Source: an optimization exercise on an open RTL-to-GDS flow (aim: small area). Production flows keep margins and buffers that such runs may drop.
Only simulation tests tie the RTL to the original design; equivalence was not proved.
The series may have gaps, and a smaller design here may also do less where the tests do not look.

==> design/flow/design.v <==
module freq_detector(
    input             clk               ,
    input             rst_n             ,
    input             pulse_in          ,  
    output reg [31:0] freq                 
);
localparam CLK_FREQ = 20000000;   
localparam CLK_300MHz = 300000; 
reg [31:0] freq_reg;  
reg  pulse_in_d1, pulse_in_d2;
wire rising_edge;
always @(posedge clk or negedge rst_n) begin
     if (!rst_n) begin
         pulse_in_d1 <= 1'b0;
         pulse_in_d2 <= 1'b0;
     end 
     else begin
         pulse_in_d1 <= pulse_in;
         pulse_in_d2 <= pulse_in_d1;
     end
 end
assign rising_edge = (pulse_in_d1 && !pulse_in_d2);  
reg [31:0]PULSE_ticks;      
always @(posedge clk or negedge rst_n) begin
    if (!rst_n) begin
        PULSE_ticks <= 0;
        freq_reg    <= 0;
    end
    else begin
    PULSE_ticks <= PULSE_ticks + 1;  
        if(rising_edge)begin   
            PULSE_ticks <= 1;  
            freq_reg <= CLK_FREQ / PULSE_ticks;  
        end
    end
end
always @(posedge clk or negedge rst_n) begin
    if(!rst_n)begin
        freq <= 0;
    end
    else if(freq_reg <= CLK_300MHz)begin
        freq <= freq_reg;
    end
end
endmodule
module top_freq_test (
    input wire         clk        ,  
    input wire         rst_n      ,  
    input wire         pulse_sig_1,  
    input wire         pulse_sig_2,  
    input wire         pulse_sig_3,  
    input wire         pulse_sig_4,  
    output wire [19:0] freq_out_1 ,  
    output wire [19:0] freq_out_2 ,  
    output wire [19:0] freq_out_3 ,  
    output wire [19:0] freq_out_4    
);
localparam CLK_FREQ = 20_000_000;   
wire rst;
assign rst = ~rst_n;
reg   [19:0] freq;
    freq_detector u_freq_detector_0(
        .clk      (clk          ),
        .rst_n    (rst_n        ),
        .pulse_in (pulse_sig_1  ),
        .freq     (freq_out_1   )
    );
    freq_detector u_freq_detector_1(
        .clk      (clk          ),
        .rst_n    (rst_n        ),
        .pulse_in (pulse_sig_2  ),
        .freq     (freq_out_2   )
    );
    freq_detector u_freq_detector_2(
        .clk      (clk          ),
        .rst_n    (rst_n        ),
        .pulse_in (pulse_sig_3 ),
        .freq     (freq_out_3   )
    );
    freq_detector u_freq_detector_3(
        .clk      (clk          ),
        .rst_n    (rst_n        ),
        .pulse_in (pulse_sig_4  ),
        .freq     (freq_out_4   )
    );
endmodule
==> design/flow/run.sh <==
#!/bin/bash
# synth_recipe.tcl (not shown) runs the flow's synth.tcl, then flattens the netlist and writes it again
# the make line also repeats each setting of config.mk as NAME=value (left out here)
make -C /OpenROAD-flow-scripts/flow DESIGN_CONFIG=/design/flow/config.mk WORK_HOME=/design/flow/orfs CLKGATE_MAP_FILE= SYNTH_SCRIPT=/design/flow/synth_recipe.tcl finish
==> design/flow/config.mk <==
export PLATFORM = sky130hd
export DESIGN_NAME = top_freq_test
export DESIGN_NICKNAME = top_freq_test
export VERILOG_FILES = /design/flow/design.v
export SDC_FILE = /design/flow/constraint.sdc
export NUM_CORES = 4
export LEC_CHECK = 0
export CAP_MARGIN = 40
export CORE_MARGIN = 2
export CORE_UTILIZATION = 35
export SLEW_MARGIN = 40
==> design/flow/constraint.sdc <==
create_clock -name core_clock -period 80.0 [get_ports {clk}]
set_input_delay 16.0000 -clock core_clock [delete_from_list [all_inputs] [get_ports {clk}]]
set_output_delay 16.0000 -clock core_clock [all_outputs]
set_load 0.01 [all_outputs]
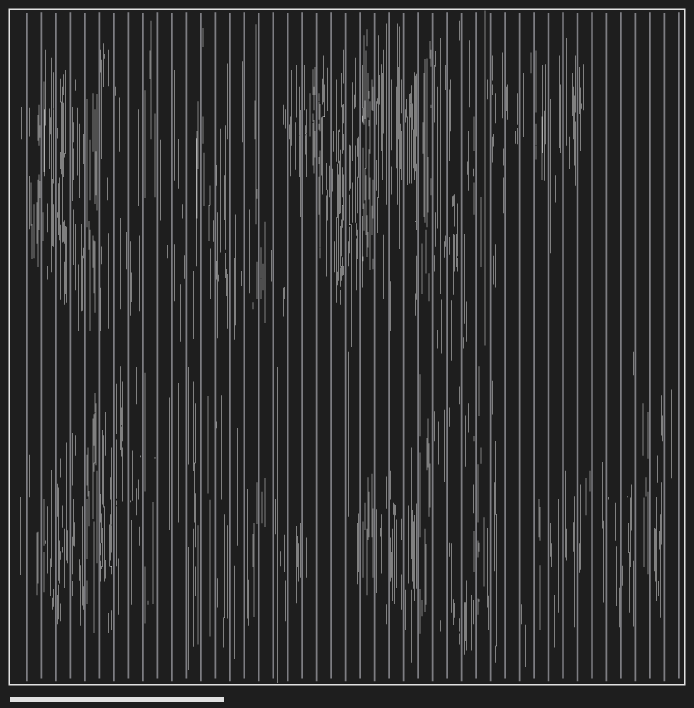
(run_1/m4.png)
Scale bar: 200 µm. Supply wires on this layer in gray.
- nets with wire on the layer: 437
- share of all routed wire: 5.0%
- longest straight run: 314 µm
Via Count: 162000
Post-Route WL: 588 mm

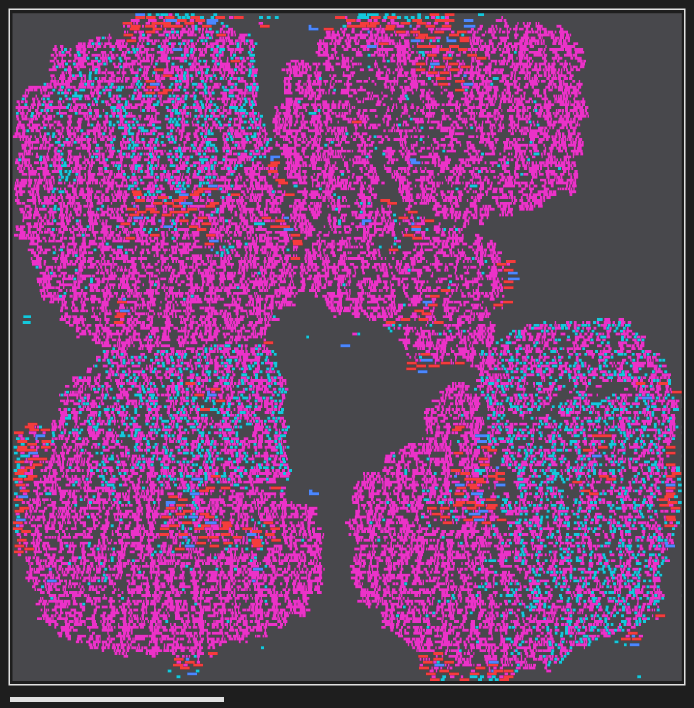
(run_1/class_map.png)
Scale bar: 200 µm. Fill, decap, tap and diode cells in gray.
- remaining logic cells: magenta (cells 19022; share of their area 81%)
- sequential cells: red (cells 344; share of their area 5.5%)
- clock drivers and dummy loads: blue (cells 103; share of their area 1.2%)
- remaining buffers and delay cells: cyan (cells 2463; share of their area 12%)
row cnt: 230
Core ar.: 392000 µm²

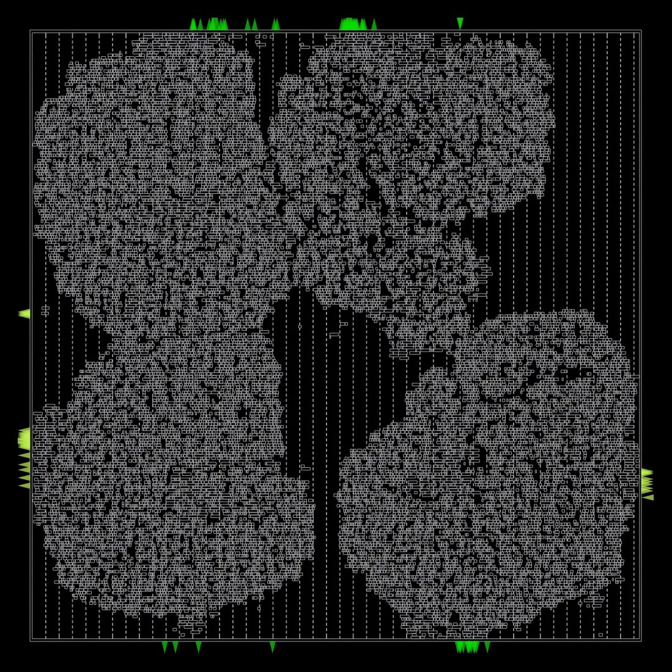
(run_1/placed.png)
final core utilization: 0.418
tap cells: 5220
Seq/total area: 0.0525
number of fill cells: 41000

## run 1: cell families (layout without fill, tap and decap cells)
group                    after synthesis  count (layout)  share of synthesized area
AO/OA/AOI/OAI                       6960            6960                      0.335
XOR/XNOR                            1553            1553                     0.0988
adder cells (fa/ha/maj)             2000            2000                      0.182
buffers and inverters               1372            3310                     0.0376
flip-flops                           344             344                     0.0625
multiplexers                         491             491                     0.0390
other                                  0               6                          0
AND/OR/NAND/NOR                     7273            7274                      0.246
## run 1: worst min path at each step
| stage | depth (start not counted) | from | end | slack [ps] |
|---|---|---|---|---|
| after CTS | 0 | u_freq_detector_3.pulse_in_d1 | u_freq_detector_3.pulse_in_d2 | 430 |
| after floorplan | 0 | u_freq_detector_0.pulse_in_d1 | u_freq_detector_0.pulse_in_d2 | 370 |
| after global routing | 0 | u_freq_detector_2.pulse_in_d1 | u_freq_detector_2.pulse_in_d2 | 430 |
| final | 0 | u_freq_detector_2.pulse_in_d1 | u_freq_detector_2.pulse_in_d2 | 420 |
| after detailed placement | 0 | u_freq_detector_1.pulse_in_d1 | u_freq_detector_1.pulse_in_d2 | 410 |
| after global placement | 0 | u_freq_detector_2.pulse_in_d1 | u_freq_detector_2.pulse_in_d2 | 400 |
## run 1: timing repair
item / 4_1_cts / 5_1_grt
resized for setup: 0 / 154
endpoints found under the setup margin: 0 / 8
setup buffers: 0 / 20
## run 1: layer usage
layer / vias up / track usage / share of wire / wire length (µm)
met5: - / 0 / 0.00011 / 66
met4: 10 / 0.120 / 0.050 / 29400
met3: 1302 / 0.0262 / 0.063 / 37000
met2: 5924 / 0.460 / 0.44 / 260000
met1: 76100 / 0.374 / 0.44 / 261000
li1: 78400 / - / - / -
## run 1: per-stage QoR
stage / hold WS [ps] / util
after global routing: 434 / 0.418
after detailed placement: 410 / 0.411
after global placement: 404 / 0.410
after floorplan: 368 / -
after CTS: 426 / 0.416
final: 418 / 0.418
==> flow_metrics.tcl, run 1 <==
set metrics [dict create \
    layout_common_cells "buf_4 (2360), nor2_1 (2219), nand2_1 (2079)" \
    io_buffers 85 \
    cp.arrival_ps 76300 \
    hold_viol_final 0 \
    crit_path_end_kind "flip-flop" \
    worst_slew_pin_slew_ps 937 \
    clk_pin_slew_ps 70 \
    worst_slack_ps 4390 \
    synth_top_area_cell "ha_1" \
    maxCapViolations 0 \
    synth_commonest_cells "nor2_1 (2234), nand2_1 (2090), ha_1 (2000)" \
    multi_input_area_share 0.763 \
    post-place-ws_ps 1220 \
    num-multi-input-gates 18300 \
    cpPeakStageDelay_ps 740 \
    gp_congestion 1.02 \
    firstDrtPassIters 8 \
    io_pins 86 \
    yosysWarnings 5 \
    crit_slowest_cell "or3_2" \
    htreeDepth 2 \
    worstSkewPairLatency_ps 790 \
    multiInputGateArea_um2 125000 \
    crit_fanout 23 \
    synth_top_area_frac 0.182 \
    ys_seq_elements 344 \
    grt_usage 0.281 \
    placedInstanceArea_um2 161000 \
    seq_cells 344 \
    final_common_cell "buf_4" \
    startpoint "u_freq_detector_3.PULSE_ticks[20]" \
    cts_buffers 55 \
    drv_slew 0 \
    status "complete, no violations" \
    fmax_mhz 13.2 \
    worstReg2RegStart "u_freq_detector_3.PULSE_ticks[20]" \
    hold_path_class "flip-flop to flip-flop" \
    crit_path_end "u_freq_detector_3.freq_reg[0]" \
    wl_per_cell_um 21.6 \
    synth_flop_cell "dfrtp_1" \
    syn_area_per_cell_um2 6.89 \
    initial_utilization 0.351 \
    final_nets 23900 \
    cp.required_ps 80690 \
    final-seq-area_um2 8620 \
    fin_crit_sh 0.945 \
    synth_area_um2 138000 \
    grt_pass1_wl_mm 893 \
    die_x_um 631 \
    crit_top_cell "ha_1" \
    fin_setup_tns_ps 0 \
    synth_edf_count 0 \
    syn_inst 20000 \
    cts_hold_buf 0 \
    overflow 0 \
    finalSetupViolCount 0 \
    fin_skew_ps 52.1 \
    synthToLayoutAreaGrowth_pct 19.1 \
    clock-sinks 344 \
    biggestCellCategory "multi-input combinational cells" \
    ys_seq_area_frac 0.0625 \
    first_global_vias 152000 \
    final_cells 27200 \
    cts_buffer_depth 3 \
    nonClkBufAreaFrac 0.115 \
    critPathLaunchType "flip-flop" \
    clk_share 0.0116 \
    ff2ff_path_depth 312 \
    path_class "flip-flop to flip-flop" \
    clockRootBuffer "clkbuf_16" \
    critical_path_buf_inv_count 35 \
    antenna_found_initial 16 \
    die_h_um 631 \
    grt_max_degree 65 \
    placed_cells 27000 \
    async_flop_share 1.00 \
    postLayoutCellArea_um2 164000 \
    layout-drive-gt1-share 0.156 \
    crit_family "compound AO/OA/AOI/OAI gates" \
    slew_headroom 0.370 \
    hpwlAfterDp_mm 464 \
    crit_cells 312 \
    drtIter0Drc 14400 \
    nNonClkInverters 744 \
    synth_area_leaders "ha_1 (18%), xnor2_1 (6.6%), dfrtp_1 (6.3%)" \
    nonClockBufferCount 2463 \
    yosysMostFrequentCell "nor2_1" \
    min_period_ps 75610 \
    synth_cell_types 104 \
    dieArea_um2 399000 \
    clkbuf_count 66 \
    cts_tree "done" \
    drc_errors 0 \
    timing.rr.end "u_freq_detector_3.freq_reg[0]" \
    vias_per_cell 5.96 \
    diodes 6 \
    ant_nets 0 \
    rrSetupSlack_ps 4390 \
]
==> run 2: a larger rewrite; changed files in full <==
==> design/flow/design.v <==
module freq_detector(
    input             clk,
    input             rst_n,
    input             pulse_in,
    output reg [18:0] freq
);
reg d1, d2, d3;
always @(posedge clk or negedge rst_n) begin
    if (!rst_n) begin
        d1 <= 1'b0;
        d2 <= 1'b0;
        d3 <= 1'b0;
    end else begin
        d1 <= pulse_in;
        d2 <= d1;
        d3 <= d2;
    end
end
wire st1 = d1 & ~d2;    
wire st2 = d2 & ~d3;    
wire st0 = ~st1 & ~st2;
reg  [19:0] cnt;
wire        sat = &cnt[19:15];
wire [20:0] ic;                  
wire [19:0] cnt_inc;
assign ic[0] = st0 & ~sat;
genvar i;
generate
    for (i = 0; i < 20; i = i + 1) begin : g_inc
        assign cnt_inc[i] = cnt[i] ^ ic[i];
        assign ic[i+1]    = cnt[i] & ic[i];
    end
endgenerate
always @(posedge clk or negedge rst_n) begin
    if (!rst_n)
        cnt <= 20'd0;
    else if (st2)
        cnt <= 20'd2;
    else
        cnt <= cnt_inc;
end
wire lt67 = ~|cnt[19:7] & (~cnt[6] | (~|cnt[5:2] & ~(cnt[1] & cnt[0])));
reg  [6:0]  Q;
reg  [12:0] R;
wire [6:0]  Qg = st1 ? 7'd0 : Q;
wire [13:0] bw;                  
wire [12:0] rd;
assign bw[0] = 1'b0;
generate
    for (i = 0; i < 13; i = i + 1) begin : g_rd
        if (i < 7) begin : g_lo
            assign rd[i]   = R[i] ^ Qg[i] ^ bw[i];
            assign bw[i+1] = (~R[i] & Qg[i]) | (~R[i] & bw[i]) | (Qg[i] & bw[i]);
        end else begin : g_hi
            assign rd[i]   = R[i] ^ bw[i];
            assign bw[i+1] = ~R[i] & bw[i];
        end
    end
endgenerate
wire        neg = bw[13];
wire [13:0] ac;
wire [12:0] radj;
assign ac[0] = 1'b1;
generate
    for (i = 0; i < 13; i = i + 1) begin : g_ra
        assign radj[i] = rd[i] ^ cnt[i] ^ ac[i];
        assign ac[i+1] = (rd[i] & cnt[i]) | (rd[i] & ac[i]) | (cnt[i] & ac[i]);
    end
endgenerate
wire [7:0] qc;
wire [6:0] Qdec;
assign qc[0] = neg;
generate
    for (i = 0; i < 7; i = i + 1) begin : g_qd
        assign Qdec[i] = Q[i] ^ qc[i];
        assign qc[i+1] = ~Q[i] & qc[i];
    end
endgenerate
wire [6:0]  Qn = lt67 ? 7'd72  : Qdec;
wire [12:0] Rn = lt67 ? 13'd58 : (neg ? radj : rd);
always @(posedge clk) begin
    Q <= Qn;
    R <= Rn;
end
reg  [19:0] SR;       
reg  [7:0]  qs;       
wire [19:0] rin = st0 ? {7'd0, Rn} : SR;
wire        cin = ~st0;               
wire [3:0]  cb  = {st0, st0, 1'b0, st0};    
wire [19:0] ncnt = ~cnt;
wire [19:0] r0, r1, r2, r3;
wire [3:0]  qb;
div_row u_r0 (.p({rin, cb[3]}), .nd(ncnt), .cin(cin), .q(qb[3]), .r(r0));
div_row u_r1 (.p({r0,  cb[2]}), .nd(ncnt), .cin(cin), .q(qb[2]), .r(r1));
div_row u_r2 (.p({r1,  cb[1]}), .nd(ncnt), .cin(cin), .q(qb[1]), .r(r2));
div_row u_r3 (.p({r2,  cb[0]}), .nd(ncnt), .cin(cin), .q(qb[0]), .r(r3));
always @(posedge clk) begin
    SR <= r3;
    qs <= {qs[3:0], qb};
end
always @(posedge clk or negedge rst_n) begin
    if (!rst_n)
        freq <= 19'd0;
    else if (st2 & ~lt67)
        freq <= {Q, qs, qb};
end
endmodule
module div_row(
    input  [20:0] p,
    input  [19:0] nd,
    input         cin,
    output        q,
    output [19:0] r
);
wire [20:0] c;
wire [19:0] s;
assign c[0] = cin;
genvar i;
generate
    for (i = 0; i < 20; i = i + 1) begin : g_b
        assign s[i]   = p[i] ^ nd[i] ^ c[i];
        assign c[i+1] = (p[i] & nd[i]) | (p[i] & c[i]) | (nd[i] & c[i]);
    end
endgenerate
assign q = p[20] | c[20];
assign r = q ? s : p[19:0];
endmodule
module top_freq_test (
    input wire         clk        ,
    input wire         rst_n      ,
    input wire         pulse_sig_1,
    input wire         pulse_sig_2,
    input wire         pulse_sig_3,
    input wire         pulse_sig_4,
    output wire [19:0] freq_out_1 ,
    output wire [19:0] freq_out_2 ,
    output wire [19:0] freq_out_3 ,
    output wire [19:0] freq_out_4
);
assign freq_out_1[19] = 1'b0;
assign freq_out_2[19] = 1'b0;
assign freq_out_3[19] = 1'b0;
assign freq_out_4[19] = 1'b0;
freq_detector u_freq_detector_0 (.clk(clk), .rst_n(rst_n), .pulse_in(pulse_sig_1), .freq(freq_out_1[18:0]));
freq_detector u_freq_detector_1 (.clk(clk), .rst_n(rst_n), .pulse_in(pulse_sig_2), .freq(freq_out_2[18:0]));
freq_detector u_freq_detector_2 (.clk(clk), .rst_n(rst_n), .pulse_in(pulse_sig_3), .freq(freq_out_3[18:0]));
freq_detector u_freq_detector_3 (.clk(clk), .rst_n(rst_n), .pulse_in(pulse_sig_4), .freq(freq_out_4[18:0]));
endmodule
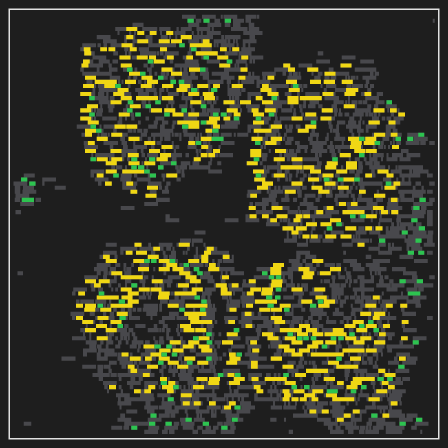
(run_2/gates.png)
- mux cells: green (cells 167; most used mux2i_1; where widely spread)
- fa/ha/maj cells: yellow (cells 512; most used fa_1)
Non-Filler Instances: 3831
commonest non-fill, non-tap cell in the layout: fa_1
multi-input combinational area share: 0.583

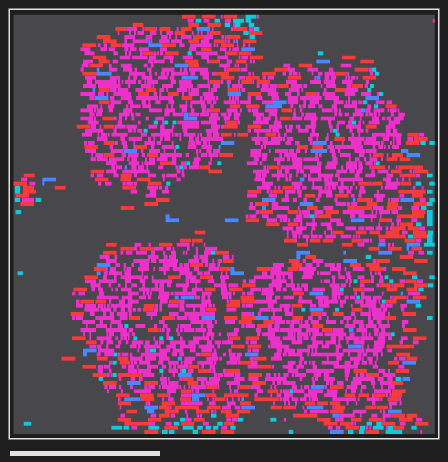
(run_2/class_map.png)
Scale bar: 100 µm. Fill, decap, tap and diode cells in gray.
- sequential cells: red (cells 360; share of their area 27%)
- remaining logic cells: magenta (cells 2210; share of their area 64%)
- remaining buffers and delay cells: cyan (cells 127; share of their area 3.9%)
- clock drivers and dummy loads: blue (cells 84; share of their area 5.2%)
final core utilization: 0.397
Core ar.: 78900 µm²
row cnt: 103
post-route cell area: 31300 µm²
Seq/total area: 0.257

==> run 2 against run 1 <==
  * Sequential share of layout area rose by 20 points
  * Hold slack got worse by 74 ps
  * Clock skew fell by 32 ps
  * Utilization fell by 2.1 points
  * Final area fell by 81%
  * Synthesized cell count fell by 87%
  * Synthesized area fell by 80%
  * Highest routed layer is now met4
==> flow_metrics.tcl, run 2 <==
set metrics [dict create \
    status "complete, no violations" \
    cts_buffers 45 \
    hold_path_class "flip-flop to flip-flop" \
    gp_congestion 0.856 \
    crit_slowest_cell "nor4_2" \
    synth_flop_cell "dfxtp_1" \
    slew_headroom 0.439 \
    crit_path_end "u_freq_detector_0.SR[3]" \
    overflow 0 \
    clock-sinks 360 \
    min_period_ps 40870 \
    ant_nets 0 \
    async_flop_share 0.467 \
    yosysWarnings 1 \
    cp.required_ps 80490 \
    rsz0062_at_grt "false" \
    initial_utilization 0.353 \
    grtUsageMet3 0.0234 \
    first_global_vias 21200 \
    drv_slew 0 \
    syn_area_per_cell_um2 10.3 \
    rrSetupSlack_ps 39130 \
    timing.rr.end "u_freq_detector_0.SR[3]" \
    synth_top_family_by_area "adder cells" \
    met2_usage 0.294 \
    synth_top_area_cell "fa_1" \
    grt_usage 0.177 \
    cts_buffer_depth 3 \
    synth_compound_area_frac 0.128 \
    startpoint "u_freq_detector_0.d2" \
    synth_cell_types 85 \
    maxCapViolations 0 \
    cts_tree "done" \
    dieArea_um2 81800 \
    synthToLayoutAreaGrowth_pct 12.5 \
    placed_cells 3747 \
    critPathLaunchType "flip-flop" \
    worst_slack_ps 39130 \
    yosysMostFrequentCell "fa_1" \
    clockRootBuffer "clkbuf_16" \
    worstReg2RegStart "u_freq_detector_0.d2" \
    wl_per_cell_um 18.3 \
    fin_setup_tns_ps 0 \
    vias 19800 \
    path_class "flip-flop to flip-flop" \
    synth_edf_count 0 \
    worstSkewPairLatency_ps 600 \
    cp.arrival_ps 41360 \
    io_buffers 81 \
    fin_crit_sh 0.511 \
    met1_usage 0.241 \
    synth-simple-area-share 0.127 \
    ys_seq_area_frac 0.289 \
    die_h_um 286 \
    crit_family "adder cells" \
    grt_max_degree 70 \
    synth-adder-area-share 0.327 \
    firstDrtPassIters 5 \
    final_nets 3262 \
    cpPeakStageDelay_ps 790 \
    cts_hold_buf 0 \
    worst_slew_pin_slew_ps 836 \
    fmax_mhz 24.5 \
    finalSetupViolCount 0 \
    critical_path_buf_inv_count 14 \
    synth_commonest_cells "fa_1 (360), inv_1 (253), nand2_1 (199)" \
    drc_errors 0 \
    synth_area_um2 27800 \
    syn_inst 2698 \
    cts_resized 0 \
    htreeDepth 2 \
    hold_viol_final 0 \
    clk_pin_slew_ps 60 \
    synth_area_leaders "fa_1 (26%), dfrtp_1 (15%), dfxtp_1 (14%)" \
    ys_seq_elements 360 \
    ff2ff_path_depth 119 \
    io_pins 86 \
    cts_setup_buffers 0 \
    layout_common_cells "fa_1 (359), inv_1 (253), nand2_1 (197)" \
    fin_skew_ps 19.9 \
    layout-drive-gt1-share 0.0885 \
    hpwlAfterDp_mm 51.7 \
    top_usage_layer "met2" \
    totalWireLength_mm 70.1 \
    diodes 0 \
    crit_fanout 20 \
    synth_mux_area_frac 0.0626 \
    die_x_um 286 \
    post-place-ws_ps 39050 \
    antenna_found_initial 0 \
    grt_pass1_wl_mm 117 \
    crit_cells 119 \
    crit_top_cell "fa_1" \
    drtIter0Drc 1114 \
    synthXorXnorAreaFrac 0.00881 \
    crit_path_end_kind "flip-flop" \
    synth_top_area_frac 0.259 \
    vias_per_cell 5.18 \
]
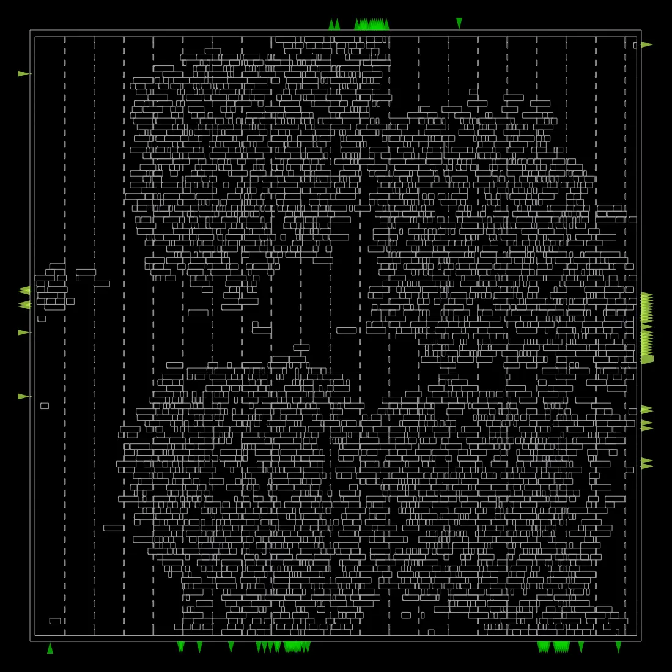
(run_2/placed.png)
Seq cells: 360
tap cells: 1050
number of fill cells: 7764

==> run 2: cell count changes in the layout (fill, tap and decap cells not counted), moves of 1008 or more <==
cell / previous run / this run
nand2_1: 2079 / 197
nor2_1: 2219 / 187
o21ai_0: 1346 / 133
buf_4: 2360 / 44
a21oi_1: 1682 / 84
xnor2_1: 1030 / 22
ha_1: 2000 / 152
==> run 2: area by class of cell <==
class	instances	area, µm²
Timing Repair Buffer	127	1170
Tap cell	1050	1310
Sequential cell	360	8050
Clock buffer	59	1260
Clock inverter	25	288
Inverter	263	987
Fill cell	7764	47600
Multi-Input combinational cell	1947	18300
==> run 2: stage by stage <==
stage	instance area, µm²	hold slack, ps
after global placement	29700	334
after floorplan	27900	327
after CTS	31300	348
after global routing	31300	354
final	31300	345
after detailed placement	29800	335
==> run 2: worst min path at each step <==
stage	start	endpoint	slack, ps	cells after the start
6_report	u_freq_detector_3.qs[3]	u_freq_detector_3.qs[7]	340	0
5_1_grt	u_freq_detector_3.qs[3]	u_freq_detector_3.qs[7]	350	0
4_1_cts	u_freq_detector_3.qs[3]	u_freq_detector_3.qs[7]	350	0
3_5_place_dp	u_freq_detector_3.qs[3]	u_freq_detector_3.qs[7]	340	0
3_3_place_gp	u_freq_detector_0.qs[1]	u_freq_detector_0.qs[5]	330	0
2_1_floorplan	u_freq_detector_0.qs[0]	u_freq_detector_0.qs[4]	330	0
==> run 2: cells by family (layout without fill, tap and decap cells) <==
logic type | count (synthesis) | count (layout)
AO/OA/AOI/OAI | 508 | 508
XOR/XNOR | 28 | 28
adder cells (fa/ha/maj) | 512 | 512
buffers and inverters | 394 | 474
flip-flops | 360 | 360
multiplexers | 167 | 167
other | 1 | 4
AND/OR/NAND/NOR | 728 | 728
==> run 2: routing by layer <==
metal,vias up,part of all wire
met5,-,0
met4,0,0.026
met3,115,0.048
met2,479,0.48
met1,9953,0.45
li1,9299,-
==> run 3: a larger rewrite; changed files in full <==
==> design/flow/design.v <==
module freq_detector(
    input             clk,
    input             rst_n,
    input             pulse_in,
    output reg [18:0] freq
);
reg d1, d2, d3;
always @(posedge clk or negedge rst_n) begin
    if (!rst_n) begin
        d1 <= 1'b0;
        d2 <= 1'b0;
        d3 <= 1'b0;
    end else begin
        d1 <= pulse_in;
        d2 <= d1;
        d3 <= d2;
    end
end
wire pre = pulse_in & ~d1;    
wire st1 = d1 & ~d2;          
wire st2 = d2 & ~d3;          
wire st0 = pre & ~st2;        
wire hold = pre | st1;
reg  [19:0] K;
wire        sat = &K[19:15];
wire [20:0] ic;
wire [19:0] K_inc;
assign ic[0] = ~hold & ~sat;
genvar i;
generate
    for (i = 0; i < 20; i = i + 1) begin : g_inc
        assign K_inc[i] = K[i] ^ ic[i];
        assign ic[i+1]  = K[i] & ic[i];
    end
endgenerate
always @(posedge clk or negedge rst_n) begin
    if (!rst_n)
        K <= 20'd1;
    else if (st2)
        K <= 20'd3;
    else
        K <= K_inc;
end
wire lt67 = ~|K[19:7] & (~K[6] | (~|K[5:2] & ~(K[1] & K[0])));
reg  [6:0]  Q;
reg  [19:0] X;
wire [13:0] bw;                  
wire [12:0] rd;
assign bw[0] = 1'b0;
generate
    for (i = 0; i < 13; i = i + 1) begin : g_rd
        if (i < 7) begin : g_lo
            assign rd[i]   = X[i] ^ Q[i] ^ bw[i];
            assign bw[i+1] = (~X[i] & Q[i]) | (~X[i] & bw[i]) | (Q[i] & bw[i]);
        end else begin : g_hi
            assign rd[i]   = X[i] ^ bw[i];
            assign bw[i+1] = ~X[i] & bw[i];
        end
    end
endgenerate
wire        neg = bw[13];
wire [13:0] ac;
wire [12:0] radj;
assign ac[0] = 1'b1;
generate
    for (i = 0; i < 13; i = i + 1) begin : g_ra
        assign radj[i] = rd[i] ^ K[i] ^ ac[i];
        assign ac[i+1] = (rd[i] & K[i]) | (rd[i] & ac[i]) | (K[i] & ac[i]);
    end
endgenerate
wire [7:0] qc;
wire [6:0] Qdec;
assign qc[0] = neg & ~hold;
generate
    for (i = 0; i < 7; i = i + 1) begin : g_qd
        assign Qdec[i] = Q[i] ^ qc[i];
        assign qc[i+1] = ~Q[i] & qc[i];
    end
endgenerate
wire [12:0] Rn = lt67 ? 13'd58 : (neg ? radj : rd);    
reg  [7:0]  qs;       
wire [3:0]  cb = {st0, st0, 1'b0, st0};    
wire [19:0] nK = ~K;
wire [19:0] r0, r1, r2, r3;
wire [3:0]  qb;
div_row u_r0 (.p({X,  cb[3]}), .nd(nK), .q(qb[3]), .r(r0));
div_row u_r1 (.p({r0, cb[2]}), .nd(nK), .q(qb[2]), .r(r1));
div_row u_r2 (.p({r1, cb[1]}), .nd(nK), .q(qb[1]), .r(r2));
div_row u_r3 (.p({r2, cb[0]}), .nd(nK), .q(qb[0]), .r(r3));
always @(posedge clk) begin
    Q  <= lt67 ? 7'd72 : Qdec;
    X  <= (st0 | st1) ? r3 : {7'd0, Rn};
    qs <= {qs[3:0], qb};
end
always @(posedge clk or negedge rst_n) begin
    if (!rst_n)
        freq <= 19'd0;
    else if (st2 & ~lt67)
        freq <= {Q, qs, qb};
end
endmodule
module div_row(
    input  [20:0] p,
    input  [19:0] nd,
    output        q,
    output [19:0] r
);
wire [20:0] c;
wire [19:0] s;
assign c[0] = 1'b1;
genvar i;
generate
    for (i = 0; i < 20; i = i + 1) begin : g_b
        assign s[i]   = p[i] ^ nd[i] ^ c[i];
        assign c[i+1] = (p[i] & nd[i]) | (p[i] & c[i]) | (nd[i] & c[i]);
    end
endgenerate
assign q = p[20] | c[20];
assign r = q ? s : p[19:0];
endmodule
module top_freq_test (
    input wire         clk        ,
    input wire         rst_n      ,
    input wire         pulse_sig_1,
    input wire         pulse_sig_2,
    input wire         pulse_sig_3,
    input wire         pulse_sig_4,
    output wire [19:0] freq_out_1 ,
    output wire [19:0] freq_out_2 ,
    output wire [19:0] freq_out_3 ,
    output wire [19:0] freq_out_4
);
assign freq_out_1[19] = 1'b0;
assign freq_out_2[19] = 1'b0;
assign freq_out_3[19] = 1'b0;
assign freq_out_4[19] = 1'b0;
freq_detector u_freq_detector_0 (.clk(clk), .rst_n(rst_n), .pulse_in(pulse_sig_1), .freq(freq_out_1[18:0]));
freq_detector u_freq_detector_1 (.clk(clk), .rst_n(rst_n), .pulse_in(pulse_sig_2), .freq(freq_out_2[18:0]));
freq_detector u_freq_detector_2 (.clk(clk), .rst_n(rst_n), .pulse_in(pulse_sig_3), .freq(freq_out_3[18:0]));
freq_detector u_freq_detector_3 (.clk(clk), .rst_n(rst_n), .pulse_in(pulse_sig_4), .freq(freq_out_4[18:0]));
endmodule
==> design/flow/config.mk <==
export PLATFORM = sky130hd
export DESIGN_NAME = top_freq_test
export DESIGN_NICKNAME = top_freq_test
export VERILOG_FILES = /design/flow/design.v
export SDC_FILE = /design/flow/constraint.sdc
export NUM_CORES = 4
export LEC_CHECK = 0
export CAP_MARGIN = 0
export CORE_MARGIN = 2
export CORE_UTILIZATION = 50
export CTS_BUF_LIST = sky130_fd_sc_hd__clkbuf_8
export CTS_CLUSTER_DIAMETER = 60
export CTS_CLUSTER_SIZE = 16
export GPL_TIMING_DRIVEN = 0
export SLEW_MARGIN = 0
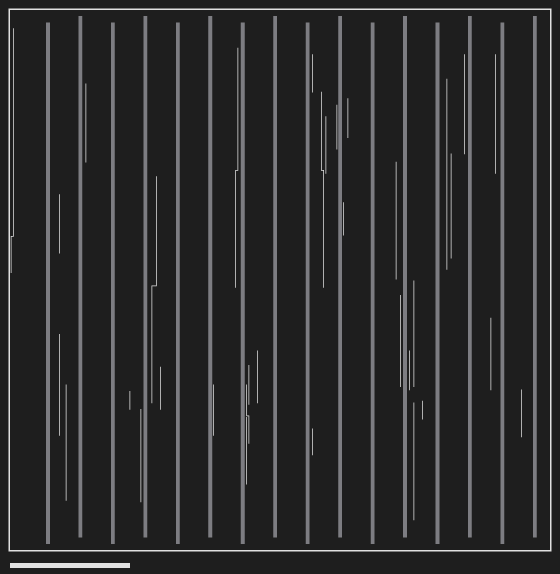
(run_3/m4.png)
Scale bar: 50 µm. Supply wires on this layer in gray.
- longest straight run: 86.8 µm
- main direction: vertical
Via Count: 16700
Post-Route WL: 58.7 mm

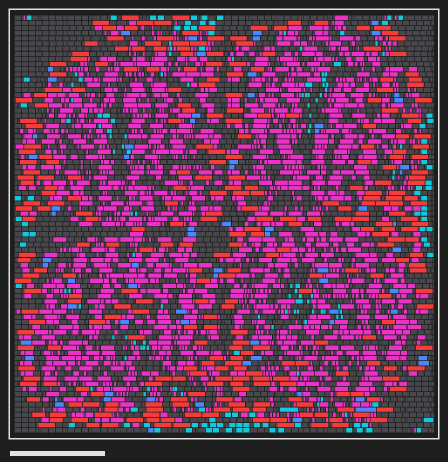
(run_3/class_map.png)
Scale bar: 50 µm. Fill, decap, tap and diode cells in gray.
- sequential cells: red (cells 308; share of their area 27%)
- remaining logic cells: magenta (cells 1845; share of their area 65%)
- clock drivers and dummy loads: blue (cells 70; share of their area 3.3%)
- remaining buffers and delay cells: cyan (cells 180; share of their area 5.0%)
final core utilization: 0.557
row cnt: 81
Core ar.: 48700 µm²

==> run 3 against run 2 <==
  * Maximum frequency down 25%
  * Final area is 13% lower
  * Synthesized cell count down 17%
==> flow_metrics.tcl, run 3 <==
set metrics [dict create \
    top_layer "met4" \
    hold_end "u_freq_detector_2.qs[5]" \
    crit_top_cell "fa_1" \
    status "complete, no violations" \
    io_pins 86 \
    drc_errors 0 \
    synth_area_leaders "fa_1 (30%), dfrtp_1 (17%), dfxtp_1 (11%)" \
    slew_headroom 0.409 \
    synth_top_area_cell "fa_1" \
    rrSetupSlack_ps 40690 \
    grt_pass1_wl_mm 98.2 \
    synth-adder-area-share 0.373 \
    hpwlAfterDp_mm 45.9 \
    fmax_mhz 18.4 \
    synth-simple-area-share 0.102 \
    ys_seq_elements 308 \
    hold_path_class "flip-flop to flip-flop" \
    synth_commonest_cells "fa_1 (368), inv_1 (262), nand2_1 (190)" \
    grt_usage 0.245 \
    hold_start "u_freq_detector_2.qs[1]" \
    maxCapViolations 0 \
    crit_fanout 10 \
    worstSkewPairLatency_ps 640 \
    first_global_vias 18200 \
    synth_area_um2 24600 \
    wl_per_cell_um 19.1 \
    rsz0062_at_grt "false" \
    cts_tree "done" \
    die_h_um 226 \
    cts_hold_buf 0 \
    synth_cell_types 74 \
    fin_skew_ps 31.1 \
    worstReg2RegStart "u_freq_detector_1.d2" \
    final_nets 2891 \
    wl_met2_mm 28.8 \
    io_buffers 81 \
    fin_crit_sh 0.680 \
    min_path_cells 0 \
    critPathLaunchType "input port" \
    cts_buffer_depth 3 \
    path_class "input port to flip-flop" \
    antenna_found_initial 0 \
    htreeDepth 2 \
    fin_setup_tns_ps 0 \
    ys_seq_area_frac 0.285 \
    synth_mux_area_frac 0.0635 \
    cts_buffers 38 \
    async_flop_share 0.545 \
    yosysMostFrequentCell "fa_1" \
    layout-drive-gt1-share 0.107 \
    met3_length_mm 2.04 \
    hold_viol_final 0 \
    min_period_ps 54410 \
    ant_nets 0 \
    vias_per_cell 5.44 \
    firstDrtPassIters 5 \
    timing.rr.end "u_freq_detector_1.X[11]" \
    whs_ps 350 \
    postLayoutCellArea_um2 27100 \
    clock-sinks 308 \
    clockRootBuffer "clkbuf_8" \
    crit_path_end_kind "flip-flop" \
    post-place-ws_ps 24870 \
    dieArea_um2 51000 \
    finalSetupViolCount 0 \
    synth_edf_count 0 \
    final_common_cell "fa_1" \
    synth_flop_cell "dfrtp_1" \
    synth_compound_area_frac 0.109 \
    clk_pin_slew_ps 100 \
    cp.arrival_ps 54920 \
    placedInstanceArea_um2 26300 \
    syn_area_per_cell_um2 10.9 \
    drtIter0Drc 959 \
    yosysWarnings 1 \
    synth_top_area_frac 0.300 \
    synthXorXnorAreaFrac 0.00712 \
    die_x_um 226 \
    cts_setup_buffers 0 \
]
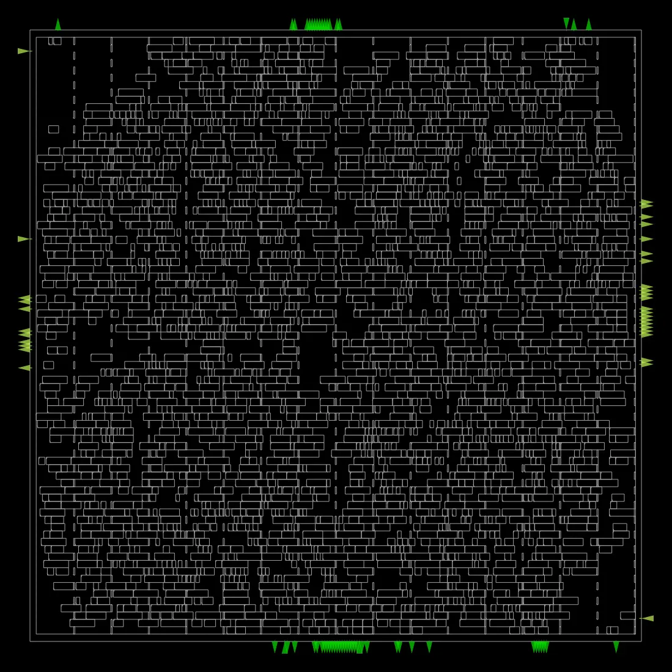
(run_3/placed.png)
Non-Filler Instances: 3068
Seq/total area: 0.258
tap cells: 664
number of fill cells: 4363
Seq cells: 308

## run 3: how the worst max path moves through the flow
stage | from | end | slack [ps] | cells past startpoint
global placement | pulse_sig_2 | u_freq_detector_1.X[11] | 25080 | 108
finish | pulse_sig_2 | u_freq_detector_1.X[11] | 25590 | 108
CTS | pulse_sig_2 | u_freq_detector_1.X[11] | 25420 | 108
global route | pulse_sig_2 | u_freq_detector_1.X[9] | 23900 | 108
detailed placement | pulse_sig_2 | u_freq_detector_1.X[11] | 24870 | 108
floorplan | pulse_sig_2 | u_freq_detector_1.X[0] | 28610 | 107
## run 3: layer usage
metal | track usage | vias up
li1 | - | 7744
met1 | 0.336 | 8587
met2 | 0.414 | 286
met3 | 0.0263 | 79
met4 | 0.0681 | 0
met5 | 0 | -
## run 3: cells by family after synthesis
group	after synthesis
XOR/XNOR	20
buffers and inverters	369
other	1
AND/OR/NAND/NOR	519
flip-flops	308
AO/OA/AOI/OAI	373
adder cells (fa/ha/maj)	512
multiplexers	145
## run 3: area by class of cell
cell class / instances / area (µm²) / area share
Timing Repair Buffer: 83 / 848 / 0.0313
Tap cell: 664 / 831 / 0.0306
Clock inverter: 31 / 330 / 0.0122
Sequential cell: 308 / 7010 / 0.258
Inverter: 272 / 1020 / 0.0377
Clock buffer: 39 / 537 / 0.0198
Antenna cell: 1 / 2.50 / 0.0000922
Multi-Input combinational cell: 1573 / 16100 / 0.593
Buffer: 97 / 465 / 0.0171
## run 3: through the flow
stage | util | cells
2_1_floorplan | - | 2250
3_3_place_gp | 0.538 | 2995
3_5_place_dp | 0.539 | 2997
4_1_cts | 0.557 | 3067
5_1_grt | 0.557 | 3067
6_report | 0.557 | 3068
## run 3: critical path: cells and delay by family
kind                       cells  cell delay (ps)
buffers and inverters         16             3640
AOI/OAI and AO/OA              9             1870
adders and majority gates     76            32400
and+or+nand+nor                7             1010
==> inputs of run 4 (changes only) <==
--- a/design/flow/config.mk
+++ b/design/flow/config.mk
@@ -7,2 +7,3 @@
 export LEC_CHECK = 0
+export ABC_AREA = 1
 export CAP_MARGIN = 0
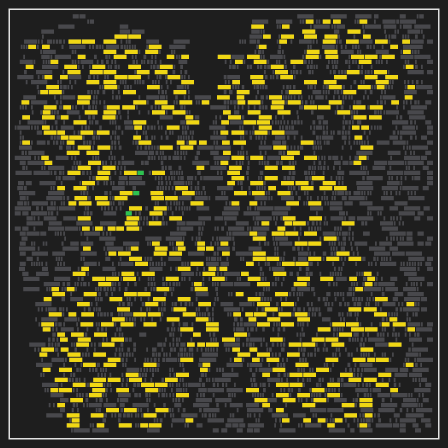
(run_4/gates.png)
- mux cells: green (cells 3; most used mux2i_1)
- fa/ha/maj cells: yellow (cells 512; most used fa_1; where widely spread)
multi-input combinational area share: 0.568
commonest non-fill, non-tap cell in the layout: nand2_1

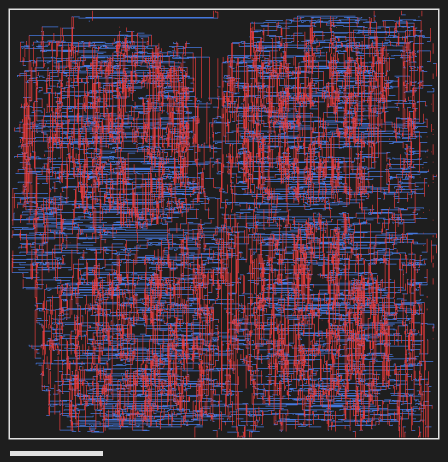
(run_4/layers.png)
Scale bar: 50 µm. Two of the layers only.
- M1: blue (wire length 27.9 mm)
- M2: red (wire length 29.9 mm)
GRT Total Usage: 0.250
Post-Route WL: 62.9 mm
Via Count: 19500

==> run 4 against run 3 <==
  * Final area is 3.7% higher
  * Die area rose by 4.4%
  * Non-clock buffer count up 5
  * Wire length increased by 7.3%
  * Register-to-register slack improved by 2600 ps
  * Flip-flop and latch count is the same
  * Synthesized area rose by 4.4%
  * Setup slack better by 2400 ps
  * Hold slack better by 5.8 ps
  * Critical path type unchanged
==> flow_metrics.tcl, run 4 <==
set metrics [dict create \
    status "complete, no violations" \
    synth_area_um2 25700 \
    synth_area_leaders "fa_1 (29%), dfrtp_1 (16%), nand2_1 (13%)" \
    multiInputGateArea_um2 16000 \
    rsz0062_at_grt "false" \
    grt_max_degree 108 \
    syn_inst 3067 \
    timing.rr.end "u_freq_detector_0.X[5]" \
    met1_usage 0.335 \
    min_period_ps 52040 \
    fin_setup_tns_ps 0 \
    crit_slowest_cell "fa_1" \
    first_global_vias 20400 \
    ys_seq_elements 308 \
    gp_congestion 0.909 \
    die_h_um 231 \
    layout_common_cells "nand2_1 (861), inv_1 (574), fa_1 (368)" \
    drtIter0Drc 1075 \
    drc_errors 0 \
    layout-drive-gt1-share 0.0585 \
    clockRootBuffer "clkbuf_8" \
    cts_buffer_depth 3 \
    top_usage_layer "met2" \
    cp.required_ps 80520 \
    hpwlAfterDp_mm 49.7 \
    io_pins 86 \
    cts_setup_buffers 0 \
    cts_buffers 35 \
    drv_slew 0 \
    fmax_mhz 19.2 \
    worstReg2RegStart "u_freq_detector_0.d3" \
    ys_seq_area_frac 0.273 \
    grtUsageMet3 0.0414 \
    hold_start "u_freq_detector_2.qs[2]" \
    met2_usage 0.416 \
    rrSetupSlack_ps 43320 \
    crit_path_end_kind "flip-flop" \
    cts_tree "done" \
    worst_slew_pin_slew_ps 696 \
    cts_resized 0 \
    finalSetupViolCount 0 \
    overflow 0 \
    async_flop_share 0.545 \
    hold_viol_final 0 \
    final_nets 3707 \
    slew_headroom 0.536 \
    min_path_cells 0 \
    diodes 0 \
    fin_crit_sh 0.650 \
    cp.arrival_ps 52560 \
    firstDrtPassIters 6 \
    antenna_found_initial 0 \
    clk_pin_slew_ps 90 \
    io_buffers 81 \
    clock-sinks 308 \
    fill_cells 4803 \
    synth_commonest_cells "nand2_1 (861), inv_1 (568), fa_1 (368)" \
    ant_nets 0 \
    ff2ff_path_depth 106 \
    maxCapViolations 0 \
    crit_fanout 10 \
    synth_flop_cell "dfrtp_1" \
    fin_skew_ps 32.7 \
    critPathLaunchType "input port" \
    synth_edf_count 0 \
    crit_top_cell "fa_1" \
    cpPeakStageDelay_ps 500 \
    yosysMostFrequentCell "nand2_1" \
    worstSkewPairLatency_ps 640 \
    initial_utilization 0.504 \
    path_class "input port to flip-flop" \
    htreeDepth 2 \
    wl_per_cell_um 16.2 \
    final-seq-area_um2 7010 \
    grt_pass1_wl_mm 106 \
    die_x_um 231 \
    synth_top_area_cell "fa_1" \
    dieArea_um2 53200 \
    cts_hold_buf 0 \
    yosysWarnings 1 \
    synth_cell_types 37 \
    synth_top_area_frac 0.287 \
    syn_area_per_cell_um2 8.37 \
    synthToLayoutAreaGrowth_pct 9.62 \
    hold_path_class "flip-flop to flip-flop" \
    hold_end "u_freq_detector_2.qs[6]" \
]
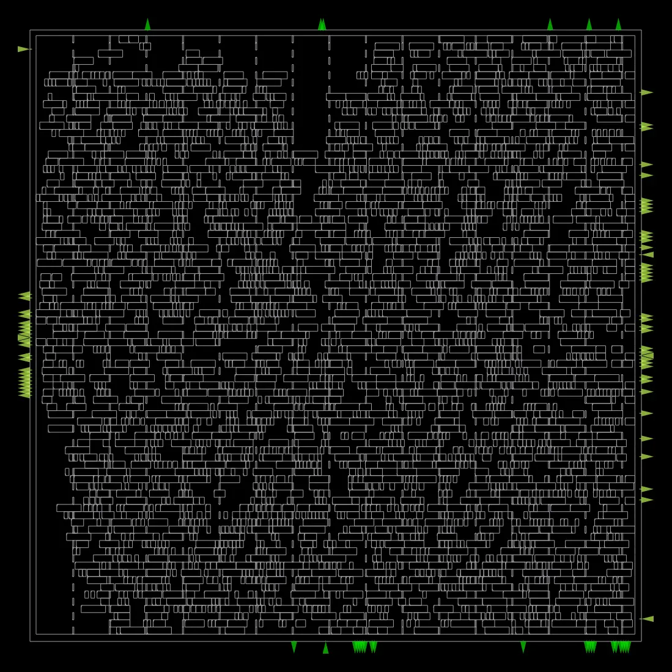
(run_4/placed.png)
tap cells: 680
row cnt: 83
Seq/total area: 0.249
Core ar.: 51000 µm²
final core utilization: 0.552

## run 4: cell types whose count changed after synthesis, sizes merged, moves of 36 or more
cell / change
and2: -36
inv: +303
mux2: -87
mux2i: -55
nand2: +677
nand3: +148
nor2: +94
nor2b: -52
o21ai: +52
o221ai: -42
## run 4: layout make-up
class                   count  share of cell area
plain buffers             103              0.0181
clock buffers              37              0.0181
inverters                 579              0.0772
well taps                 680              0.0302
multi-input cells        2080               0.568
repair buffers             82              0.0300
flip-flops and latches    308               0.249
clock inverters            26             0.00911
## run 4: worst max path at each step
| stage | to | start | cells past startpoint |
|---|---|---|---|
| floorplan | u_freq_detector_1.X[10] | pulse_sig_2 | 106 |
| global placement | u_freq_detector_0.X[5] | pulse_sig_1 | 105 |
| detailed placement | u_freq_detector_0.X[12] | pulse_sig_1 | 105 |
| CTS | u_freq_detector_0.X[12] | pulse_sig_1 | 105 |
| global route | u_freq_detector_0.X[4] | pulse_sig_1 | 105 |
| finish | u_freq_detector_0.X[5] | pulse_sig_1 | 105 |
## run 4: per-stage QoR
stage                     instance area (µm²)  hold slack [ps]  setup WS (ps)  instances
after detailed placement                27400              339          27270       3832
after global placement                  27400              334          27510       3831
final                                   28100              356          27960       3895
after floorplan                         25700              331          30330       3070
after global routing                    28100              364          26640       3895
after CTS                               28100              354          27870       3895
## run 4: per-layer routing
metal  vias to the layer above  wire, µm
met3                       127      3260
met1                      9491     27900
met5                         -         0
met2                       450     29900
li1                       9473         -
met4                         0      1930
## run 4: cells by family (layout without fill, tap and decap cells)
| logic type | Yosys count | count (layout) | share of synthesized area |
|---|---|---|---|
| multiplexers | 3 | 3 | 0.00117 |
| AO/OA/AOI/OAI | 233 | 233 | 0.0472 |
| flip-flops | 308 | 308 | 0.273 |
| adder cells (fa/ha/maj) | 512 | 512 | 0.357 |
| other | 1 | 4 | 0.000146 |
| XOR/XNOR | 10 | 10 | 0.00341 |
| buffers and inverters | 682 | 827 | 0.105 |
| AND/OR/NAND/NOR | 1318 | 1318 | 0.213 |
## run 4: critical path: cells and delay by family
family	cells	cell delay, ps
and+or+nand+nor	14	1660
adders and majority gates	76	32560
buffers and inverters	13	1790
AOI/OAI and AO/OA	2	500
==> inputs of run 5 (changes only) <==
--- a/design/flow/config.mk
+++ b/design/flow/config.mk
@@ -7,3 +7,2 @@
 export LEC_CHECK = 0
-export ABC_AREA = 1
 export CAP_MARGIN = 0
@@ -11,5 +10,2 @@
 export CORE_UTILIZATION = 50
-export CTS_BUF_LIST = sky130_fd_sc_hd__clkbuf_8
-export CTS_CLUSTER_DIAMETER = 60
-export CTS_CLUSTER_SIZE = 16
 export GPL_TIMING_DRIVEN = 0
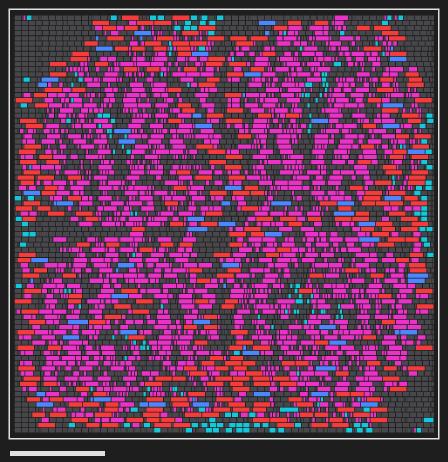
(run_5/class_map.png)
Scale bar: 50 µm. Fill, decap, tap and diode cells in gray.
- remaining logic cells: magenta (cells 1845; share of their area 64%)
- sequential cells: red (cells 308; share of their area 26%)
- clock drivers and dummy loads: blue (cells 70; share of their area 5.3%)
- remaining buffers and delay cells: cyan (cells 180; share of their area 4.9%)
final core utilization: 0.568
Seq/total area: 0.253
row cnt: 81
post-route cell area: 27700 µm²
Core ar.: 48700 µm²

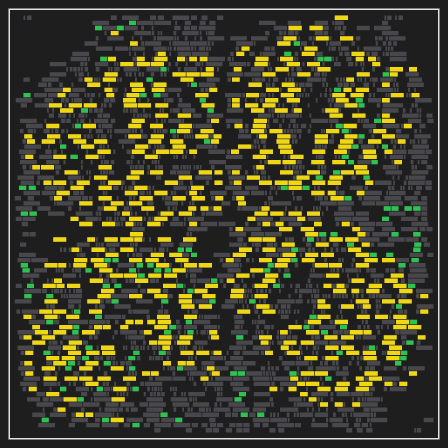
(run_5/gates.png)
- mux cells: green (cells 145; most used mux2_2; where widely spread)
- fa/ha/maj cells: yellow (cells 512; most used fa_1; where widely spread)
Non-Filler Instances: 3067
commonest non-fill, non-tap cell in the layout: fa_1
multi-input combinational area share: 0.581

==> run 5 against run 4 <==
  * Register-to-register slack worse by 2600 ps
  * Die area down 4.2%
  * Final area down 1.6%
  * Via count down 14%
  * Maximum frequency down 4.5%
  * Non-clock buffer count down 5
==> flow_metrics.tcl, run 5 <==
set metrics [dict create \
    hold_viol_final 0 \
    grt_max_degree 112 \
    crit_slowest_cell "clkbuf_1" \
    hpwlAfterDp_mm 45.9 \
    yosysWarnings 1 \
    min_period_ps 54480 \
    min_path_cells 0 \
    synth_area_leaders "fa_1 (30%), dfrtp_1 (17%), dfxtp_1 (11%)" \
    cts_buffers 38 \
    cts_buffer_depth 3 \
    async_flop_share 0.545 \
    fin_skew_ps 24.7 \
    maxCapViolations 0 \
    crit_path_end_kind "flip-flop" \
    yosysMostFrequentCell "fa_1" \
    syn_area_per_cell_um2 10.9 \
    io_pins 86 \
    crit_fanout 10 \
    ant_nets 0 \
    crit_cells 108 \
    crit_top_cell "fa_1" \
    status "complete, no violations" \
    drc_errors 0 \
    ys_seq_area_frac 0.285 \
    layout-drive-gt1-share 0.105 \
    dieArea_um2 51000 \
    cts_setup_buffers 0 \
    synth_area_um2 24600 \
    fmax_mhz 18.4 \
    synthToLayoutAreaGrowth_pct 12.6 \
    fin_crit_sh 0.681 \
    ys_seq_elements 308 \
    clockRootBuffer "clkbuf_16" \
    cpPeakStageDelay_ps 560 \
    cts_tree "done" \
    rsz0062_at_grt "false" \
    synth_flop_cell "dfrtp_1" \
    gp_congestion 0.856 \
    cts_hold_buf 0 \
    critPathLaunchType "input port" \
    clock-sinks 308 \
    fill_cells 4276 \
    htreeDepth 2 \
    drtIter0Drc 970 \
    ff2ff_path_depth 109 \
    grt_pass1_wl_mm 98.2 \
    placed_cells 2997 \
    multiInputGateArea_um2 16100 \
    first_global_vias 18200 \
    vias_per_cell 5.45 \
    crit_family "adder cells" \
    final_nets 2891 \
    overflow 0 \
    fin_setup_tns_ps 0 \
    path_class "input port to flip-flop" \
    drv_slew 0 \
    cts_resized 0 \
    synth_commonest_cells "fa_1 (368), inv_1 (262), nand2_1 (190)" \
    critical_path_buf_inv_count 16 \
    initial_utilization 0.504 \
    cp.arrival_ps 54950 \
    diodes 0 \
    io_buffers 81 \
    synth_top_area_frac 0.300 \
    synth_edf_count 0 \
    slew_headroom 0.407 \
    firstDrtPassIters 5 \
    worstSkewPairLatency_ps 570 \
    antenna_found_initial 0 \
    die_x_um 226 \
    worst_slew_pin_slew_ps 889 \
    syn_inst 2247 \
    final-seq-area_um2 7010 \
    layout_common_cells "fa_1 (368), inv_1 (262), nand2_1 (190)" \
    hold_path_class "flip-flop to flip-flop" \
    finalSetupViolCount 0 \
    synth_top_area_cell "fa_1" \
    clk_pin_slew_ps 60 \
    die_h_um 226 \
    synth_cell_types 74 \
    cp.required_ps 80460 \
]
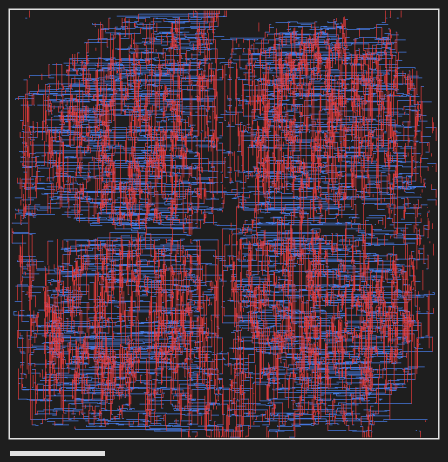
(run_5/layers.png)
Scale bar: 50 µm. Two of the layers only.
- M2: red (wire length 29.1 mm)
- M1: blue (wire length 26.3 mm)
Post-Route WL: 59.0 mm
Via Count: 16700
routed len/inst: 19.2 µm
GRT Total Usage: 0.246

[run 5: final cells by class]
class	instances	area share
clock inverters	18	0.0107
repair buffers	83	0.0306
flip-flops and latches	308	0.253
clock buffers	52	0.0404
well taps	664	0.0300
inverters	272	0.0370
plain buffers	97	0.0168
multi-input cells	1573	0.581
[run 5: metal layers]
| layer | GRT usage | share of wire | vias up |
|---|---|---|---|
| met1 | 0.337 | 0.45 | 8561 |
| met3 | 0.0286 | 0.039 | 72 |
| met4 | 0.0686 | 0.021 | 0 |
| met2 | 0.414 | 0.49 | 317 |
| met5 | 0 | 0 | - |
| li1 | - | - | 7763 |
[run 5: worst register-to-register path: cells and delay by family (launching register included)]
kind / cells / cell delay, ps
buffers and inverters: 16 / 3270
flip-flops: 1 / 400
AND/OR/NAND/NOR: 8 / 1280
AO/OA/AOI/OAI: 9 / 1890
adder cells (fa/ha/maj): 76 / 32420
[run 5: cells by family after synthesis]
family | share of synthesized area
AOI/OAI and AO/OA | 0.109
xor gates and xnor gates | 0.00712
adders and majority gates | 0.373
buffers and inverters | 0.0606
DFF | 0.285
muxes | 0.0635
other | 0.000153
and+or+nand+nor | 0.102
[run 5: stage by stage]
| stage | setup WS (ps) | hold WS (ps) | instance area [µm²] |
|---|---|---|---|
| global route | 23800 | 352 | 27700 |
| CTS | 25310 | 347 | 27700 |
| floorplan | 28610 | 327 | 24600 |
| detailed placement | 24870 | 335 | 26300 |
| global placement | 25080 | 330 | 26200 |
| finish | 25520 | 345 | 27700 |
[run 5: final timing paths]
| check | start | end | slack [ps] |
|---|---|---|---|
| max | pulse_sig_2 | u_freq_detector_1.X[11] | 25520 |
| min | u_freq_detector_2.qs[2] | u_freq_detector_2.qs[6] | 350 |
| max reg2reg | u_freq_detector_1.d2 | u_freq_detector_1.X[11] | 40690 |
| min reg2reg | u_freq_detector_2.qs[2] | u_freq_detector_2.qs[6] | 350 |
| max in group asynchronous | rst_n | u_freq_detector_0.K[0] | 63610 |
| min in group asynchronous | rst_n | u_freq_detector_1.freq[18] | 15500 |
==> inputs of run 6 (changes only) <==
==> design/flow/flow/run.sh (new file) <==
#!/bin/bash
# Standard ORFS layout (standard.sh), with two changes:
#  * port buffers use sky130_fd_sc_hd__buf_1 (every port still gets a buffer)
#  * clock tree synthesis does not insert dummy loads
# The whole make output goes to flow.log in this folder.
set -euo pipefail
export BUFFER_PORTS_ARGS="-buffer_cell sky130_fd_sc_hd__buf_1"
export CTS_ARGS="-sink_clustering_enable -repair_clock_nets -dont_use_dummy_load -buf_list sky130_fd_sc_hd__clkbuf_8 -sink_clustering_size 16 -sink_clustering_max_diameter 60"
bash standard.sh finish > flow.log 2>&1
==> design/flow/standard.sh (new file) <==
#!/bin/bash
# synth_recipe.tcl (not shown) runs the flow's synth.tcl, then flattens the netlist and writes it again
# the make line also repeats each setting of config.mk as NAME=value (left out here)
make -C /OpenROAD-flow-scripts/flow DESIGN_CONFIG=/design/flow/config.mk WORK_HOME=/design/flow/orfs CLKGATE_MAP_FILE= SYNTH_SCRIPT=/design/flow/synth_recipe.tcl "${@:-finish}"
--- a/design/flow/config.mk
+++ b/design/flow/config.mk
@@ -10,2 +10,5 @@
 export CORE_UTILIZATION = 50
+export CTS_BUF_LIST = sky130_fd_sc_hd__clkbuf_8
+export CTS_CLUSTER_DIAMETER = 60
+export CTS_CLUSTER_SIZE = 16
 export GPL_TIMING_DRIVEN = 0
removed: design/flow/run.sh
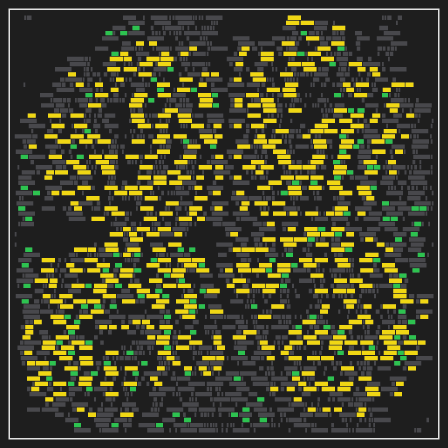
(run_6/gates.png)
- fa/ha/maj cells: yellow (cells 512; most used fa_1; where widely spread)
- mux cells: green (cells 145; most used mux2_2; where widely spread)
multi-input combinational area share: 0.612
Non-Filler Instances: 3035

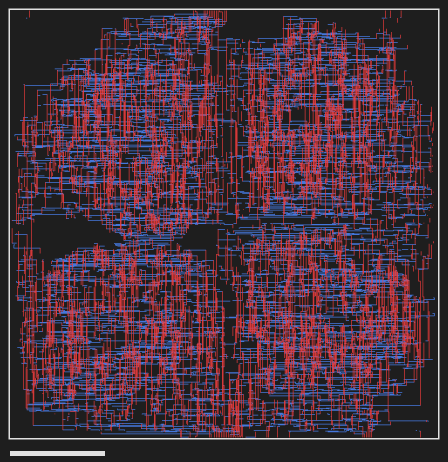
(run_6/layers.png)
Scale bar: 50 µm. Two of the layers only.
- M2: red (wire length 27.9 mm)
- M1: blue (wire length 25.9 mm)
Via Count: 16600
GRT Total Usage: 0.241
routed len/inst: 19.0 µm
Post-Route WL: 57.6 mm

==> run 6 against run 5 <==
  * Still clean
  * Hold slack got worse by 25 ps
  * Synthesized area did not move
  * Via count fell by 0.46%
  * Critical path type unchanged
  * Critical endpoint is now u_freq_detector_1.X[10]
==> flow_metrics.tcl, run 6 <==
set metrics [dict create \
    status "complete, no violations" \
    critical_path_buf_inv_count 16 \
    cts_tree "done" \
    cts_buffers 36 \
    fin_crit_sh 0.676 \
    synth_area_leaders "fa_1 (30%), dfrtp_1 (17%), dfxtp_1 (11%)" \
    maxCapViolations 0 \
    grt_pass1_wl_mm 96.9 \
    fmax_mhz 18.5 \
    diodes 0 \
    yosysWarnings 1 \
    worst_slack_ps 25920 \
    synth_mux_area_frac 0.0635 \
    crit_fanout 10 \
    min_period_ps 54080 \
    synth_flop_cell "dfrtp_1" \
    crit_slowest_cell "clkbuf_1" \
    dieArea_um2 51000 \
    first_global_vias 18200 \
    synth_commonest_cells "fa_1 (368), inv_1 (262), nand2_1 (190)" \
    drtIter0Drc 828 \
    synth_cell_types 74 \
    cp.required_ps 80500 \
    cts_resized 0 \
    cts_hold_buf 0 \
    synth-adder-area-share 0.373 \
    io_pins 86 \
    io_buffers 81 \
    crit_top_cell "fa_1" \
    path_class "input port to flip-flop" \
    layout-drive-gt1-share 0.0957 \
    synth_top_area_frac 0.300 \
    hpwlAfterDp_mm 45.9 \
    yosysMostFrequentCell "fa_1" \
    crit_path_end_kind "flip-flop" \
    die_x_um 226 \
    synthXorXnorAreaFrac 0.00712 \
    initial_utilization 0.504 \
    fill_cells 4345 \
    synthToLayoutAreaGrowth_pct 7.01 \
    ys_seq_area_frac 0.285 \
    htreeDepth 2 \
    slew_headroom 0.373 \
    layout_common_cells "fa_1 (368), inv_1 (262), nand2_1 (190)" \
    cts_buffer_depth 3 \
    synth_edf_count 0 \
    worst_slew_pin_slew_ps 935 \
    crit_family "adder cells" \
    syn_area_per_cell_um2 10.9 \
    antenna_found_initial 0 \
    synth_top_family_by_area "adder cells" \
    clk_pin_slew_ps 80 \
    fin_skew_ps 58.4 \
    postLayoutCellArea_um2 26300 \
    synth-simple-area-share 0.102 \
    die_h_um 226 \
    clockRootBuffer "clkbuf_8" \
    placedInstanceArea_um2 25800 \
    rsz0062_at_grt "false" \
    rows 81 \
    firstDrtPassIters 5 \
    drv_slew 0 \
    cp.arrival_ps 54570 \
    worstSkewPairLatency_ps 630 \
    synth_compound_area_frac 0.109 \
    critPathLaunchType "input port" \
    gp_congestion 0.883 \
    vias_per_cell 5.48 \
    final_nets 2891 \
    ant_nets 0 \
    finalSetupViolCount 0 \
    hold_viol_final 0 \
    overflow 0 \
    synth_area_um2 24600 \
    fin_setup_tns_ps 0 \
    cpPeakStageDelay_ps 580 \
    synth_top_area_cell "fa_1" \
    syn_inst 2247 \
    post-place-ws_ps 25320 \
    grt_max_degree 39 \
    core_um2 48700 \
    cts_setup_buffers 0 \
    drc_errors 0 \
    hold_path_class "flip-flop to flip-flop" \
    final_common_cell "fa_1" \
    async_flop_share 0.545 \
    ys_seq_elements 308 \
    clock-sinks 308 \
]
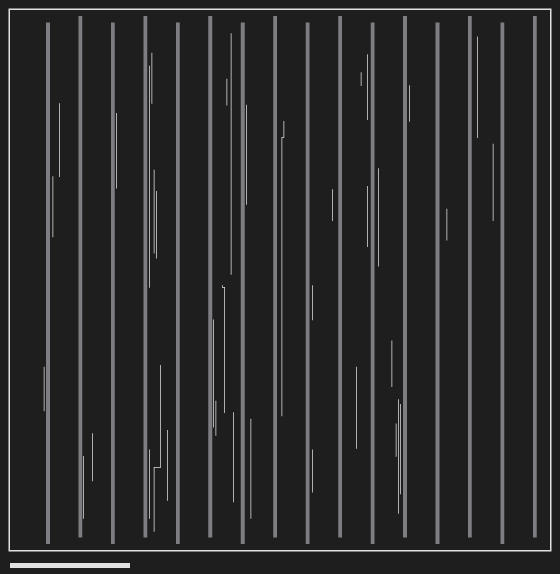
(run_6/m4.png)
Scale bar: 50 µm. Supply wires on this layer in gray.
- share of all routed wire: 2.3%
- longest straight run: 116 µm
- main direction: vertical

-- run 6: final timing paths --
kind / start / end / cells past startpoint / slack, ps
max: pulse_sig_2 / u_freq_detector_1.X[10] / 108 / 25920
min in group asynchronous: rst_n / u_freq_detector_1.freq[18] / 1 / 15490
min: u_freq_detector_2.qs[2] / u_freq_detector_2.qs[6] / 0 / 320
min reg2reg: u_freq_detector_2.qs[2] / u_freq_detector_2.qs[6] / 0 / 320
max reg2reg: u_freq_detector_1.d2 / u_freq_detector_1.X[10] / 109 / 40620
max in group asynchronous: rst_n / u_freq_detector_0.K[19] / 3 / 63440
-- run 6: per-stage QoR --
step | hold WS (ps) | cells | utilization
2_1_floorplan | 327 | 2250 | -
3_3_place_gp | 328 | 2995 | 0.528
3_5_place_dp | 336 | 2999 | 0.530
4_1_cts | 323 | 3035 | 0.540
5_1_grt | 329 | 3035 | 0.540
6_report | 320 | 3035 | 0.540
-- run 6: logic make-up (layout without fill, tap and decap cells) --
kind of cell,after synthesis,count (layout)
AO/OA/AOI/OAI,373,373
XOR/XNOR,20,20
adder cells (fa/ha/maj),512,512
buffers and inverters,369,490
flip-flops,308,308
multiplexers,145,145
other,1,4
AND/OR/NAND/NOR,519,519
-- run 6: layout make-up --
cell class              instances  area [µm²]  share of cell area
plain buffers                  97         465              0.0177
flip-flops and latches        308        7010               0.267
well taps                     664         831              0.0316
multi-input cells            1573       16100               0.612
inverters                     272        1020              0.0389
clock buffers                  36         495              0.0188
repair buffers                 85         385              0.0146
-- run 6: per-layer routing --
metal | GRT usage | up-vias | routed length, µm
met5 | 0 | - | 0
met4 | 0.0645 | 0 | 1320
met3 | 0.0337 | 85 | 2430
met2 | 0.401 | 312 | 27900
met1 | 0.333 | 8532 | 25900
li1 | - | 7707 | -
## Run 7: files that changed since run 6, shown whole
==> design/flow/design.v <==
module freq_detector(
    input             clk,
    input             rst_n,
    input             pulse_in,
    output reg [18:0] freq
);
reg d1, d2, d3;
always @(posedge clk or negedge rst_n) begin
    if (!rst_n) begin
        d1 <= 1'b0;
        d2 <= 1'b0;
        d3 <= 1'b0;
    end else begin
        d1 <= pulse_in;
        d2 <= d1;
        d3 <= d2;
    end
end
wire pre = pulse_in & ~d1;    
wire st1 = d1 & ~d2;          
wire st2 = d2 & ~d3;          
wire st0 = pre & ~st2;        
wire hold = pre | st1;
reg  [19:0] K;
wire        sat = &K[19:15];
wire [20:0] ic;
wire [19:0] K_inc;
assign ic[0] = ~hold & ~sat;
genvar i;
generate
    for (i = 0; i < 20; i = i + 1) begin : g_inc
        assign K_inc[i] = K[i] ^ ic[i];
        assign ic[i+1]  = K[i] & ic[i];
    end
endgenerate
always @(posedge clk or negedge rst_n) begin
    if (!rst_n)
        K <= 20'd1;
    else if (st2)
        K <= 20'd3;
    else
        K <= K_inc;
end
wire lt67 = ~|K[19:7] & (~K[6] | (~|K[5:2] & ~(K[1] & K[0])));
reg  [6:0]  Q;
reg  [19:0] nX;
wire [13:0] sc;
wire [12:0] s;
assign sc[0] = 1'b0;
generate
    for (i = 0; i < 13; i = i + 1) begin : g_s
        if (i < 7) begin : g_lo
            assign s[i]    = nX[i] ^ Q[i] ^ sc[i];
            assign sc[i+1] = (nX[i] & Q[i]) | (nX[i] & sc[i]) | (Q[i] & sc[i]);
        end else begin : g_hi
            assign s[i]    = nX[i] ^ sc[i];
            assign sc[i+1] = nX[i] & sc[i];
        end
    end
endgenerate
wire        neg = sc[13];
wire [13:0] ac;
wire [12:0] sadj;
assign ac[0] = 1'b0;
generate
    for (i = 0; i < 13; i = i + 1) begin : g_ra
        assign sadj[i] = s[i] ^ ~K[i] ^ ac[i];
        assign ac[i+1] = (s[i] & ~K[i]) | (s[i] & ac[i]) | (~K[i] & ac[i]);
    end
endgenerate
wire [7:0] qc;
wire [6:0] Qdec;
assign qc[0] = neg & ~hold;
generate
    for (i = 0; i < 7; i = i + 1) begin : g_qd
        assign Qdec[i] = Q[i] ^ qc[i];
        assign qc[i+1] = ~Q[i] & qc[i];
    end
endgenerate
wire [12:0] nRn = lt67 ? ~13'd58 : (neg ? sadj : s);
reg  [7:0]  qs;       
wire [3:0]  ncb = ~{st0, st0, 1'b0, st0};    
wire [19:0] r0, r1, r2, r3;
wire [3:0]  qb;
div_row u_r0 (.np({nX, ncb[3]}), .d(K), .q(qb[3]), .nr(r0));
div_row u_r1 (.np({r0, ncb[2]}), .d(K), .q(qb[2]), .nr(r1));
div_row u_r2 (.np({r1, ncb[1]}), .d(K), .q(qb[1]), .nr(r2));
div_row u_r3 (.np({r2, ncb[0]}), .d(K), .q(qb[0]), .nr(r3));
always @(posedge clk) begin
    Q  <= lt67 ? 7'd72 : Qdec;
    nX <= (st0 | st1) ? r3 : {7'h7f, nRn};
    qs <= {qs[3:0], qb};
end
always @(posedge clk or negedge rst_n) begin
    if (!rst_n)
        freq <= 19'd0;
    else if (st2 & ~lt67)
        freq <= {Q, qs, qb};
end
endmodule
module div_row(
    input  [20:0] np,
    input  [19:0] d,
    output        q,
    output [19:0] nr
);
wire [20:0] b;        
wire [19:0] ns;       
assign b[0] = 1'b0;
genvar i;
generate
    for (i = 0; i < 20; i = i + 1) begin : g_b
        assign ns[i]  = np[i] ^ d[i] ^ b[i];
        assign b[i+1] = (np[i] & d[i]) | (np[i] & b[i]) | (d[i] & b[i]);
    end
endgenerate
assign q  = ~(np[20] & b[20]);
assign nr = q ? ns : np[19:0];
endmodule
module top_freq_test (
    input wire         clk        ,
    input wire         rst_n      ,
    input wire         pulse_sig_1,
    input wire         pulse_sig_2,
    input wire         pulse_sig_3,
    input wire         pulse_sig_4,
    output wire [19:0] freq_out_1 ,
    output wire [19:0] freq_out_2 ,
    output wire [19:0] freq_out_3 ,
    output wire [19:0] freq_out_4
);
assign freq_out_1[19] = 1'b0;
assign freq_out_2[19] = 1'b0;
assign freq_out_3[19] = 1'b0;
assign freq_out_4[19] = 1'b0;
freq_detector u_freq_detector_0 (.clk(clk), .rst_n(rst_n), .pulse_in(pulse_sig_1), .freq(freq_out_1[18:0]));
freq_detector u_freq_detector_1 (.clk(clk), .rst_n(rst_n), .pulse_in(pulse_sig_2), .freq(freq_out_2[18:0]));
freq_detector u_freq_detector_2 (.clk(clk), .rst_n(rst_n), .pulse_in(pulse_sig_3), .freq(freq_out_3[18:0]));
freq_detector u_freq_detector_3 (.clk(clk), .rst_n(rst_n), .pulse_in(pulse_sig_4), .freq(freq_out_4[18:0]));
endmodule
==> design/flow/flow/run.sh <==
#!/bin/bash
# The standard layout (standard.sh), with these changes:
#  * synthesis: the ABC mapping script is flow/abc_area_map.script (area
#    mapping without ABC's buffering/upsizing for delay), and Yosys's generic
#    'abc -fast' pass inside 'synth -run fine:' is skipped (-noabc); the
#    rest of ORFS's synthesis (flop mapping, flattening, names) is unchanged.
#  * port buffers are sky130_fd_sc_hd__buf_1 (every port still gets one).
#  * clock tree synthesis uses clkbuf_4 and inserts no dummy loads.
# make's whole output goes to flow.log here; ORFS's per-step logs are under orfs/logs.
set -euo pipefail
here=$(pwd)
rm -rf "$here/scripts"
cp -r "$FLOW_HOME/scripts" "$here/scripts"
cp "$here/flow/abc_area_map.script" "$here/scripts/abc_speed.script"
sed -i 's/synth -top $::env(DESIGN_NAME) -run fine: {\*}$synth_full_args/synth -top $::env(DESIGN_NAME) -run fine: -noabc {*}$synth_full_args/' "$here/scripts/synth.tcl"
grep -q -- '-run fine: -noabc' "$here/scripts/synth.tcl"
export SCRIPTS_DIR="$here/scripts"
export BUFFER_PORTS_ARGS="-buffer_cell sky130_fd_sc_hd__buf_1"
export CTS_ARGS="-sink_clustering_enable -repair_clock_nets -dont_use_dummy_load -buf_list sky130_fd_sc_hd__clkbuf_4 -sink_clustering_size 10 -sink_clustering_max_diameter 40"
bash standard.sh finish > flow.log 2>&1
==> design/flow/flow/abc_area_map.script <==
strash
dch
map -a
topo
&get -n
&st
&dch
&nf -R 1000 -p
&put
==> design/flow/config.mk <==
export PLATFORM = sky130hd
export DESIGN_NAME = top_freq_test
export DESIGN_NICKNAME = top_freq_test
export VERILOG_FILES = /design/flow/design.v
export SDC_FILE = /design/flow/constraint.sdc
export NUM_CORES = 4
export LEC_CHECK = 0
export CAP_MARGIN = 0
export CORE_MARGIN = 2
export CORE_UTILIZATION = 50
export GPL_TIMING_DRIVEN = 0
export SLEW_MARGIN = 0
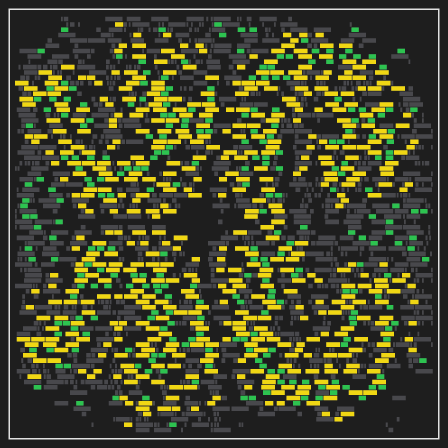
(run_7/gates.png)
- fa/ha/maj cells: yellow (cells 508; most used fa_1; where widely spread)
- mux cells: green (cells 272; most used mux2_1; where widely spread)
Non-Filler Instances: 2619
multi-input combinational area share: 0.625

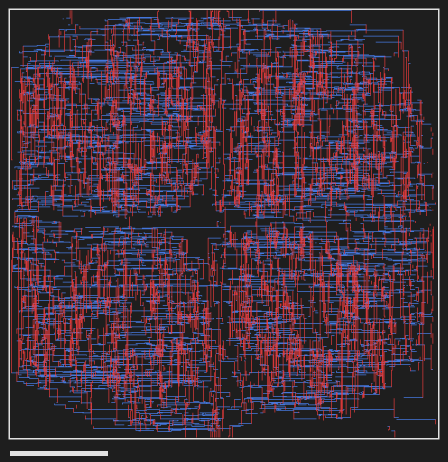
(run_7/layers.png)
Scale bar: 50 µm. Two of the layers only.
- M1: blue (wire length 21.0 mm)
- M2: red (wire length 22.8 mm)
Post-Route WL: 46.3 mm
Via Count: 14100
GRT Total Usage: 0.215
routed len/inst: 17.7 µm

==> run 7 against run 6 <==
  * Clock skew increased by 27 ps
  * Die area decreased by 6.6%
  * Register-to-register slack got worse by 2200 ps
  * Critical endpoint is now u_freq_detector_1.nX[0]
  * Highest routed layer unchanged
  * Still clean on timing, DRC and antenna
  * Utilization increased by 0.94 points
==> flow_metrics.tcl, run 7 <==
set metrics [dict create \
    die_x_um 218 \
    synth_top_area_frac 0.325 \
    finalSetupViolCount 0 \
    cts_buffers 67 \
    synth_area_leaders "fa_1 (32%), dfrtp_1 (18%), mux2_1 (13%)" \
    htreeDepth 3 \
    status "complete, no violations" \
    fmax_mhz 17.8 \
    drtIter0Drc 478 \
    ant_nets 0 \
    cts_buffer_depth 3 \
    final_common_cell "fa_1" \
    async_flop_share 0.545 \
    syn_inst 1839 \
    vias_per_cell 5.37 \
    met2_usage 0.359 \
    clockRootBuffer "clkbuf_4" \
    min_period_ps 56100 \
    hpwlAfterDp_mm 36.0 \
    synth_commonest_cells "fa_1 (372), mux2_1 (260), nand2_1 (196)" \
    gp_congestion 0.801 \
    cp.required_ps 80560 \
    top_usage_layer "met2" \
    rsz0062_at_grt "false" \
    die_h_um 218 \
    syn_area_per_cell_um2 12.5 \
    cp.arrival_ps 56660 \
    grt_max_degree 37 \
    initial_utilization 0.506 \
    maxCapViolations 0 \
    io_buffers 81 \
    crit_top_cell "fa_1" \
    synth_flop_cell "dfrtp_1" \
    synthToLayoutAreaGrowth_pct 8.43 \
    fin_crit_sh 0.701 \
    synth_area_um2 22900 \
    yosysMostFrequentCell "fa_1" \
    critPathLaunchType "input port" \
    whs_ps 318 \
    fin_setup_tns_ps 0 \
    synth_edf_count 0 \
    drv_slew 0 \
    met1_usage 0.289 \
    hold_viol_final 0 \
    clock-sinks 308 \
    slew_headroom 0.185 \
    ys_seq_elements 308 \
    synth_cell_types 30 \
    cts_setup_buffers 0 \
    crit_path_end_kind "flip-flop" \
    dieArea_um2 47600 \
    io_pins 86 \
    clk_pin_slew_ps 90 \
    yosysWarnings 1 \
    path_class "input port to flip-flop" \
    cpPeakStageDelay_ps 840 \
    firstDrtPassIters 5 \
    synth_top_area_cell "fa_1" \
    ys_seq_area_frac 0.306 \
    first_global_vias 16000 \
    worstSkewPairLatency_ps 750 \
    crit_fanout 24 \
    layout_common_cells "fa_1 (372), mux2_1 (260), nand2_1 (196)" \
    hold_path_class "flip-flop to flip-flop" \
    overflow 0 \
    cts_hold_buf 0 \
    grtUsageMet3 0.0366 \
    crit_slowest_cell "nand2_1" \
    antenna_found_initial 1 \
    cts_tree "done" \
    drc_errors 0 \
    worst_slew_pin_slew_ps 1220 \
    layout-drive-gt1-share 0.0535 \
    final_nets 2534 \
    core_um2 45300 \
    grt_pass1_wl_mm 81.9 \
    cts_resized 0 \
    fin_skew_ps 85.5 \
]
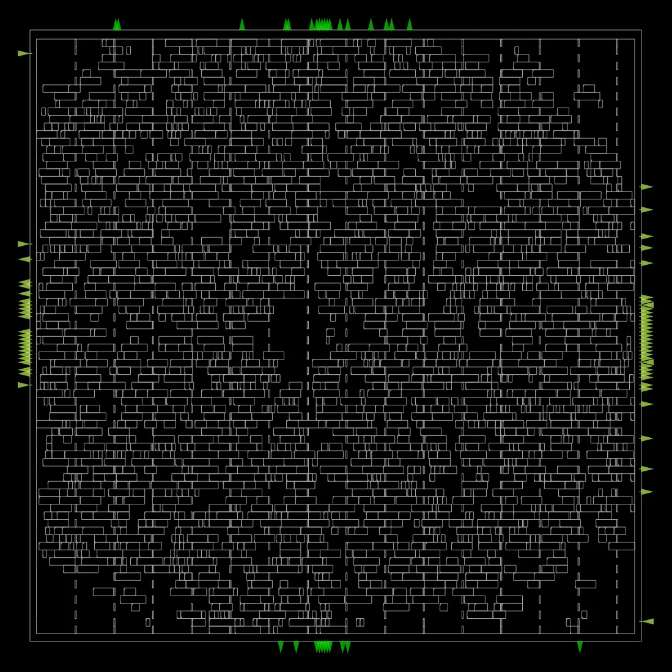
(run_7/placed.png)
Seq/total area: 0.282
row cnt: 78
final core utilization: 0.549
number of fill cells: 3959

## run 7: cells by family (layout without fill, tap and decap cells)
family,Yosys count,after routing,synth area share
XOR/XNOR,8,8,0.00306
flip-flops,308,308,0.306
AO/OA/AOI/OAI,243,243,0.0607
multiplexers,272,272,0.133
buffers and inverters,100,276,0.0170
other,1,5,0.000164
adder cells (fa/ha/maj),508,508,0.399
AND/OR/NAND/NOR,399,399,0.0814
## run 7: final cells by class
class | count | area [µm²] | area share
multi-input cells | 1434 | 15500 | 0.625
flip-flops and latches | 308 | 7010 | 0.282
well taps | 600 | 751 | 0.0302
repair buffers | 109 | 656 | 0.0264
clock buffers | 67 | 503 | 0.0202
inverters | 96 | 360 | 0.0145
plain buffers | 4 | 30.0 | 0.00121
diodes | 1 | 2.50 | 0.000101
## run 7: worst max-delay path, delay by kind of cell
kind / cells / cell delay (ps)
compound gates: 8 / 1760
fa+ha+maj: 77 / 35670
buf+inv: 7 / 1680
simple gates: 5 / 1540
## run 7: routing by layer
metal | vias up | routed length, µm
li1 | 6622 | -
met5 | - | 0
met4 | 0 | 883
met1 | 7168 | 21000
met2 | 202 | 22800
met3 | 74 | 1690
## run 7: stage by stage
step / setup WS, ps / cell area [µm²] / util / cells
2_1_floorplan: 25200 / 22900 / - / 1842
3_3_place_gp: 21420 / 24000 / 0.530 / 2523
3_5_place_dp: 22830 / 24400 / 0.538 / 2551
4_1_cts: 23620 / 24900 / 0.549 / 2618
5_1_grt: 22180 / 24900 / 0.549 / 2619
6_report: 23900 / 24900 / 0.549 / 2619
## run 7: path summary, 6_finish.rpt
| kind | start | end | slack, ps | cells past startpoint |
|---|---|---|---|---|
| worst max-delay path | pulse_sig_2 | u_freq_detector_1.nX[0] | 23900 | 97 |
| worst min-delay path | u_freq_detector_2.qs[1] | u_freq_detector_2.qs[5] | 320 | 0 |
| worst max register to register | u_freq_detector_1.d2 | u_freq_detector_1.nX[0] | 38390 | 96 |
| worst min register to register | u_freq_detector_2.qs[1] | u_freq_detector_2.qs[5] | 320 | 0 |
| max in group asynchronous | rst_n | u_freq_detector_0.K[0] | 63780 | 4 |
| min in group asynchronous | rst_n | u_freq_detector_2.K[5] | 15170 | 1 |
==> inputs of run 8 (changes only) <==
--- a/design/flow/flow/run.sh
+++ b/design/flow/flow/run.sh
@@ -7,3 +7,3 @@
 #  * port buffers are sky130_fd_sc_hd__buf_1 (every port still gets one).
-#  * clock tree synthesis uses clkbuf_4 and inserts no dummy loads.
+#  * clock tree synthesis uses clkbuf_8 and inserts no dummy loads.
 # make's whole output goes to flow.log here; ORFS's per-step logs are under orfs/logs.
@@ -18,3 +18,3 @@
 export BUFFER_PORTS_ARGS="-buffer_cell sky130_fd_sc_hd__buf_1"
-export CTS_ARGS="-sink_clustering_enable -repair_clock_nets -dont_use_dummy_load -buf_list sky130_fd_sc_hd__clkbuf_4 -sink_clustering_size 10 -sink_clustering_max_diameter 40"
+export CTS_ARGS="-sink_clustering_enable -repair_clock_nets -dont_use_dummy_load -buf_list sky130_fd_sc_hd__clkbuf_8 -sink_clustering_size 16 -sink_clustering_max_diameter 60"
 bash standard.sh finish > flow.log 2>&1
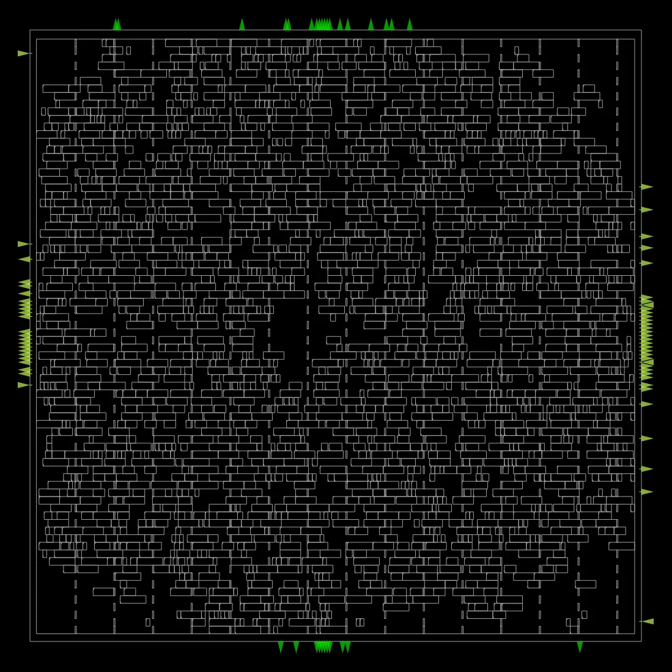
(run_8/placed.png)
Non-Filler Instances: 2591
Seq/total area: 0.281
tap cells: 600
Core ar.: 45300 µm²
final core utilization: 0.550

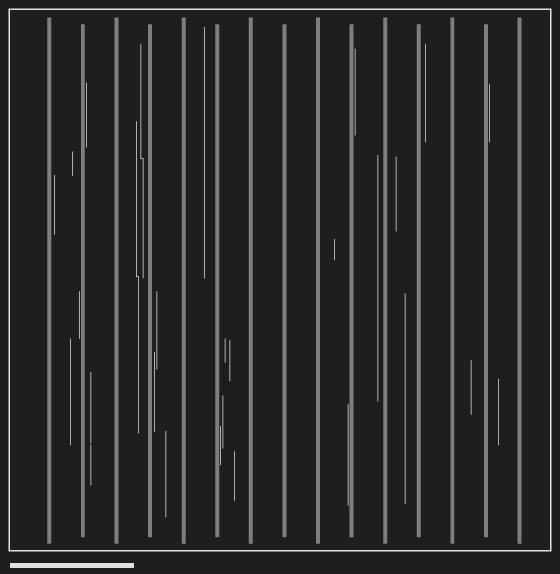
(run_8/m4.png)
Scale bar: 50 µm. Supply wires on this layer in gray.
- nets with wire on the layer: 16
- longest straight run: 101 µm
- wire length on this layer: 1080 µm
- main direction: vertical
Post-Route WL: 46.2 mm
Via Count: 13900

==> run 8 against run 7 <==
  * Still clean
  * Register-to-register slack worse by 30 ps
  * Setup slack worse by 100 ps
  * Synthesized cell count stayed put
==> flow_metrics.tcl, run 8 <==
set metrics [dict create \
    status "complete, no violations" \
    synth_top_area_frac 0.325 \
    worst_slew_pin_slew_ps 1210 \
    ff2ff_path_depth 96 \
    worstSkewPairLatency_ps 630 \
    hold_path_class "flip-flop to flip-flop" \
    timing.rr.end "u_freq_detector_1.nX[0]" \
    crit_path_end_kind "flip-flop" \
    yosysWarnings 1 \
    hold_viol_final 0 \
    cts_buffers 40 \
    met2_usage 0.359 \
    grt_usage 0.214 \
    drtIter0Drc 522 \
    vias_per_cell 5.36 \
    yosysMostFrequentCell "fa_1" \
    synth_flop_cell "dfrtp_1" \
    layout-drive-gt1-share 0.0407 \
    path_class "input port to flip-flop" \
    io_buffers 81 \
    syn_inst 1839 \
    crit_path_end "u_freq_detector_1.nX[0]" \
    cts_tree "done" \
    first_global_vias 15800 \
    ys_seq_area_frac 0.306 \
    drc_errors 0 \
    clockRootBuffer "clkbuf_8" \
    slew_headroom 0.190 \
    grtUsageMet3 0.0281 \
    initial_utilization 0.506 \
    diodes 0 \
    fmax_mhz 17.8 \
    ys_seq_elements 308 \
    clk_pin_slew_ps 90 \
    io_pins 86 \
    fin_setup_tns_ps 0 \
    htreeDepth 2 \
    cts_hold_buf 0 \
    rsz0062_at_grt "false" \
    final_nets 2507 \
    min_period_ps 56200 \
    cts_buffer_depth 3 \
    final_common_cell "fa_1" \
    whs_ps 326 \
    async_flop_share 0.545 \
    grt_max_degree 37 \
    fin_skew_ps 55.0 \
    rows 78 \
    drv_slew 0 \
    firstDrtPassIters 5 \
    hpwlAfterDp_mm 36.0 \
    cts_resized 0 \
    synth_area_um2 22900 \
    synth_edf_count 0 \
    layout_common_cells "fa_1 (372), mux2_1 (260), nand2_1 (196)" \
    synth_commonest_cells "fa_1 (372), mux2_1 (260), nand2_1 (196)" \
    overflow 0 \
    rrSetupSlack_ps 38360 \
    finalSetupViolCount 0 \
    synth_area_leaders "fa_1 (32%), dfrtp_1 (18%), mux2_1 (13%)" \
    maxCapViolations 0 \
    clock-sinks 308 \
    synthToLayoutAreaGrowth_pct 8.63 \
    die_h_um 218 \
    cp.arrival_ps 56660 \
    met1_usage 0.291 \
    crit_fanout 24 \
    crit_top_cell "fa_1" \
    synth_cell_types 30 \
    cpPeakStageDelay_ps 840 \
    grt_pass1_wl_mm 81.5 \
    top_usage_layer "met2" \
    fin_crit_sh 0.703 \
    cp.required_ps 80460 \
    synth_top_area_cell "fa_1" \
    startpoint "pulse_sig_2" \
    antenna_found_initial 0 \
    wl_per_cell_um 17.8 \
    worstReg2RegStart "u_freq_detector_1.d2" \
    gp_congestion 0.801 \
    cts_setup_buffers 0 \
    dieArea_um2 47600 \
    critPathLaunchType "input port" \
    die_x_um 218 \
    ant_nets 0 \
    syn_area_per_cell_um2 12.5 \
    crit_slowest_cell "nand2_1" \
]
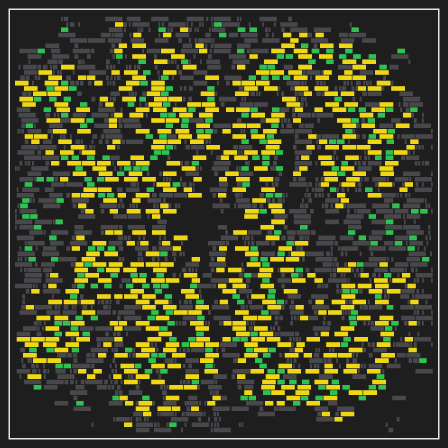
(run_8/gates.png)
- mux cells: green (cells 272; most used mux2_1; where widely spread)
- fa/ha/maj cells: yellow (cells 508; most used fa_1; where widely spread)
multi-input combinational area share: 0.624

[run 8: cells by family (layout without fill, tap and decap cells)]
group	Yosys count	after routing	synth area share
xor gates and xnor gates	8	8	0.00306
AOI/OAI and AO/OA	243	243	0.0607
adders and majority gates	508	508	0.399
buffers and inverters	100	249	0.0170
and+or+nand+nor	399	399	0.0814
muxes	272	272	0.133
DFF	308	308	0.306
other	1	4	0.000164
[run 8: area by class of cell]
| type | instances | area, µm² |
|---|---|---|
| tap | 600 | 751 |
| fill | 3937 | 20400 |
| sequential | 308 | 7010 |
| buffer | 4 | 30.0 |
| clock buffer | 40 | 551 |
| inverter | 96 | 360 |
| multi-input combinational | 1434 | 15500 |
| timing repair buffer | 109 | 656 |
[run 8: critical path, delay by kind of cell]
family	cells	cell delay, ps
AOI/OAI and AO/OA	8	1750
adders and majority gates	77	35700
and+or+nand+nor	5	1520
buffers and inverters	7	1680
[run 8: how the worst min path moves through the flow]
stage / from / slack (ps) / endpoint / cells after the start
6_report: u_freq_detector_2.qs[2] / 330 / u_freq_detector_2.qs[6] / 0
5_1_grt: u_freq_detector_2.qs[3] / 330 / u_freq_detector_2.qs[7] / 0
4_1_cts: u_freq_detector_2.qs[2] / 330 / u_freq_detector_2.qs[6] / 0
3_3_place_gp: u_freq_detector_2.qs[1] / 330 / u_freq_detector_2.qs[5] / 0
3_5_place_dp: u_freq_detector_0.qs[0] / 330 / u_freq_detector_0.qs[4] / 0
2_1_floorplan: u_freq_detector_0.qs[0] / 320 / u_freq_detector_0.qs[4] / 0
[run 8: layer usage]
layer  share of wire  wire (µm)
met1            0.46      21100
met2            0.49      22500
met3           0.032       1490
met4           0.023       1080
met5               0          0
[run 8: through the flow]
step	cell area (µm²)	instances	setup slack [ps]	utilization
final	24900	2591	23800	0.550
after floorplan	22900	1842	25200	-
after global placement	24000	2523	21420	0.530
after detailed placement	24400	2551	22830	0.538
after global routing	24900	2591	22040	0.550
after CTS	24900	2591	23460	0.550
==> run 9: a larger rewrite; changed files in full <==
==> design/flow/design.v <==
module freq_detector(
    input             clk,
    input             rst_n,
    input             pulse_in,
    output reg [18:0] freq
);
reg d1, d2, d3;
always @(posedge clk or negedge rst_n) begin
    if (!rst_n) begin
        d1 <= 1'b0;
        d2 <= 1'b0;
        d3 <= 1'b0;
    end else begin
        d1 <= pulse_in;
        d2 <= d1;
        d3 <= d2;
    end
end
wire pre = pulse_in & ~d1;    
wire st1 = d1 & ~d2;          
wire st2 = d2 & ~d3;          
wire st0 = pre & ~st2;        
wire hold = pre | st1;
reg  [19:0] K;
wire        sat = &K[19:15];
wire [20:0] ic;
wire [19:0] K_inc;
assign ic[0] = ~hold & ~sat;
genvar i;
generate
    for (i = 0; i < 20; i = i + 1) begin : g_inc
        assign K_inc[i] = K[i] ^ ic[i];
        assign ic[i+1]  = K[i] & ic[i];
    end
endgenerate
always @(posedge clk or negedge rst_n) begin
    if (!rst_n)
        K <= 20'd1;
    else if (st2)
        K <= 20'd3;
    else
        K <= K_inc;
end
wire lt67 = ~|K[19:7] & (~K[6] | (~|K[5:2] & ~(K[1] & K[0])));
reg  [6:0]  Q;
reg  [19:0] X;
reg  [7:0]  qs;       
wire        idle = ~(pre | st1 | st2);
wire [20:0] vc;
wire [19:0] v;
assign vc[0] = ic[0];
generate
    for (i = 0; i < 20; i = i + 1) begin : g_v
        if (i < 7) begin : g_lo
            assign v[i]    = X[i] ^ Q[i] ^ vc[i];
            assign vc[i+1] = (X[i] & Q[i]) | (X[i] & vc[i]) | (Q[i] & vc[i]);
        end else begin : g_hi
            assign v[i]    = X[i] ^ vc[i];
            assign vc[i+1] = X[i] & vc[i];
        end
    end
endgenerate
wire [3:0]  ncb = st0 ? 4'b0010 : 4'b1111;
wire [19:0] nK  = ~K;
wire [19:0] r0, r1, r2, r3;
wire [3:0]  nq;       
wire [20:0] p3 = idle ? {1'b0, v} : {r2, ncb[0]};
div_row u_r0 (.p({X,  ncb[3]}), .nd(nK), .cin(1'b1),  .q(nq[3]), .r(r0));
div_row u_r1 (.p({r0, ncb[2]}), .nd(nK), .cin(1'b1),  .q(nq[2]), .r(r1));
div_row u_r2 (.p({r1, ncb[1]}), .nd(nK), .cin(1'b1),  .q(nq[1]), .r(r2));
div_row u_r3 (.p(p3),           .nd(nK), .cin(~idle), .q(nq[0]), .r(r3));
wire [7:0] qc;
wire [6:0] Qdec;
assign qc[0] = nq[0] & idle;
generate
    for (i = 0; i < 7; i = i + 1) begin : g_qd
        assign Qdec[i] = Q[i] ^ qc[i];
        assign qc[i+1] = ~Q[i] & qc[i];
    end
endgenerate
always @(posedge clk) begin
    Q  <= lt67 ? 7'd72 : Qdec;
    X  <= lt67 ? 20'd8 : r3;
    qs <= {qs[3:0], nq};
end
always @(posedge clk or negedge rst_n) begin
    if (!rst_n)
        freq <= 19'd0;
    else if (st2 & ~lt67)
        freq <= {Q, ~qs, ~nq};
end
endmodule
module div_row(
    input  [20:0] p,
    input  [19:0] nd,
    input         cin,
    output        q,
    output [19:0] r
);
wire [20:0] c;
wire [19:0] s;
assign c[0] = cin;
genvar i;
generate
    for (i = 0; i < 20; i = i + 1) begin : g_b
        assign s[i]   = p[i] ^ nd[i] ^ c[i];
        assign c[i+1] = (p[i] & nd[i]) | (p[i] & c[i]) | (nd[i] & c[i]);
    end
endgenerate
assign q = p[20] | c[20];
assign r = q ? s : p[19:0];
endmodule
module top_freq_test (
    input wire         clk        ,
    input wire         rst_n      ,
    input wire         pulse_sig_1,
    input wire         pulse_sig_2,
    input wire         pulse_sig_3,
    input wire         pulse_sig_4,
    output wire [19:0] freq_out_1 ,
    output wire [19:0] freq_out_2 ,
    output wire [19:0] freq_out_3 ,
    output wire [19:0] freq_out_4
);
assign freq_out_1[19] = 1'b0;
assign freq_out_2[19] = 1'b0;
assign freq_out_3[19] = 1'b0;
assign freq_out_4[19] = 1'b0;
freq_detector u_freq_detector_0 (.clk(clk), .rst_n(rst_n), .pulse_in(pulse_sig_1), .freq(freq_out_1[18:0]));
freq_detector u_freq_detector_1 (.clk(clk), .rst_n(rst_n), .pulse_in(pulse_sig_2), .freq(freq_out_2[18:0]));
freq_detector u_freq_detector_2 (.clk(clk), .rst_n(rst_n), .pulse_in(pulse_sig_3), .freq(freq_out_3[18:0]));
freq_detector u_freq_detector_3 (.clk(clk), .rst_n(rst_n), .pulse_in(pulse_sig_4), .freq(freq_out_4[18:0]));
endmodule
==> design/flow/flow/run.sh <==
#!/bin/bash
# The standard layout (standard.sh), with these changes:
#  * synthesis: the ABC mapping script is flow/abc_area_map.script (area
#    mapping without ABC's buffering/upsizing for delay), and Yosys's generic
#    'abc -fast' pass inside 'synth -run fine:' is skipped (-noabc); the
#    rest of ORFS's synthesis (flop mapping, flattening, names) is unchanged.
#  * port buffers are sky130_fd_sc_hd__buf_1 (every port still gets one).
#  * clock tree synthesis uses clkbuf_4 and inserts no dummy loads.
# make's whole output goes to flow.log here; ORFS's per-step logs are under orfs/logs.
set -euo pipefail
here=$(pwd)
rm -rf "$here/scripts"
cp -r "$FLOW_HOME/scripts" "$here/scripts"
cp "$here/flow/abc_area_map.script" "$here/scripts/abc_speed.script"
sed -i 's/synth -top $::env(DESIGN_NAME) -run fine: {\*}$synth_full_args/synth -top $::env(DESIGN_NAME) -run fine: -noabc {*}$synth_full_args/' "$here/scripts/synth.tcl"
grep -q -- '-run fine: -noabc' "$here/scripts/synth.tcl"
export SCRIPTS_DIR="$here/scripts"
export BUFFER_PORTS_ARGS="-buffer_cell sky130_fd_sc_hd__buf_1"
export CTS_ARGS="-sink_clustering_enable -repair_clock_nets -dont_use_dummy_load -buf_list sky130_fd_sc_hd__clkbuf_4 -sink_clustering_size 10 -sink_clustering_max_diameter 40"
bash standard.sh finish > flow.log 2>&1
==> design/flow/config.mk <==
export PLATFORM = sky130hd
export DESIGN_NAME = top_freq_test
export DESIGN_NICKNAME = top_freq_test
export VERILOG_FILES = /design/flow/design.v
export SDC_FILE = /design/flow/constraint.sdc
export NUM_CORES = 4
export LEC_CHECK = 0
export CAP_MARGIN = 0
export CORE_MARGIN = 2
export CORE_UTILIZATION = 70
export GPL_TIMING_DRIVEN = 0
export SLEW_MARGIN = 0
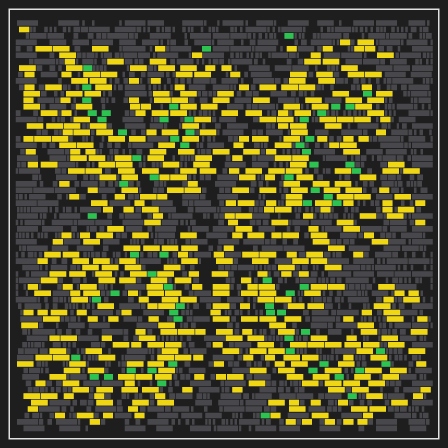
(run_9/gates.png)
- fa/ha/maj cells: yellow (cells 488; most used fa_1; where widely spread)
- mux cells: green (cells 68; most used mux2_1)
Non-Filler Instances: 2494
multi-input combinational area share: 0.617

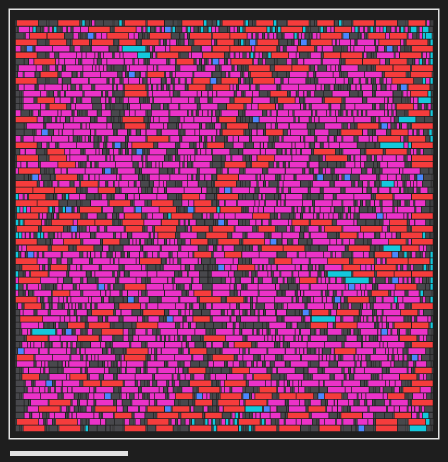
(run_9/class_map.png)
Scale bar: 50 µm. Fill, decap, tap and diode cells in gray.
- remaining buffers and delay cells: cyan (cells 98; share of their area 2.7%)
- sequential cells: red (cells 308; share of their area 30%)
- clock-net drivers: blue (cells 51; share of their area 1.7%)
- remaining logic cells: magenta (cells 1639; share of their area 65%)
row cnt: 64
final core utilization: 0.766
post-route cell area: 23500 µm²

==> run 9 against run 8 <==
  * Non-clock buffer count shrank 15
  * Setup slack gained 1600 ps
  * Count of clock-buffer cells in the layout increased by 11
  * Cell count fell by 3.7%
  * Wire length is 5.8% lower
  * Via count is 6.8% higher
  * Hold slack better by 0.89 ps
  * Die area decreased by 31%
  * First-iteration DRC count is 19% higher
==> flow_metrics.tcl, run 9 <==
set metrics [dict create \
    status "complete, no violations" \
    fin_skew_ps 110 \
    cp.required_ps 80630 \
    ant_nets 0 \
    cts_buffer_depth 3 \
    vias_per_cell 5.95 \
    core_um2 30700 \
    final_common_cell "fa_1" \
    drv_slew 0 \
    clockRootBuffer "clkbuf_4" \
    fin_setup_tns_ps 0 \
    synth_top_area_cell "fa_1" \
    post-place-ws_ps 24450 \
    fmax_mhz 18.3 \
    rrSetupSlack_ps 39690 \
    worst_slew_pin_slew_ps 1230 \
    dieArea_um2 32700 \
    synth_cell_types 31 \
    cts_setup_buffers 0 \
    hold_path_class "flip-flop to flip-flop" \
    crit_top_cell "fa_1" \
    htreeDepth 2 \
    synthToLayoutAreaGrowth_pct 7.42 \
    io_buffers 81 \
    whs_ps 327 \
    drc_errors 0 \
    synth_commonest_cells "fa_1 (332), nor2_1 (249), dfrtp_1 (164)" \
    crit_fanout 26 \
    ff2ff_path_depth 98 \
    async_flop_share 0.545 \
    placedInstanceArea_um2 23100 \
    cts_resized 0 \
    synth_flop_cell "dfrtp_1" \
    cpPeakStageDelay_ps 520 \
    cts_hold_buf 0 \
    synth_area_leaders "fa_1 (30%), dfrtp_1 (19%), dfxtp_1 (13%)" \
    grt_usage 0.291 \
    die_x_um 181 \
    worstReg2RegStart "u_freq_detector_2.d3" \
    layout-drive-gt1-share 0.0439 \
    crit_slowest_cell "fa_1" \
    gp_congestion 0.845 \
    min_path_cells 0 \
    antenna_found_initial 2 \
    crit_path_end_kind "flip-flop" \
    ys_seq_elements 308 \
    cts_tree "done" \
    syn_area_per_cell_um2 11.3 \
    io_pins 86 \
    cts_buffers 51 \
    path_class "input port to flip-flop" \
    timing.rr.end "u_freq_detector_2.Q[6]" \
    grt_pass1_wl_mm 78.2 \
    grt_max_degree 43 \
    layout_common_cells "fa_1 (332), nor2_1 (245), dfrtp_1 (164)" \
    final_nets 2592 \
    fin_crit_sh 0.683 \
    hold_viol_final 0 \
    cp.arrival_ps 55260 \
    maxCapViolations 0 \
    fill_cells 2176 \
    worst_slack_ps 25380 \
    critPathLaunchType "input port" \
    clock-sinks 308 \
    slew_headroom 0.177 \
    clk_pin_slew_ps 110 \
    hpwlAfterDp_mm 32.9 \
    synth_top_area_frac 0.303 \
    initial_utilization 0.713 \
    drtIter0Drc 623 \
    synth_edf_count 0 \
    min_period_ps 54620 \
    first_global_vias 16000 \
    overflow 0 \
    hold_end "u_freq_detector_1.qs[6]" \
    wl_per_cell_um 17.4 \
    die_h_um 181 \
    yosysMostFrequentCell "fa_1" \
    firstDrtPassIters 4 \
    ys_seq_area_frac 0.320 \
    finalSetupViolCount 0 \
    hold_start "u_freq_detector_1.qs[2]" \
    worstSkewPairLatency_ps 770 \
    synth_area_um2 21900 \
    yosysWarnings 1 \
    rsz0062_at_grt "false" \
    syn_inst 1948 \
]
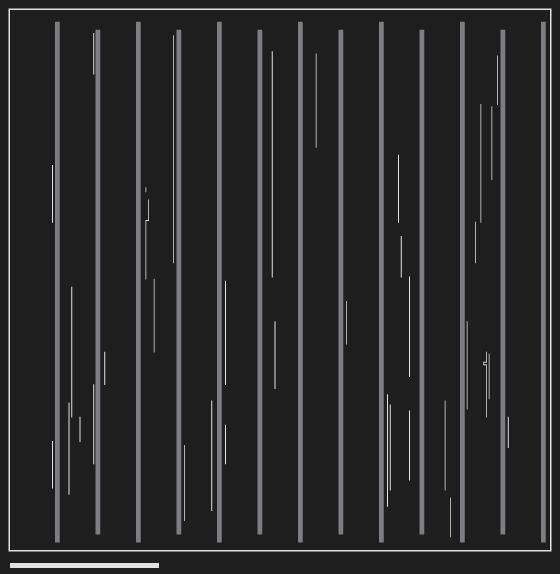
(run_9/m4.png)
Scale bar: 50 µm. Supply wires on this layer in gray.
- longest straight run: 76.2 µm
- share of all routed wire: 2.1%
- main direction: vertical
Post-Route WL: 43.5 mm
Via Count: 14800

run 9: cell families (layout without fill, tap and decap cells):
family	count (synthesis)	in the layout	share of synthesized area
AOI/OAI and AO/OA	416	416	0.111
and+or+nand+nor	521	521	0.114
adders and majority gates	488	488	0.392
muxes	68	68	0.0349
DFF	308	308	0.320
buffers and inverters	134	279	0.0236
xor gates and xnor gates	12	12	0.00480
other	1	6	0.000171
run 9: cell type report:
| cell class | instances | area (µm²) | share of cell area |
|---|---|---|---|
| multi-input cells | 1509 | 14500 | 0.617 |
| flip-flops and latches | 308 | 7010 | 0.298 |
| repair buffers | 94 | 596 | 0.0253 |
| well taps | 396 | 495 | 0.0210 |
| inverters | 130 | 488 | 0.0207 |
| clock buffers | 51 | 383 | 0.0163 |
| plain buffers | 4 | 30.0 | 0.00128 |
| diodes | 2 | 5.00 | 0.000213 |
run 9: worst max-delay path by stage:
stage	from	endpoint	slack, ps	depth (start not counted)
2_1_floorplan	pulse_sig_2	u_freq_detector_1.X[3]	26340	90
6_report	pulse_sig_3	u_freq_detector_2.Q[6]	25380	99
3_5_place_dp	pulse_sig_3	u_freq_detector_2.Q[6]	24450	99
4_1_cts	pulse_sig_3	u_freq_detector_2.Q[6]	25170	99
3_3_place_gp	pulse_sig_1	u_freq_detector_0.X[3]	23540	90
5_1_grt	pulse_sig_3	u_freq_detector_2.Q[6]	23940	99
run 9: metal layers:
layer  part of all wire  vias to the layer above  global-route usage
met2               0.50                      265               0.498
li1                   -                     6937                   -
met5                  0                        -                   0
met1               0.44                     7565               0.398
met4              0.021                        0              0.0719
met3              0.040                       81              0.0413
run 9: critical path: cells and delay by family:
family,cells,cell delay [ps]
adder cells (fa/ha/maj),82,35980
AO/OA/AOI/OAI,6,1340
AND/OR/NAND/NOR,6,890
buffers and inverters,4,880
XOR/XNOR,1,120
run 9: through the flow:
step / cells / utilization
after detailed placement: 2441 / 0.753
after global placement: 2428 / 0.739
after floorplan: 1951 / -
final: 2494 / 0.766
after global routing: 2494 / 0.766
after CTS: 2492 / 0.765
==> inputs of run 10 (changes only) <==
--- a/design/flow/config.mk
+++ b/design/flow/config.mk
@@ -9,3 +9,3 @@
 export CORE_MARGIN = 2
-export CORE_UTILIZATION = 70
+export CORE_UTILIZATION = 50
 export GPL_TIMING_DRIVEN = 0
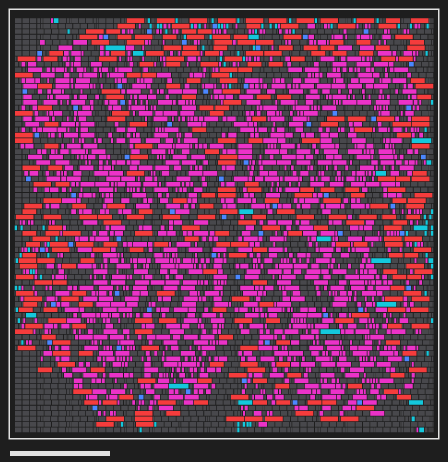
(run_10/class_map.png)
Scale bar: 50 µm. Fill, decap, tap and diode cells in gray.
- remaining logic cells: magenta (cells 1639; share of their area 65%)
- sequential cells: red (cells 308; share of their area 30%)
- clock-net drivers: blue (cells 56; share of their area 1.8%)
- remaining buffers and delay cells: cyan (cells 100; share of their area 2.9%)
final core utilization: 0.553
row cnt: 76

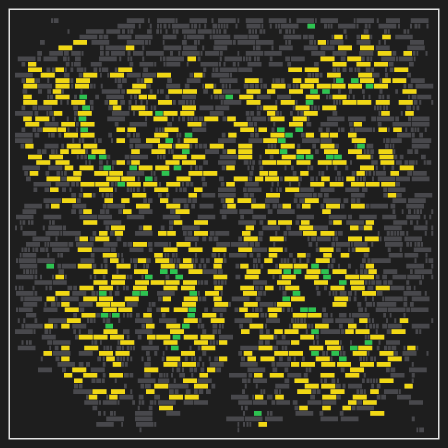
(run_10/gates.png)
- mux cells: green (cells 68; most used mux2_1)
- fa/ha/maj cells: yellow (cells 488; most used fa_1; where widely spread)
Non-Filler Instances: 2691
multi-input combinational area share: 0.609

==> run 10 against run 9 <==
  * Synthesized area is the same
  * Hold slack gained 5.5 ps
  * Utilization shrank 21 points
  * Largest cell class unchanged
==> flow_metrics.tcl, run 10 <==
set metrics [dict create \
    status "complete, no violations" \
    layout_common_cells "fa_1 (332), nor2_1 (245), dfrtp_1 (164)" \
    synthToLayoutAreaGrowth_pct 8.84 \
    async_flop_share 0.545 \
    critPathLaunchType "input port" \
    min_path_cells 0 \
    ys_seq_area_frac 0.320 \
    io_buffers 81 \
    cpPeakStageDelay_ps 500 \
    synth_top_area_cell "fa_1" \
    htreeDepth 2 \
    timing.rr.end "u_freq_detector_2.Q[6]" \
    clockRootBuffer "clkbuf_4" \
    synth_flop_cell "dfrtp_1" \
    final_common_cell "fa_1" \
    synth_cell_types 31 \
    cp.required_ps 80700 \
    syn_area_per_cell_um2 11.3 \
    top_layer "met4" \
    cts_buffer_depth 3 \
    yosysWarnings 1 \
    io_pins 86 \
    met3_length_mm 1.62 \
    firstDrtPassIters 4 \
    vias_per_cell 5.39 \
    fin_crit_sh 0.683 \
    clock-sinks 308 \
    worstReg2RegStart "u_freq_detector_2.d3" \
    grt_max_degree 43 \
    die_h_um 213 \
    crit_slowest_cell "fa_1" \
    path_class "input port to flip-flop" \
    clk_pin_slew_ps 100 \
    cts_setup_buffers 0 \
    wl_met2_mm 21.5 \
    ff2ff_path_depth 98 \
    vias 14500 \
    dieArea_um2 45500 \
    placedInstanceArea_um2 23400 \
    ant_nets 0 \
    overflow 0 \
    synth_area_um2 21900 \
    fin_skew_ps 63.9 \
    m1WireLength_mm 20.6 \
    final-seq-area_um2 7010 \
    rsz0062_at_grt "false" \
    multiInputGateArea_um2 14500 \
    slew_headroom 0.187 \
    maxCapViolations 0 \
    syn_inst 1948 \
    initial_utilization 0.508 \
    worst_slew_pin_slew_ps 1220 \
    hold_path_class "flip-flop to flip-flop" \
    antenna_found_initial 2 \
    crit_fanout 24 \
    rrSetupSlack_ps 39570 \
    worstSkewPairLatency_ps 830 \
    drc_errors 0 \
    fin_setup_tns_ps 0 \
    drtIter0Drc 675 \
    postLayoutCellArea_um2 23900 \
    final_nets 2599 \
    cts_buffers 56 \
    synth_top_area_frac 0.303 \
    synth_area_leaders "fa_1 (30%), dfrtp_1 (19%), dfxtp_1 (13%)" \
]
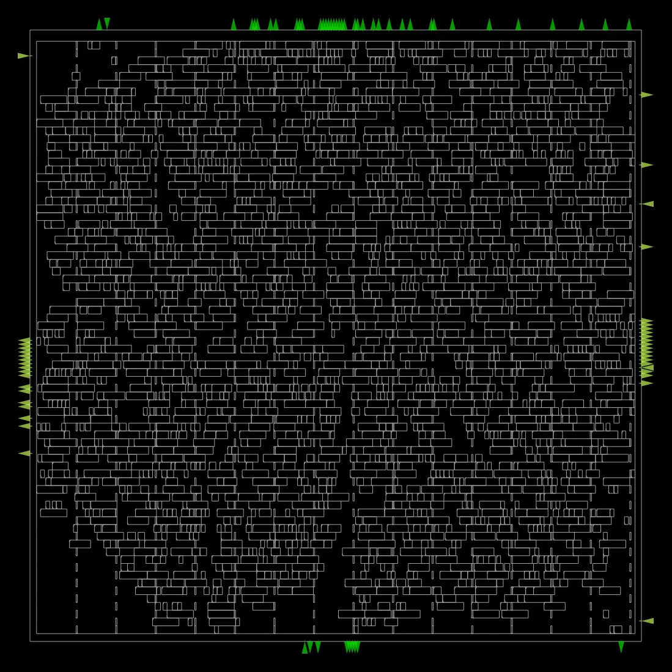
(run_10/placed.png)
Core ar.: 43200 µm²
Seq/total area: 0.294

-- run 10: area by class of cell --
type                       instances  share of cell area
sequential                       308               0.294
tap                              585              0.0307
clock buffer                      56              0.0176
inverter                         130              0.0205
buffer                             4             0.00126
antenna                            3            0.000315
multi-input combinational       1509               0.609
timing repair buffer              96              0.0264
-- run 10: critical path, delay by kind of cell --
family | cells | cell delay, ps
xor gates and xnor gates | 1 | 110
and+or+nand+nor | 6 | 870
AOI/OAI and AO/OA | 6 | 1320
adders and majority gates | 82 | 36180
buffers and inverters | 4 | 860
-- run 10: kinds of logic (layout without fill, tap and decap cells) --
logic type	Yosys count	in the layout	share of synthesized area
other	1	7	0.000171
flip-flops	308	308	0.320
AO/OA/AOI/OAI	416	416	0.111
adder cells (fa/ha/maj)	488	488	0.392
AND/OR/NAND/NOR	521	521	0.114
XOR/XNOR	12	12	0.00480
buffers and inverters	134	286	0.0236
multiplexers	68	68	0.0349
-- run 10: stage by stage --
step / std cells
6_report: 2691
5_1_grt: 2691
4_1_cts: 2688
3_5_place_dp: 2632
3_3_place_gp: 2617
2_1_floorplan: 1951
-- run 10: routing by layer --
layer  vias to the layer above  GRT usage
li1                       6958          -
met1                      7288      0.294
met2                       184      0.354
met3                        62     0.0391
met4                         0     0.0532
met5                         -          0
-- run 10: how the worst max path moves through the flow --
stage	startpoint	to	slack [ps]	cells past startpoint
after floorplan	pulse_sig_2	u_freq_detector_1.X[3]	26340	90
after global placement	pulse_sig_2	u_freq_detector_1.X[3]	23230	91
after detailed placement	pulse_sig_3	u_freq_detector_2.Q[6]	24290	99
after CTS	pulse_sig_3	u_freq_detector_2.Q[6]	25080	99
after global routing	pulse_sig_3	u_freq_detector_2.Q[6]	23820	99
final	pulse_sig_3	u_freq_detector_2.Q[6]	25340	99

==> screenshots <==
Placement by cell class.
Scale bar: 50 µm. Fill, decap, tap and diode cells in gray.
Plate I
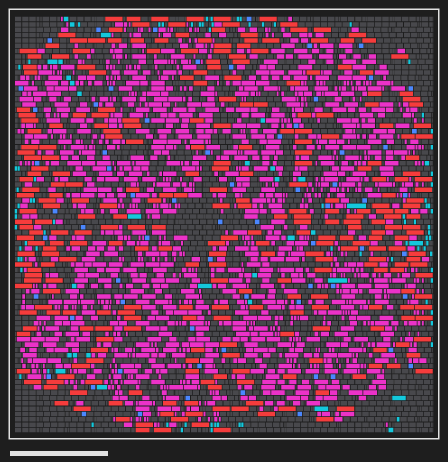
Plate II
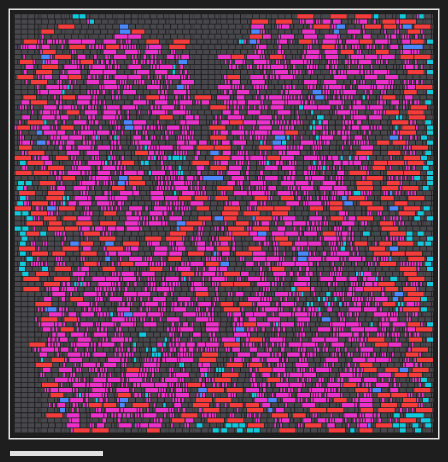
Plate III
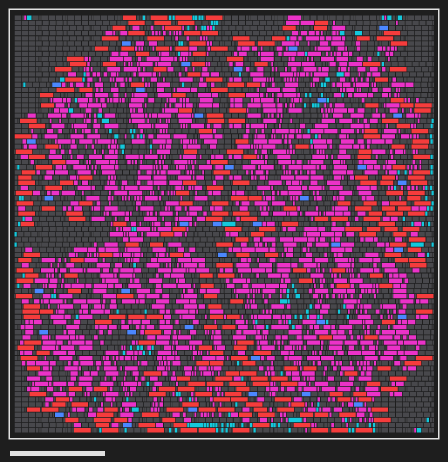
Plate I comes from run 7.
Plate III comes from run 6.
Plate II comes from run 4.

## port drivers added, routing unchanged
Ports are ideal in the flow. The routed layouts listed here were re-timed in OpenROAD. Step 1, drivers: a clkbuf_16 drives clk and a buf_2 each remaining input, both assumed. Step 2 times the ports against the registers' clock, not the clock port: input delays grow and output delays shrink by t, the midpoint of the rising clock arrivals with the driver on. Three values: no drivers, after step 1, after step 2; two values: the first two.
run	shift t [ns]	slack for setup (ns)	hold WS [ns]	worst register clock-pin slew, ns
run 1	0.871	4.389 / 4.389 / 4.389	0.418 / 0.418 / 0.418	0.08 / 0.08
run 2	0.652	39.131 / 39.131 / 39.131	0.345 / 0.345 / 0.345	0.06 / 0.06
run 3	0.681	25.593 / 25.623 / 24.941	0.350 / 0.350 / 0.350	0.10 / 0.10
run 4	0.677	27.965 / 27.988 / 27.311	0.356 / 0.356 / 0.356	0.10 / 0.10
run 5	0.619	25.517 / 25.553 / 24.933	0.345 / 0.345 / 0.345	0.06 / 0.06
run 6	0.653	25.925 / 25.947 / 25.294	0.320 / 0.320 / 0.320	0.10 / 0.10
run 7	0.767	23.902 / 23.888 / 23.121	0.318 / 0.318 / 0.318	0.11 / 0.11
run 8	0.649	23.800 / 23.788 / 23.139	0.326 / 0.326 / 0.326	0.10 / 0.10
run 9	0.768	25.376 / 25.384 / 24.616	0.327 / 0.327 / 0.327	0.11 / 0.11
run 10	0.844	25.342 / 25.355 / 24.511	0.332 / 0.332 / 0.332	0.11 / 0.11
After both steps setup and hold are still met in every run listed. For run 10, which loses most, drivers alone change the setup slack by +0.013 ns; drivers and shift together by -0.831 ns.
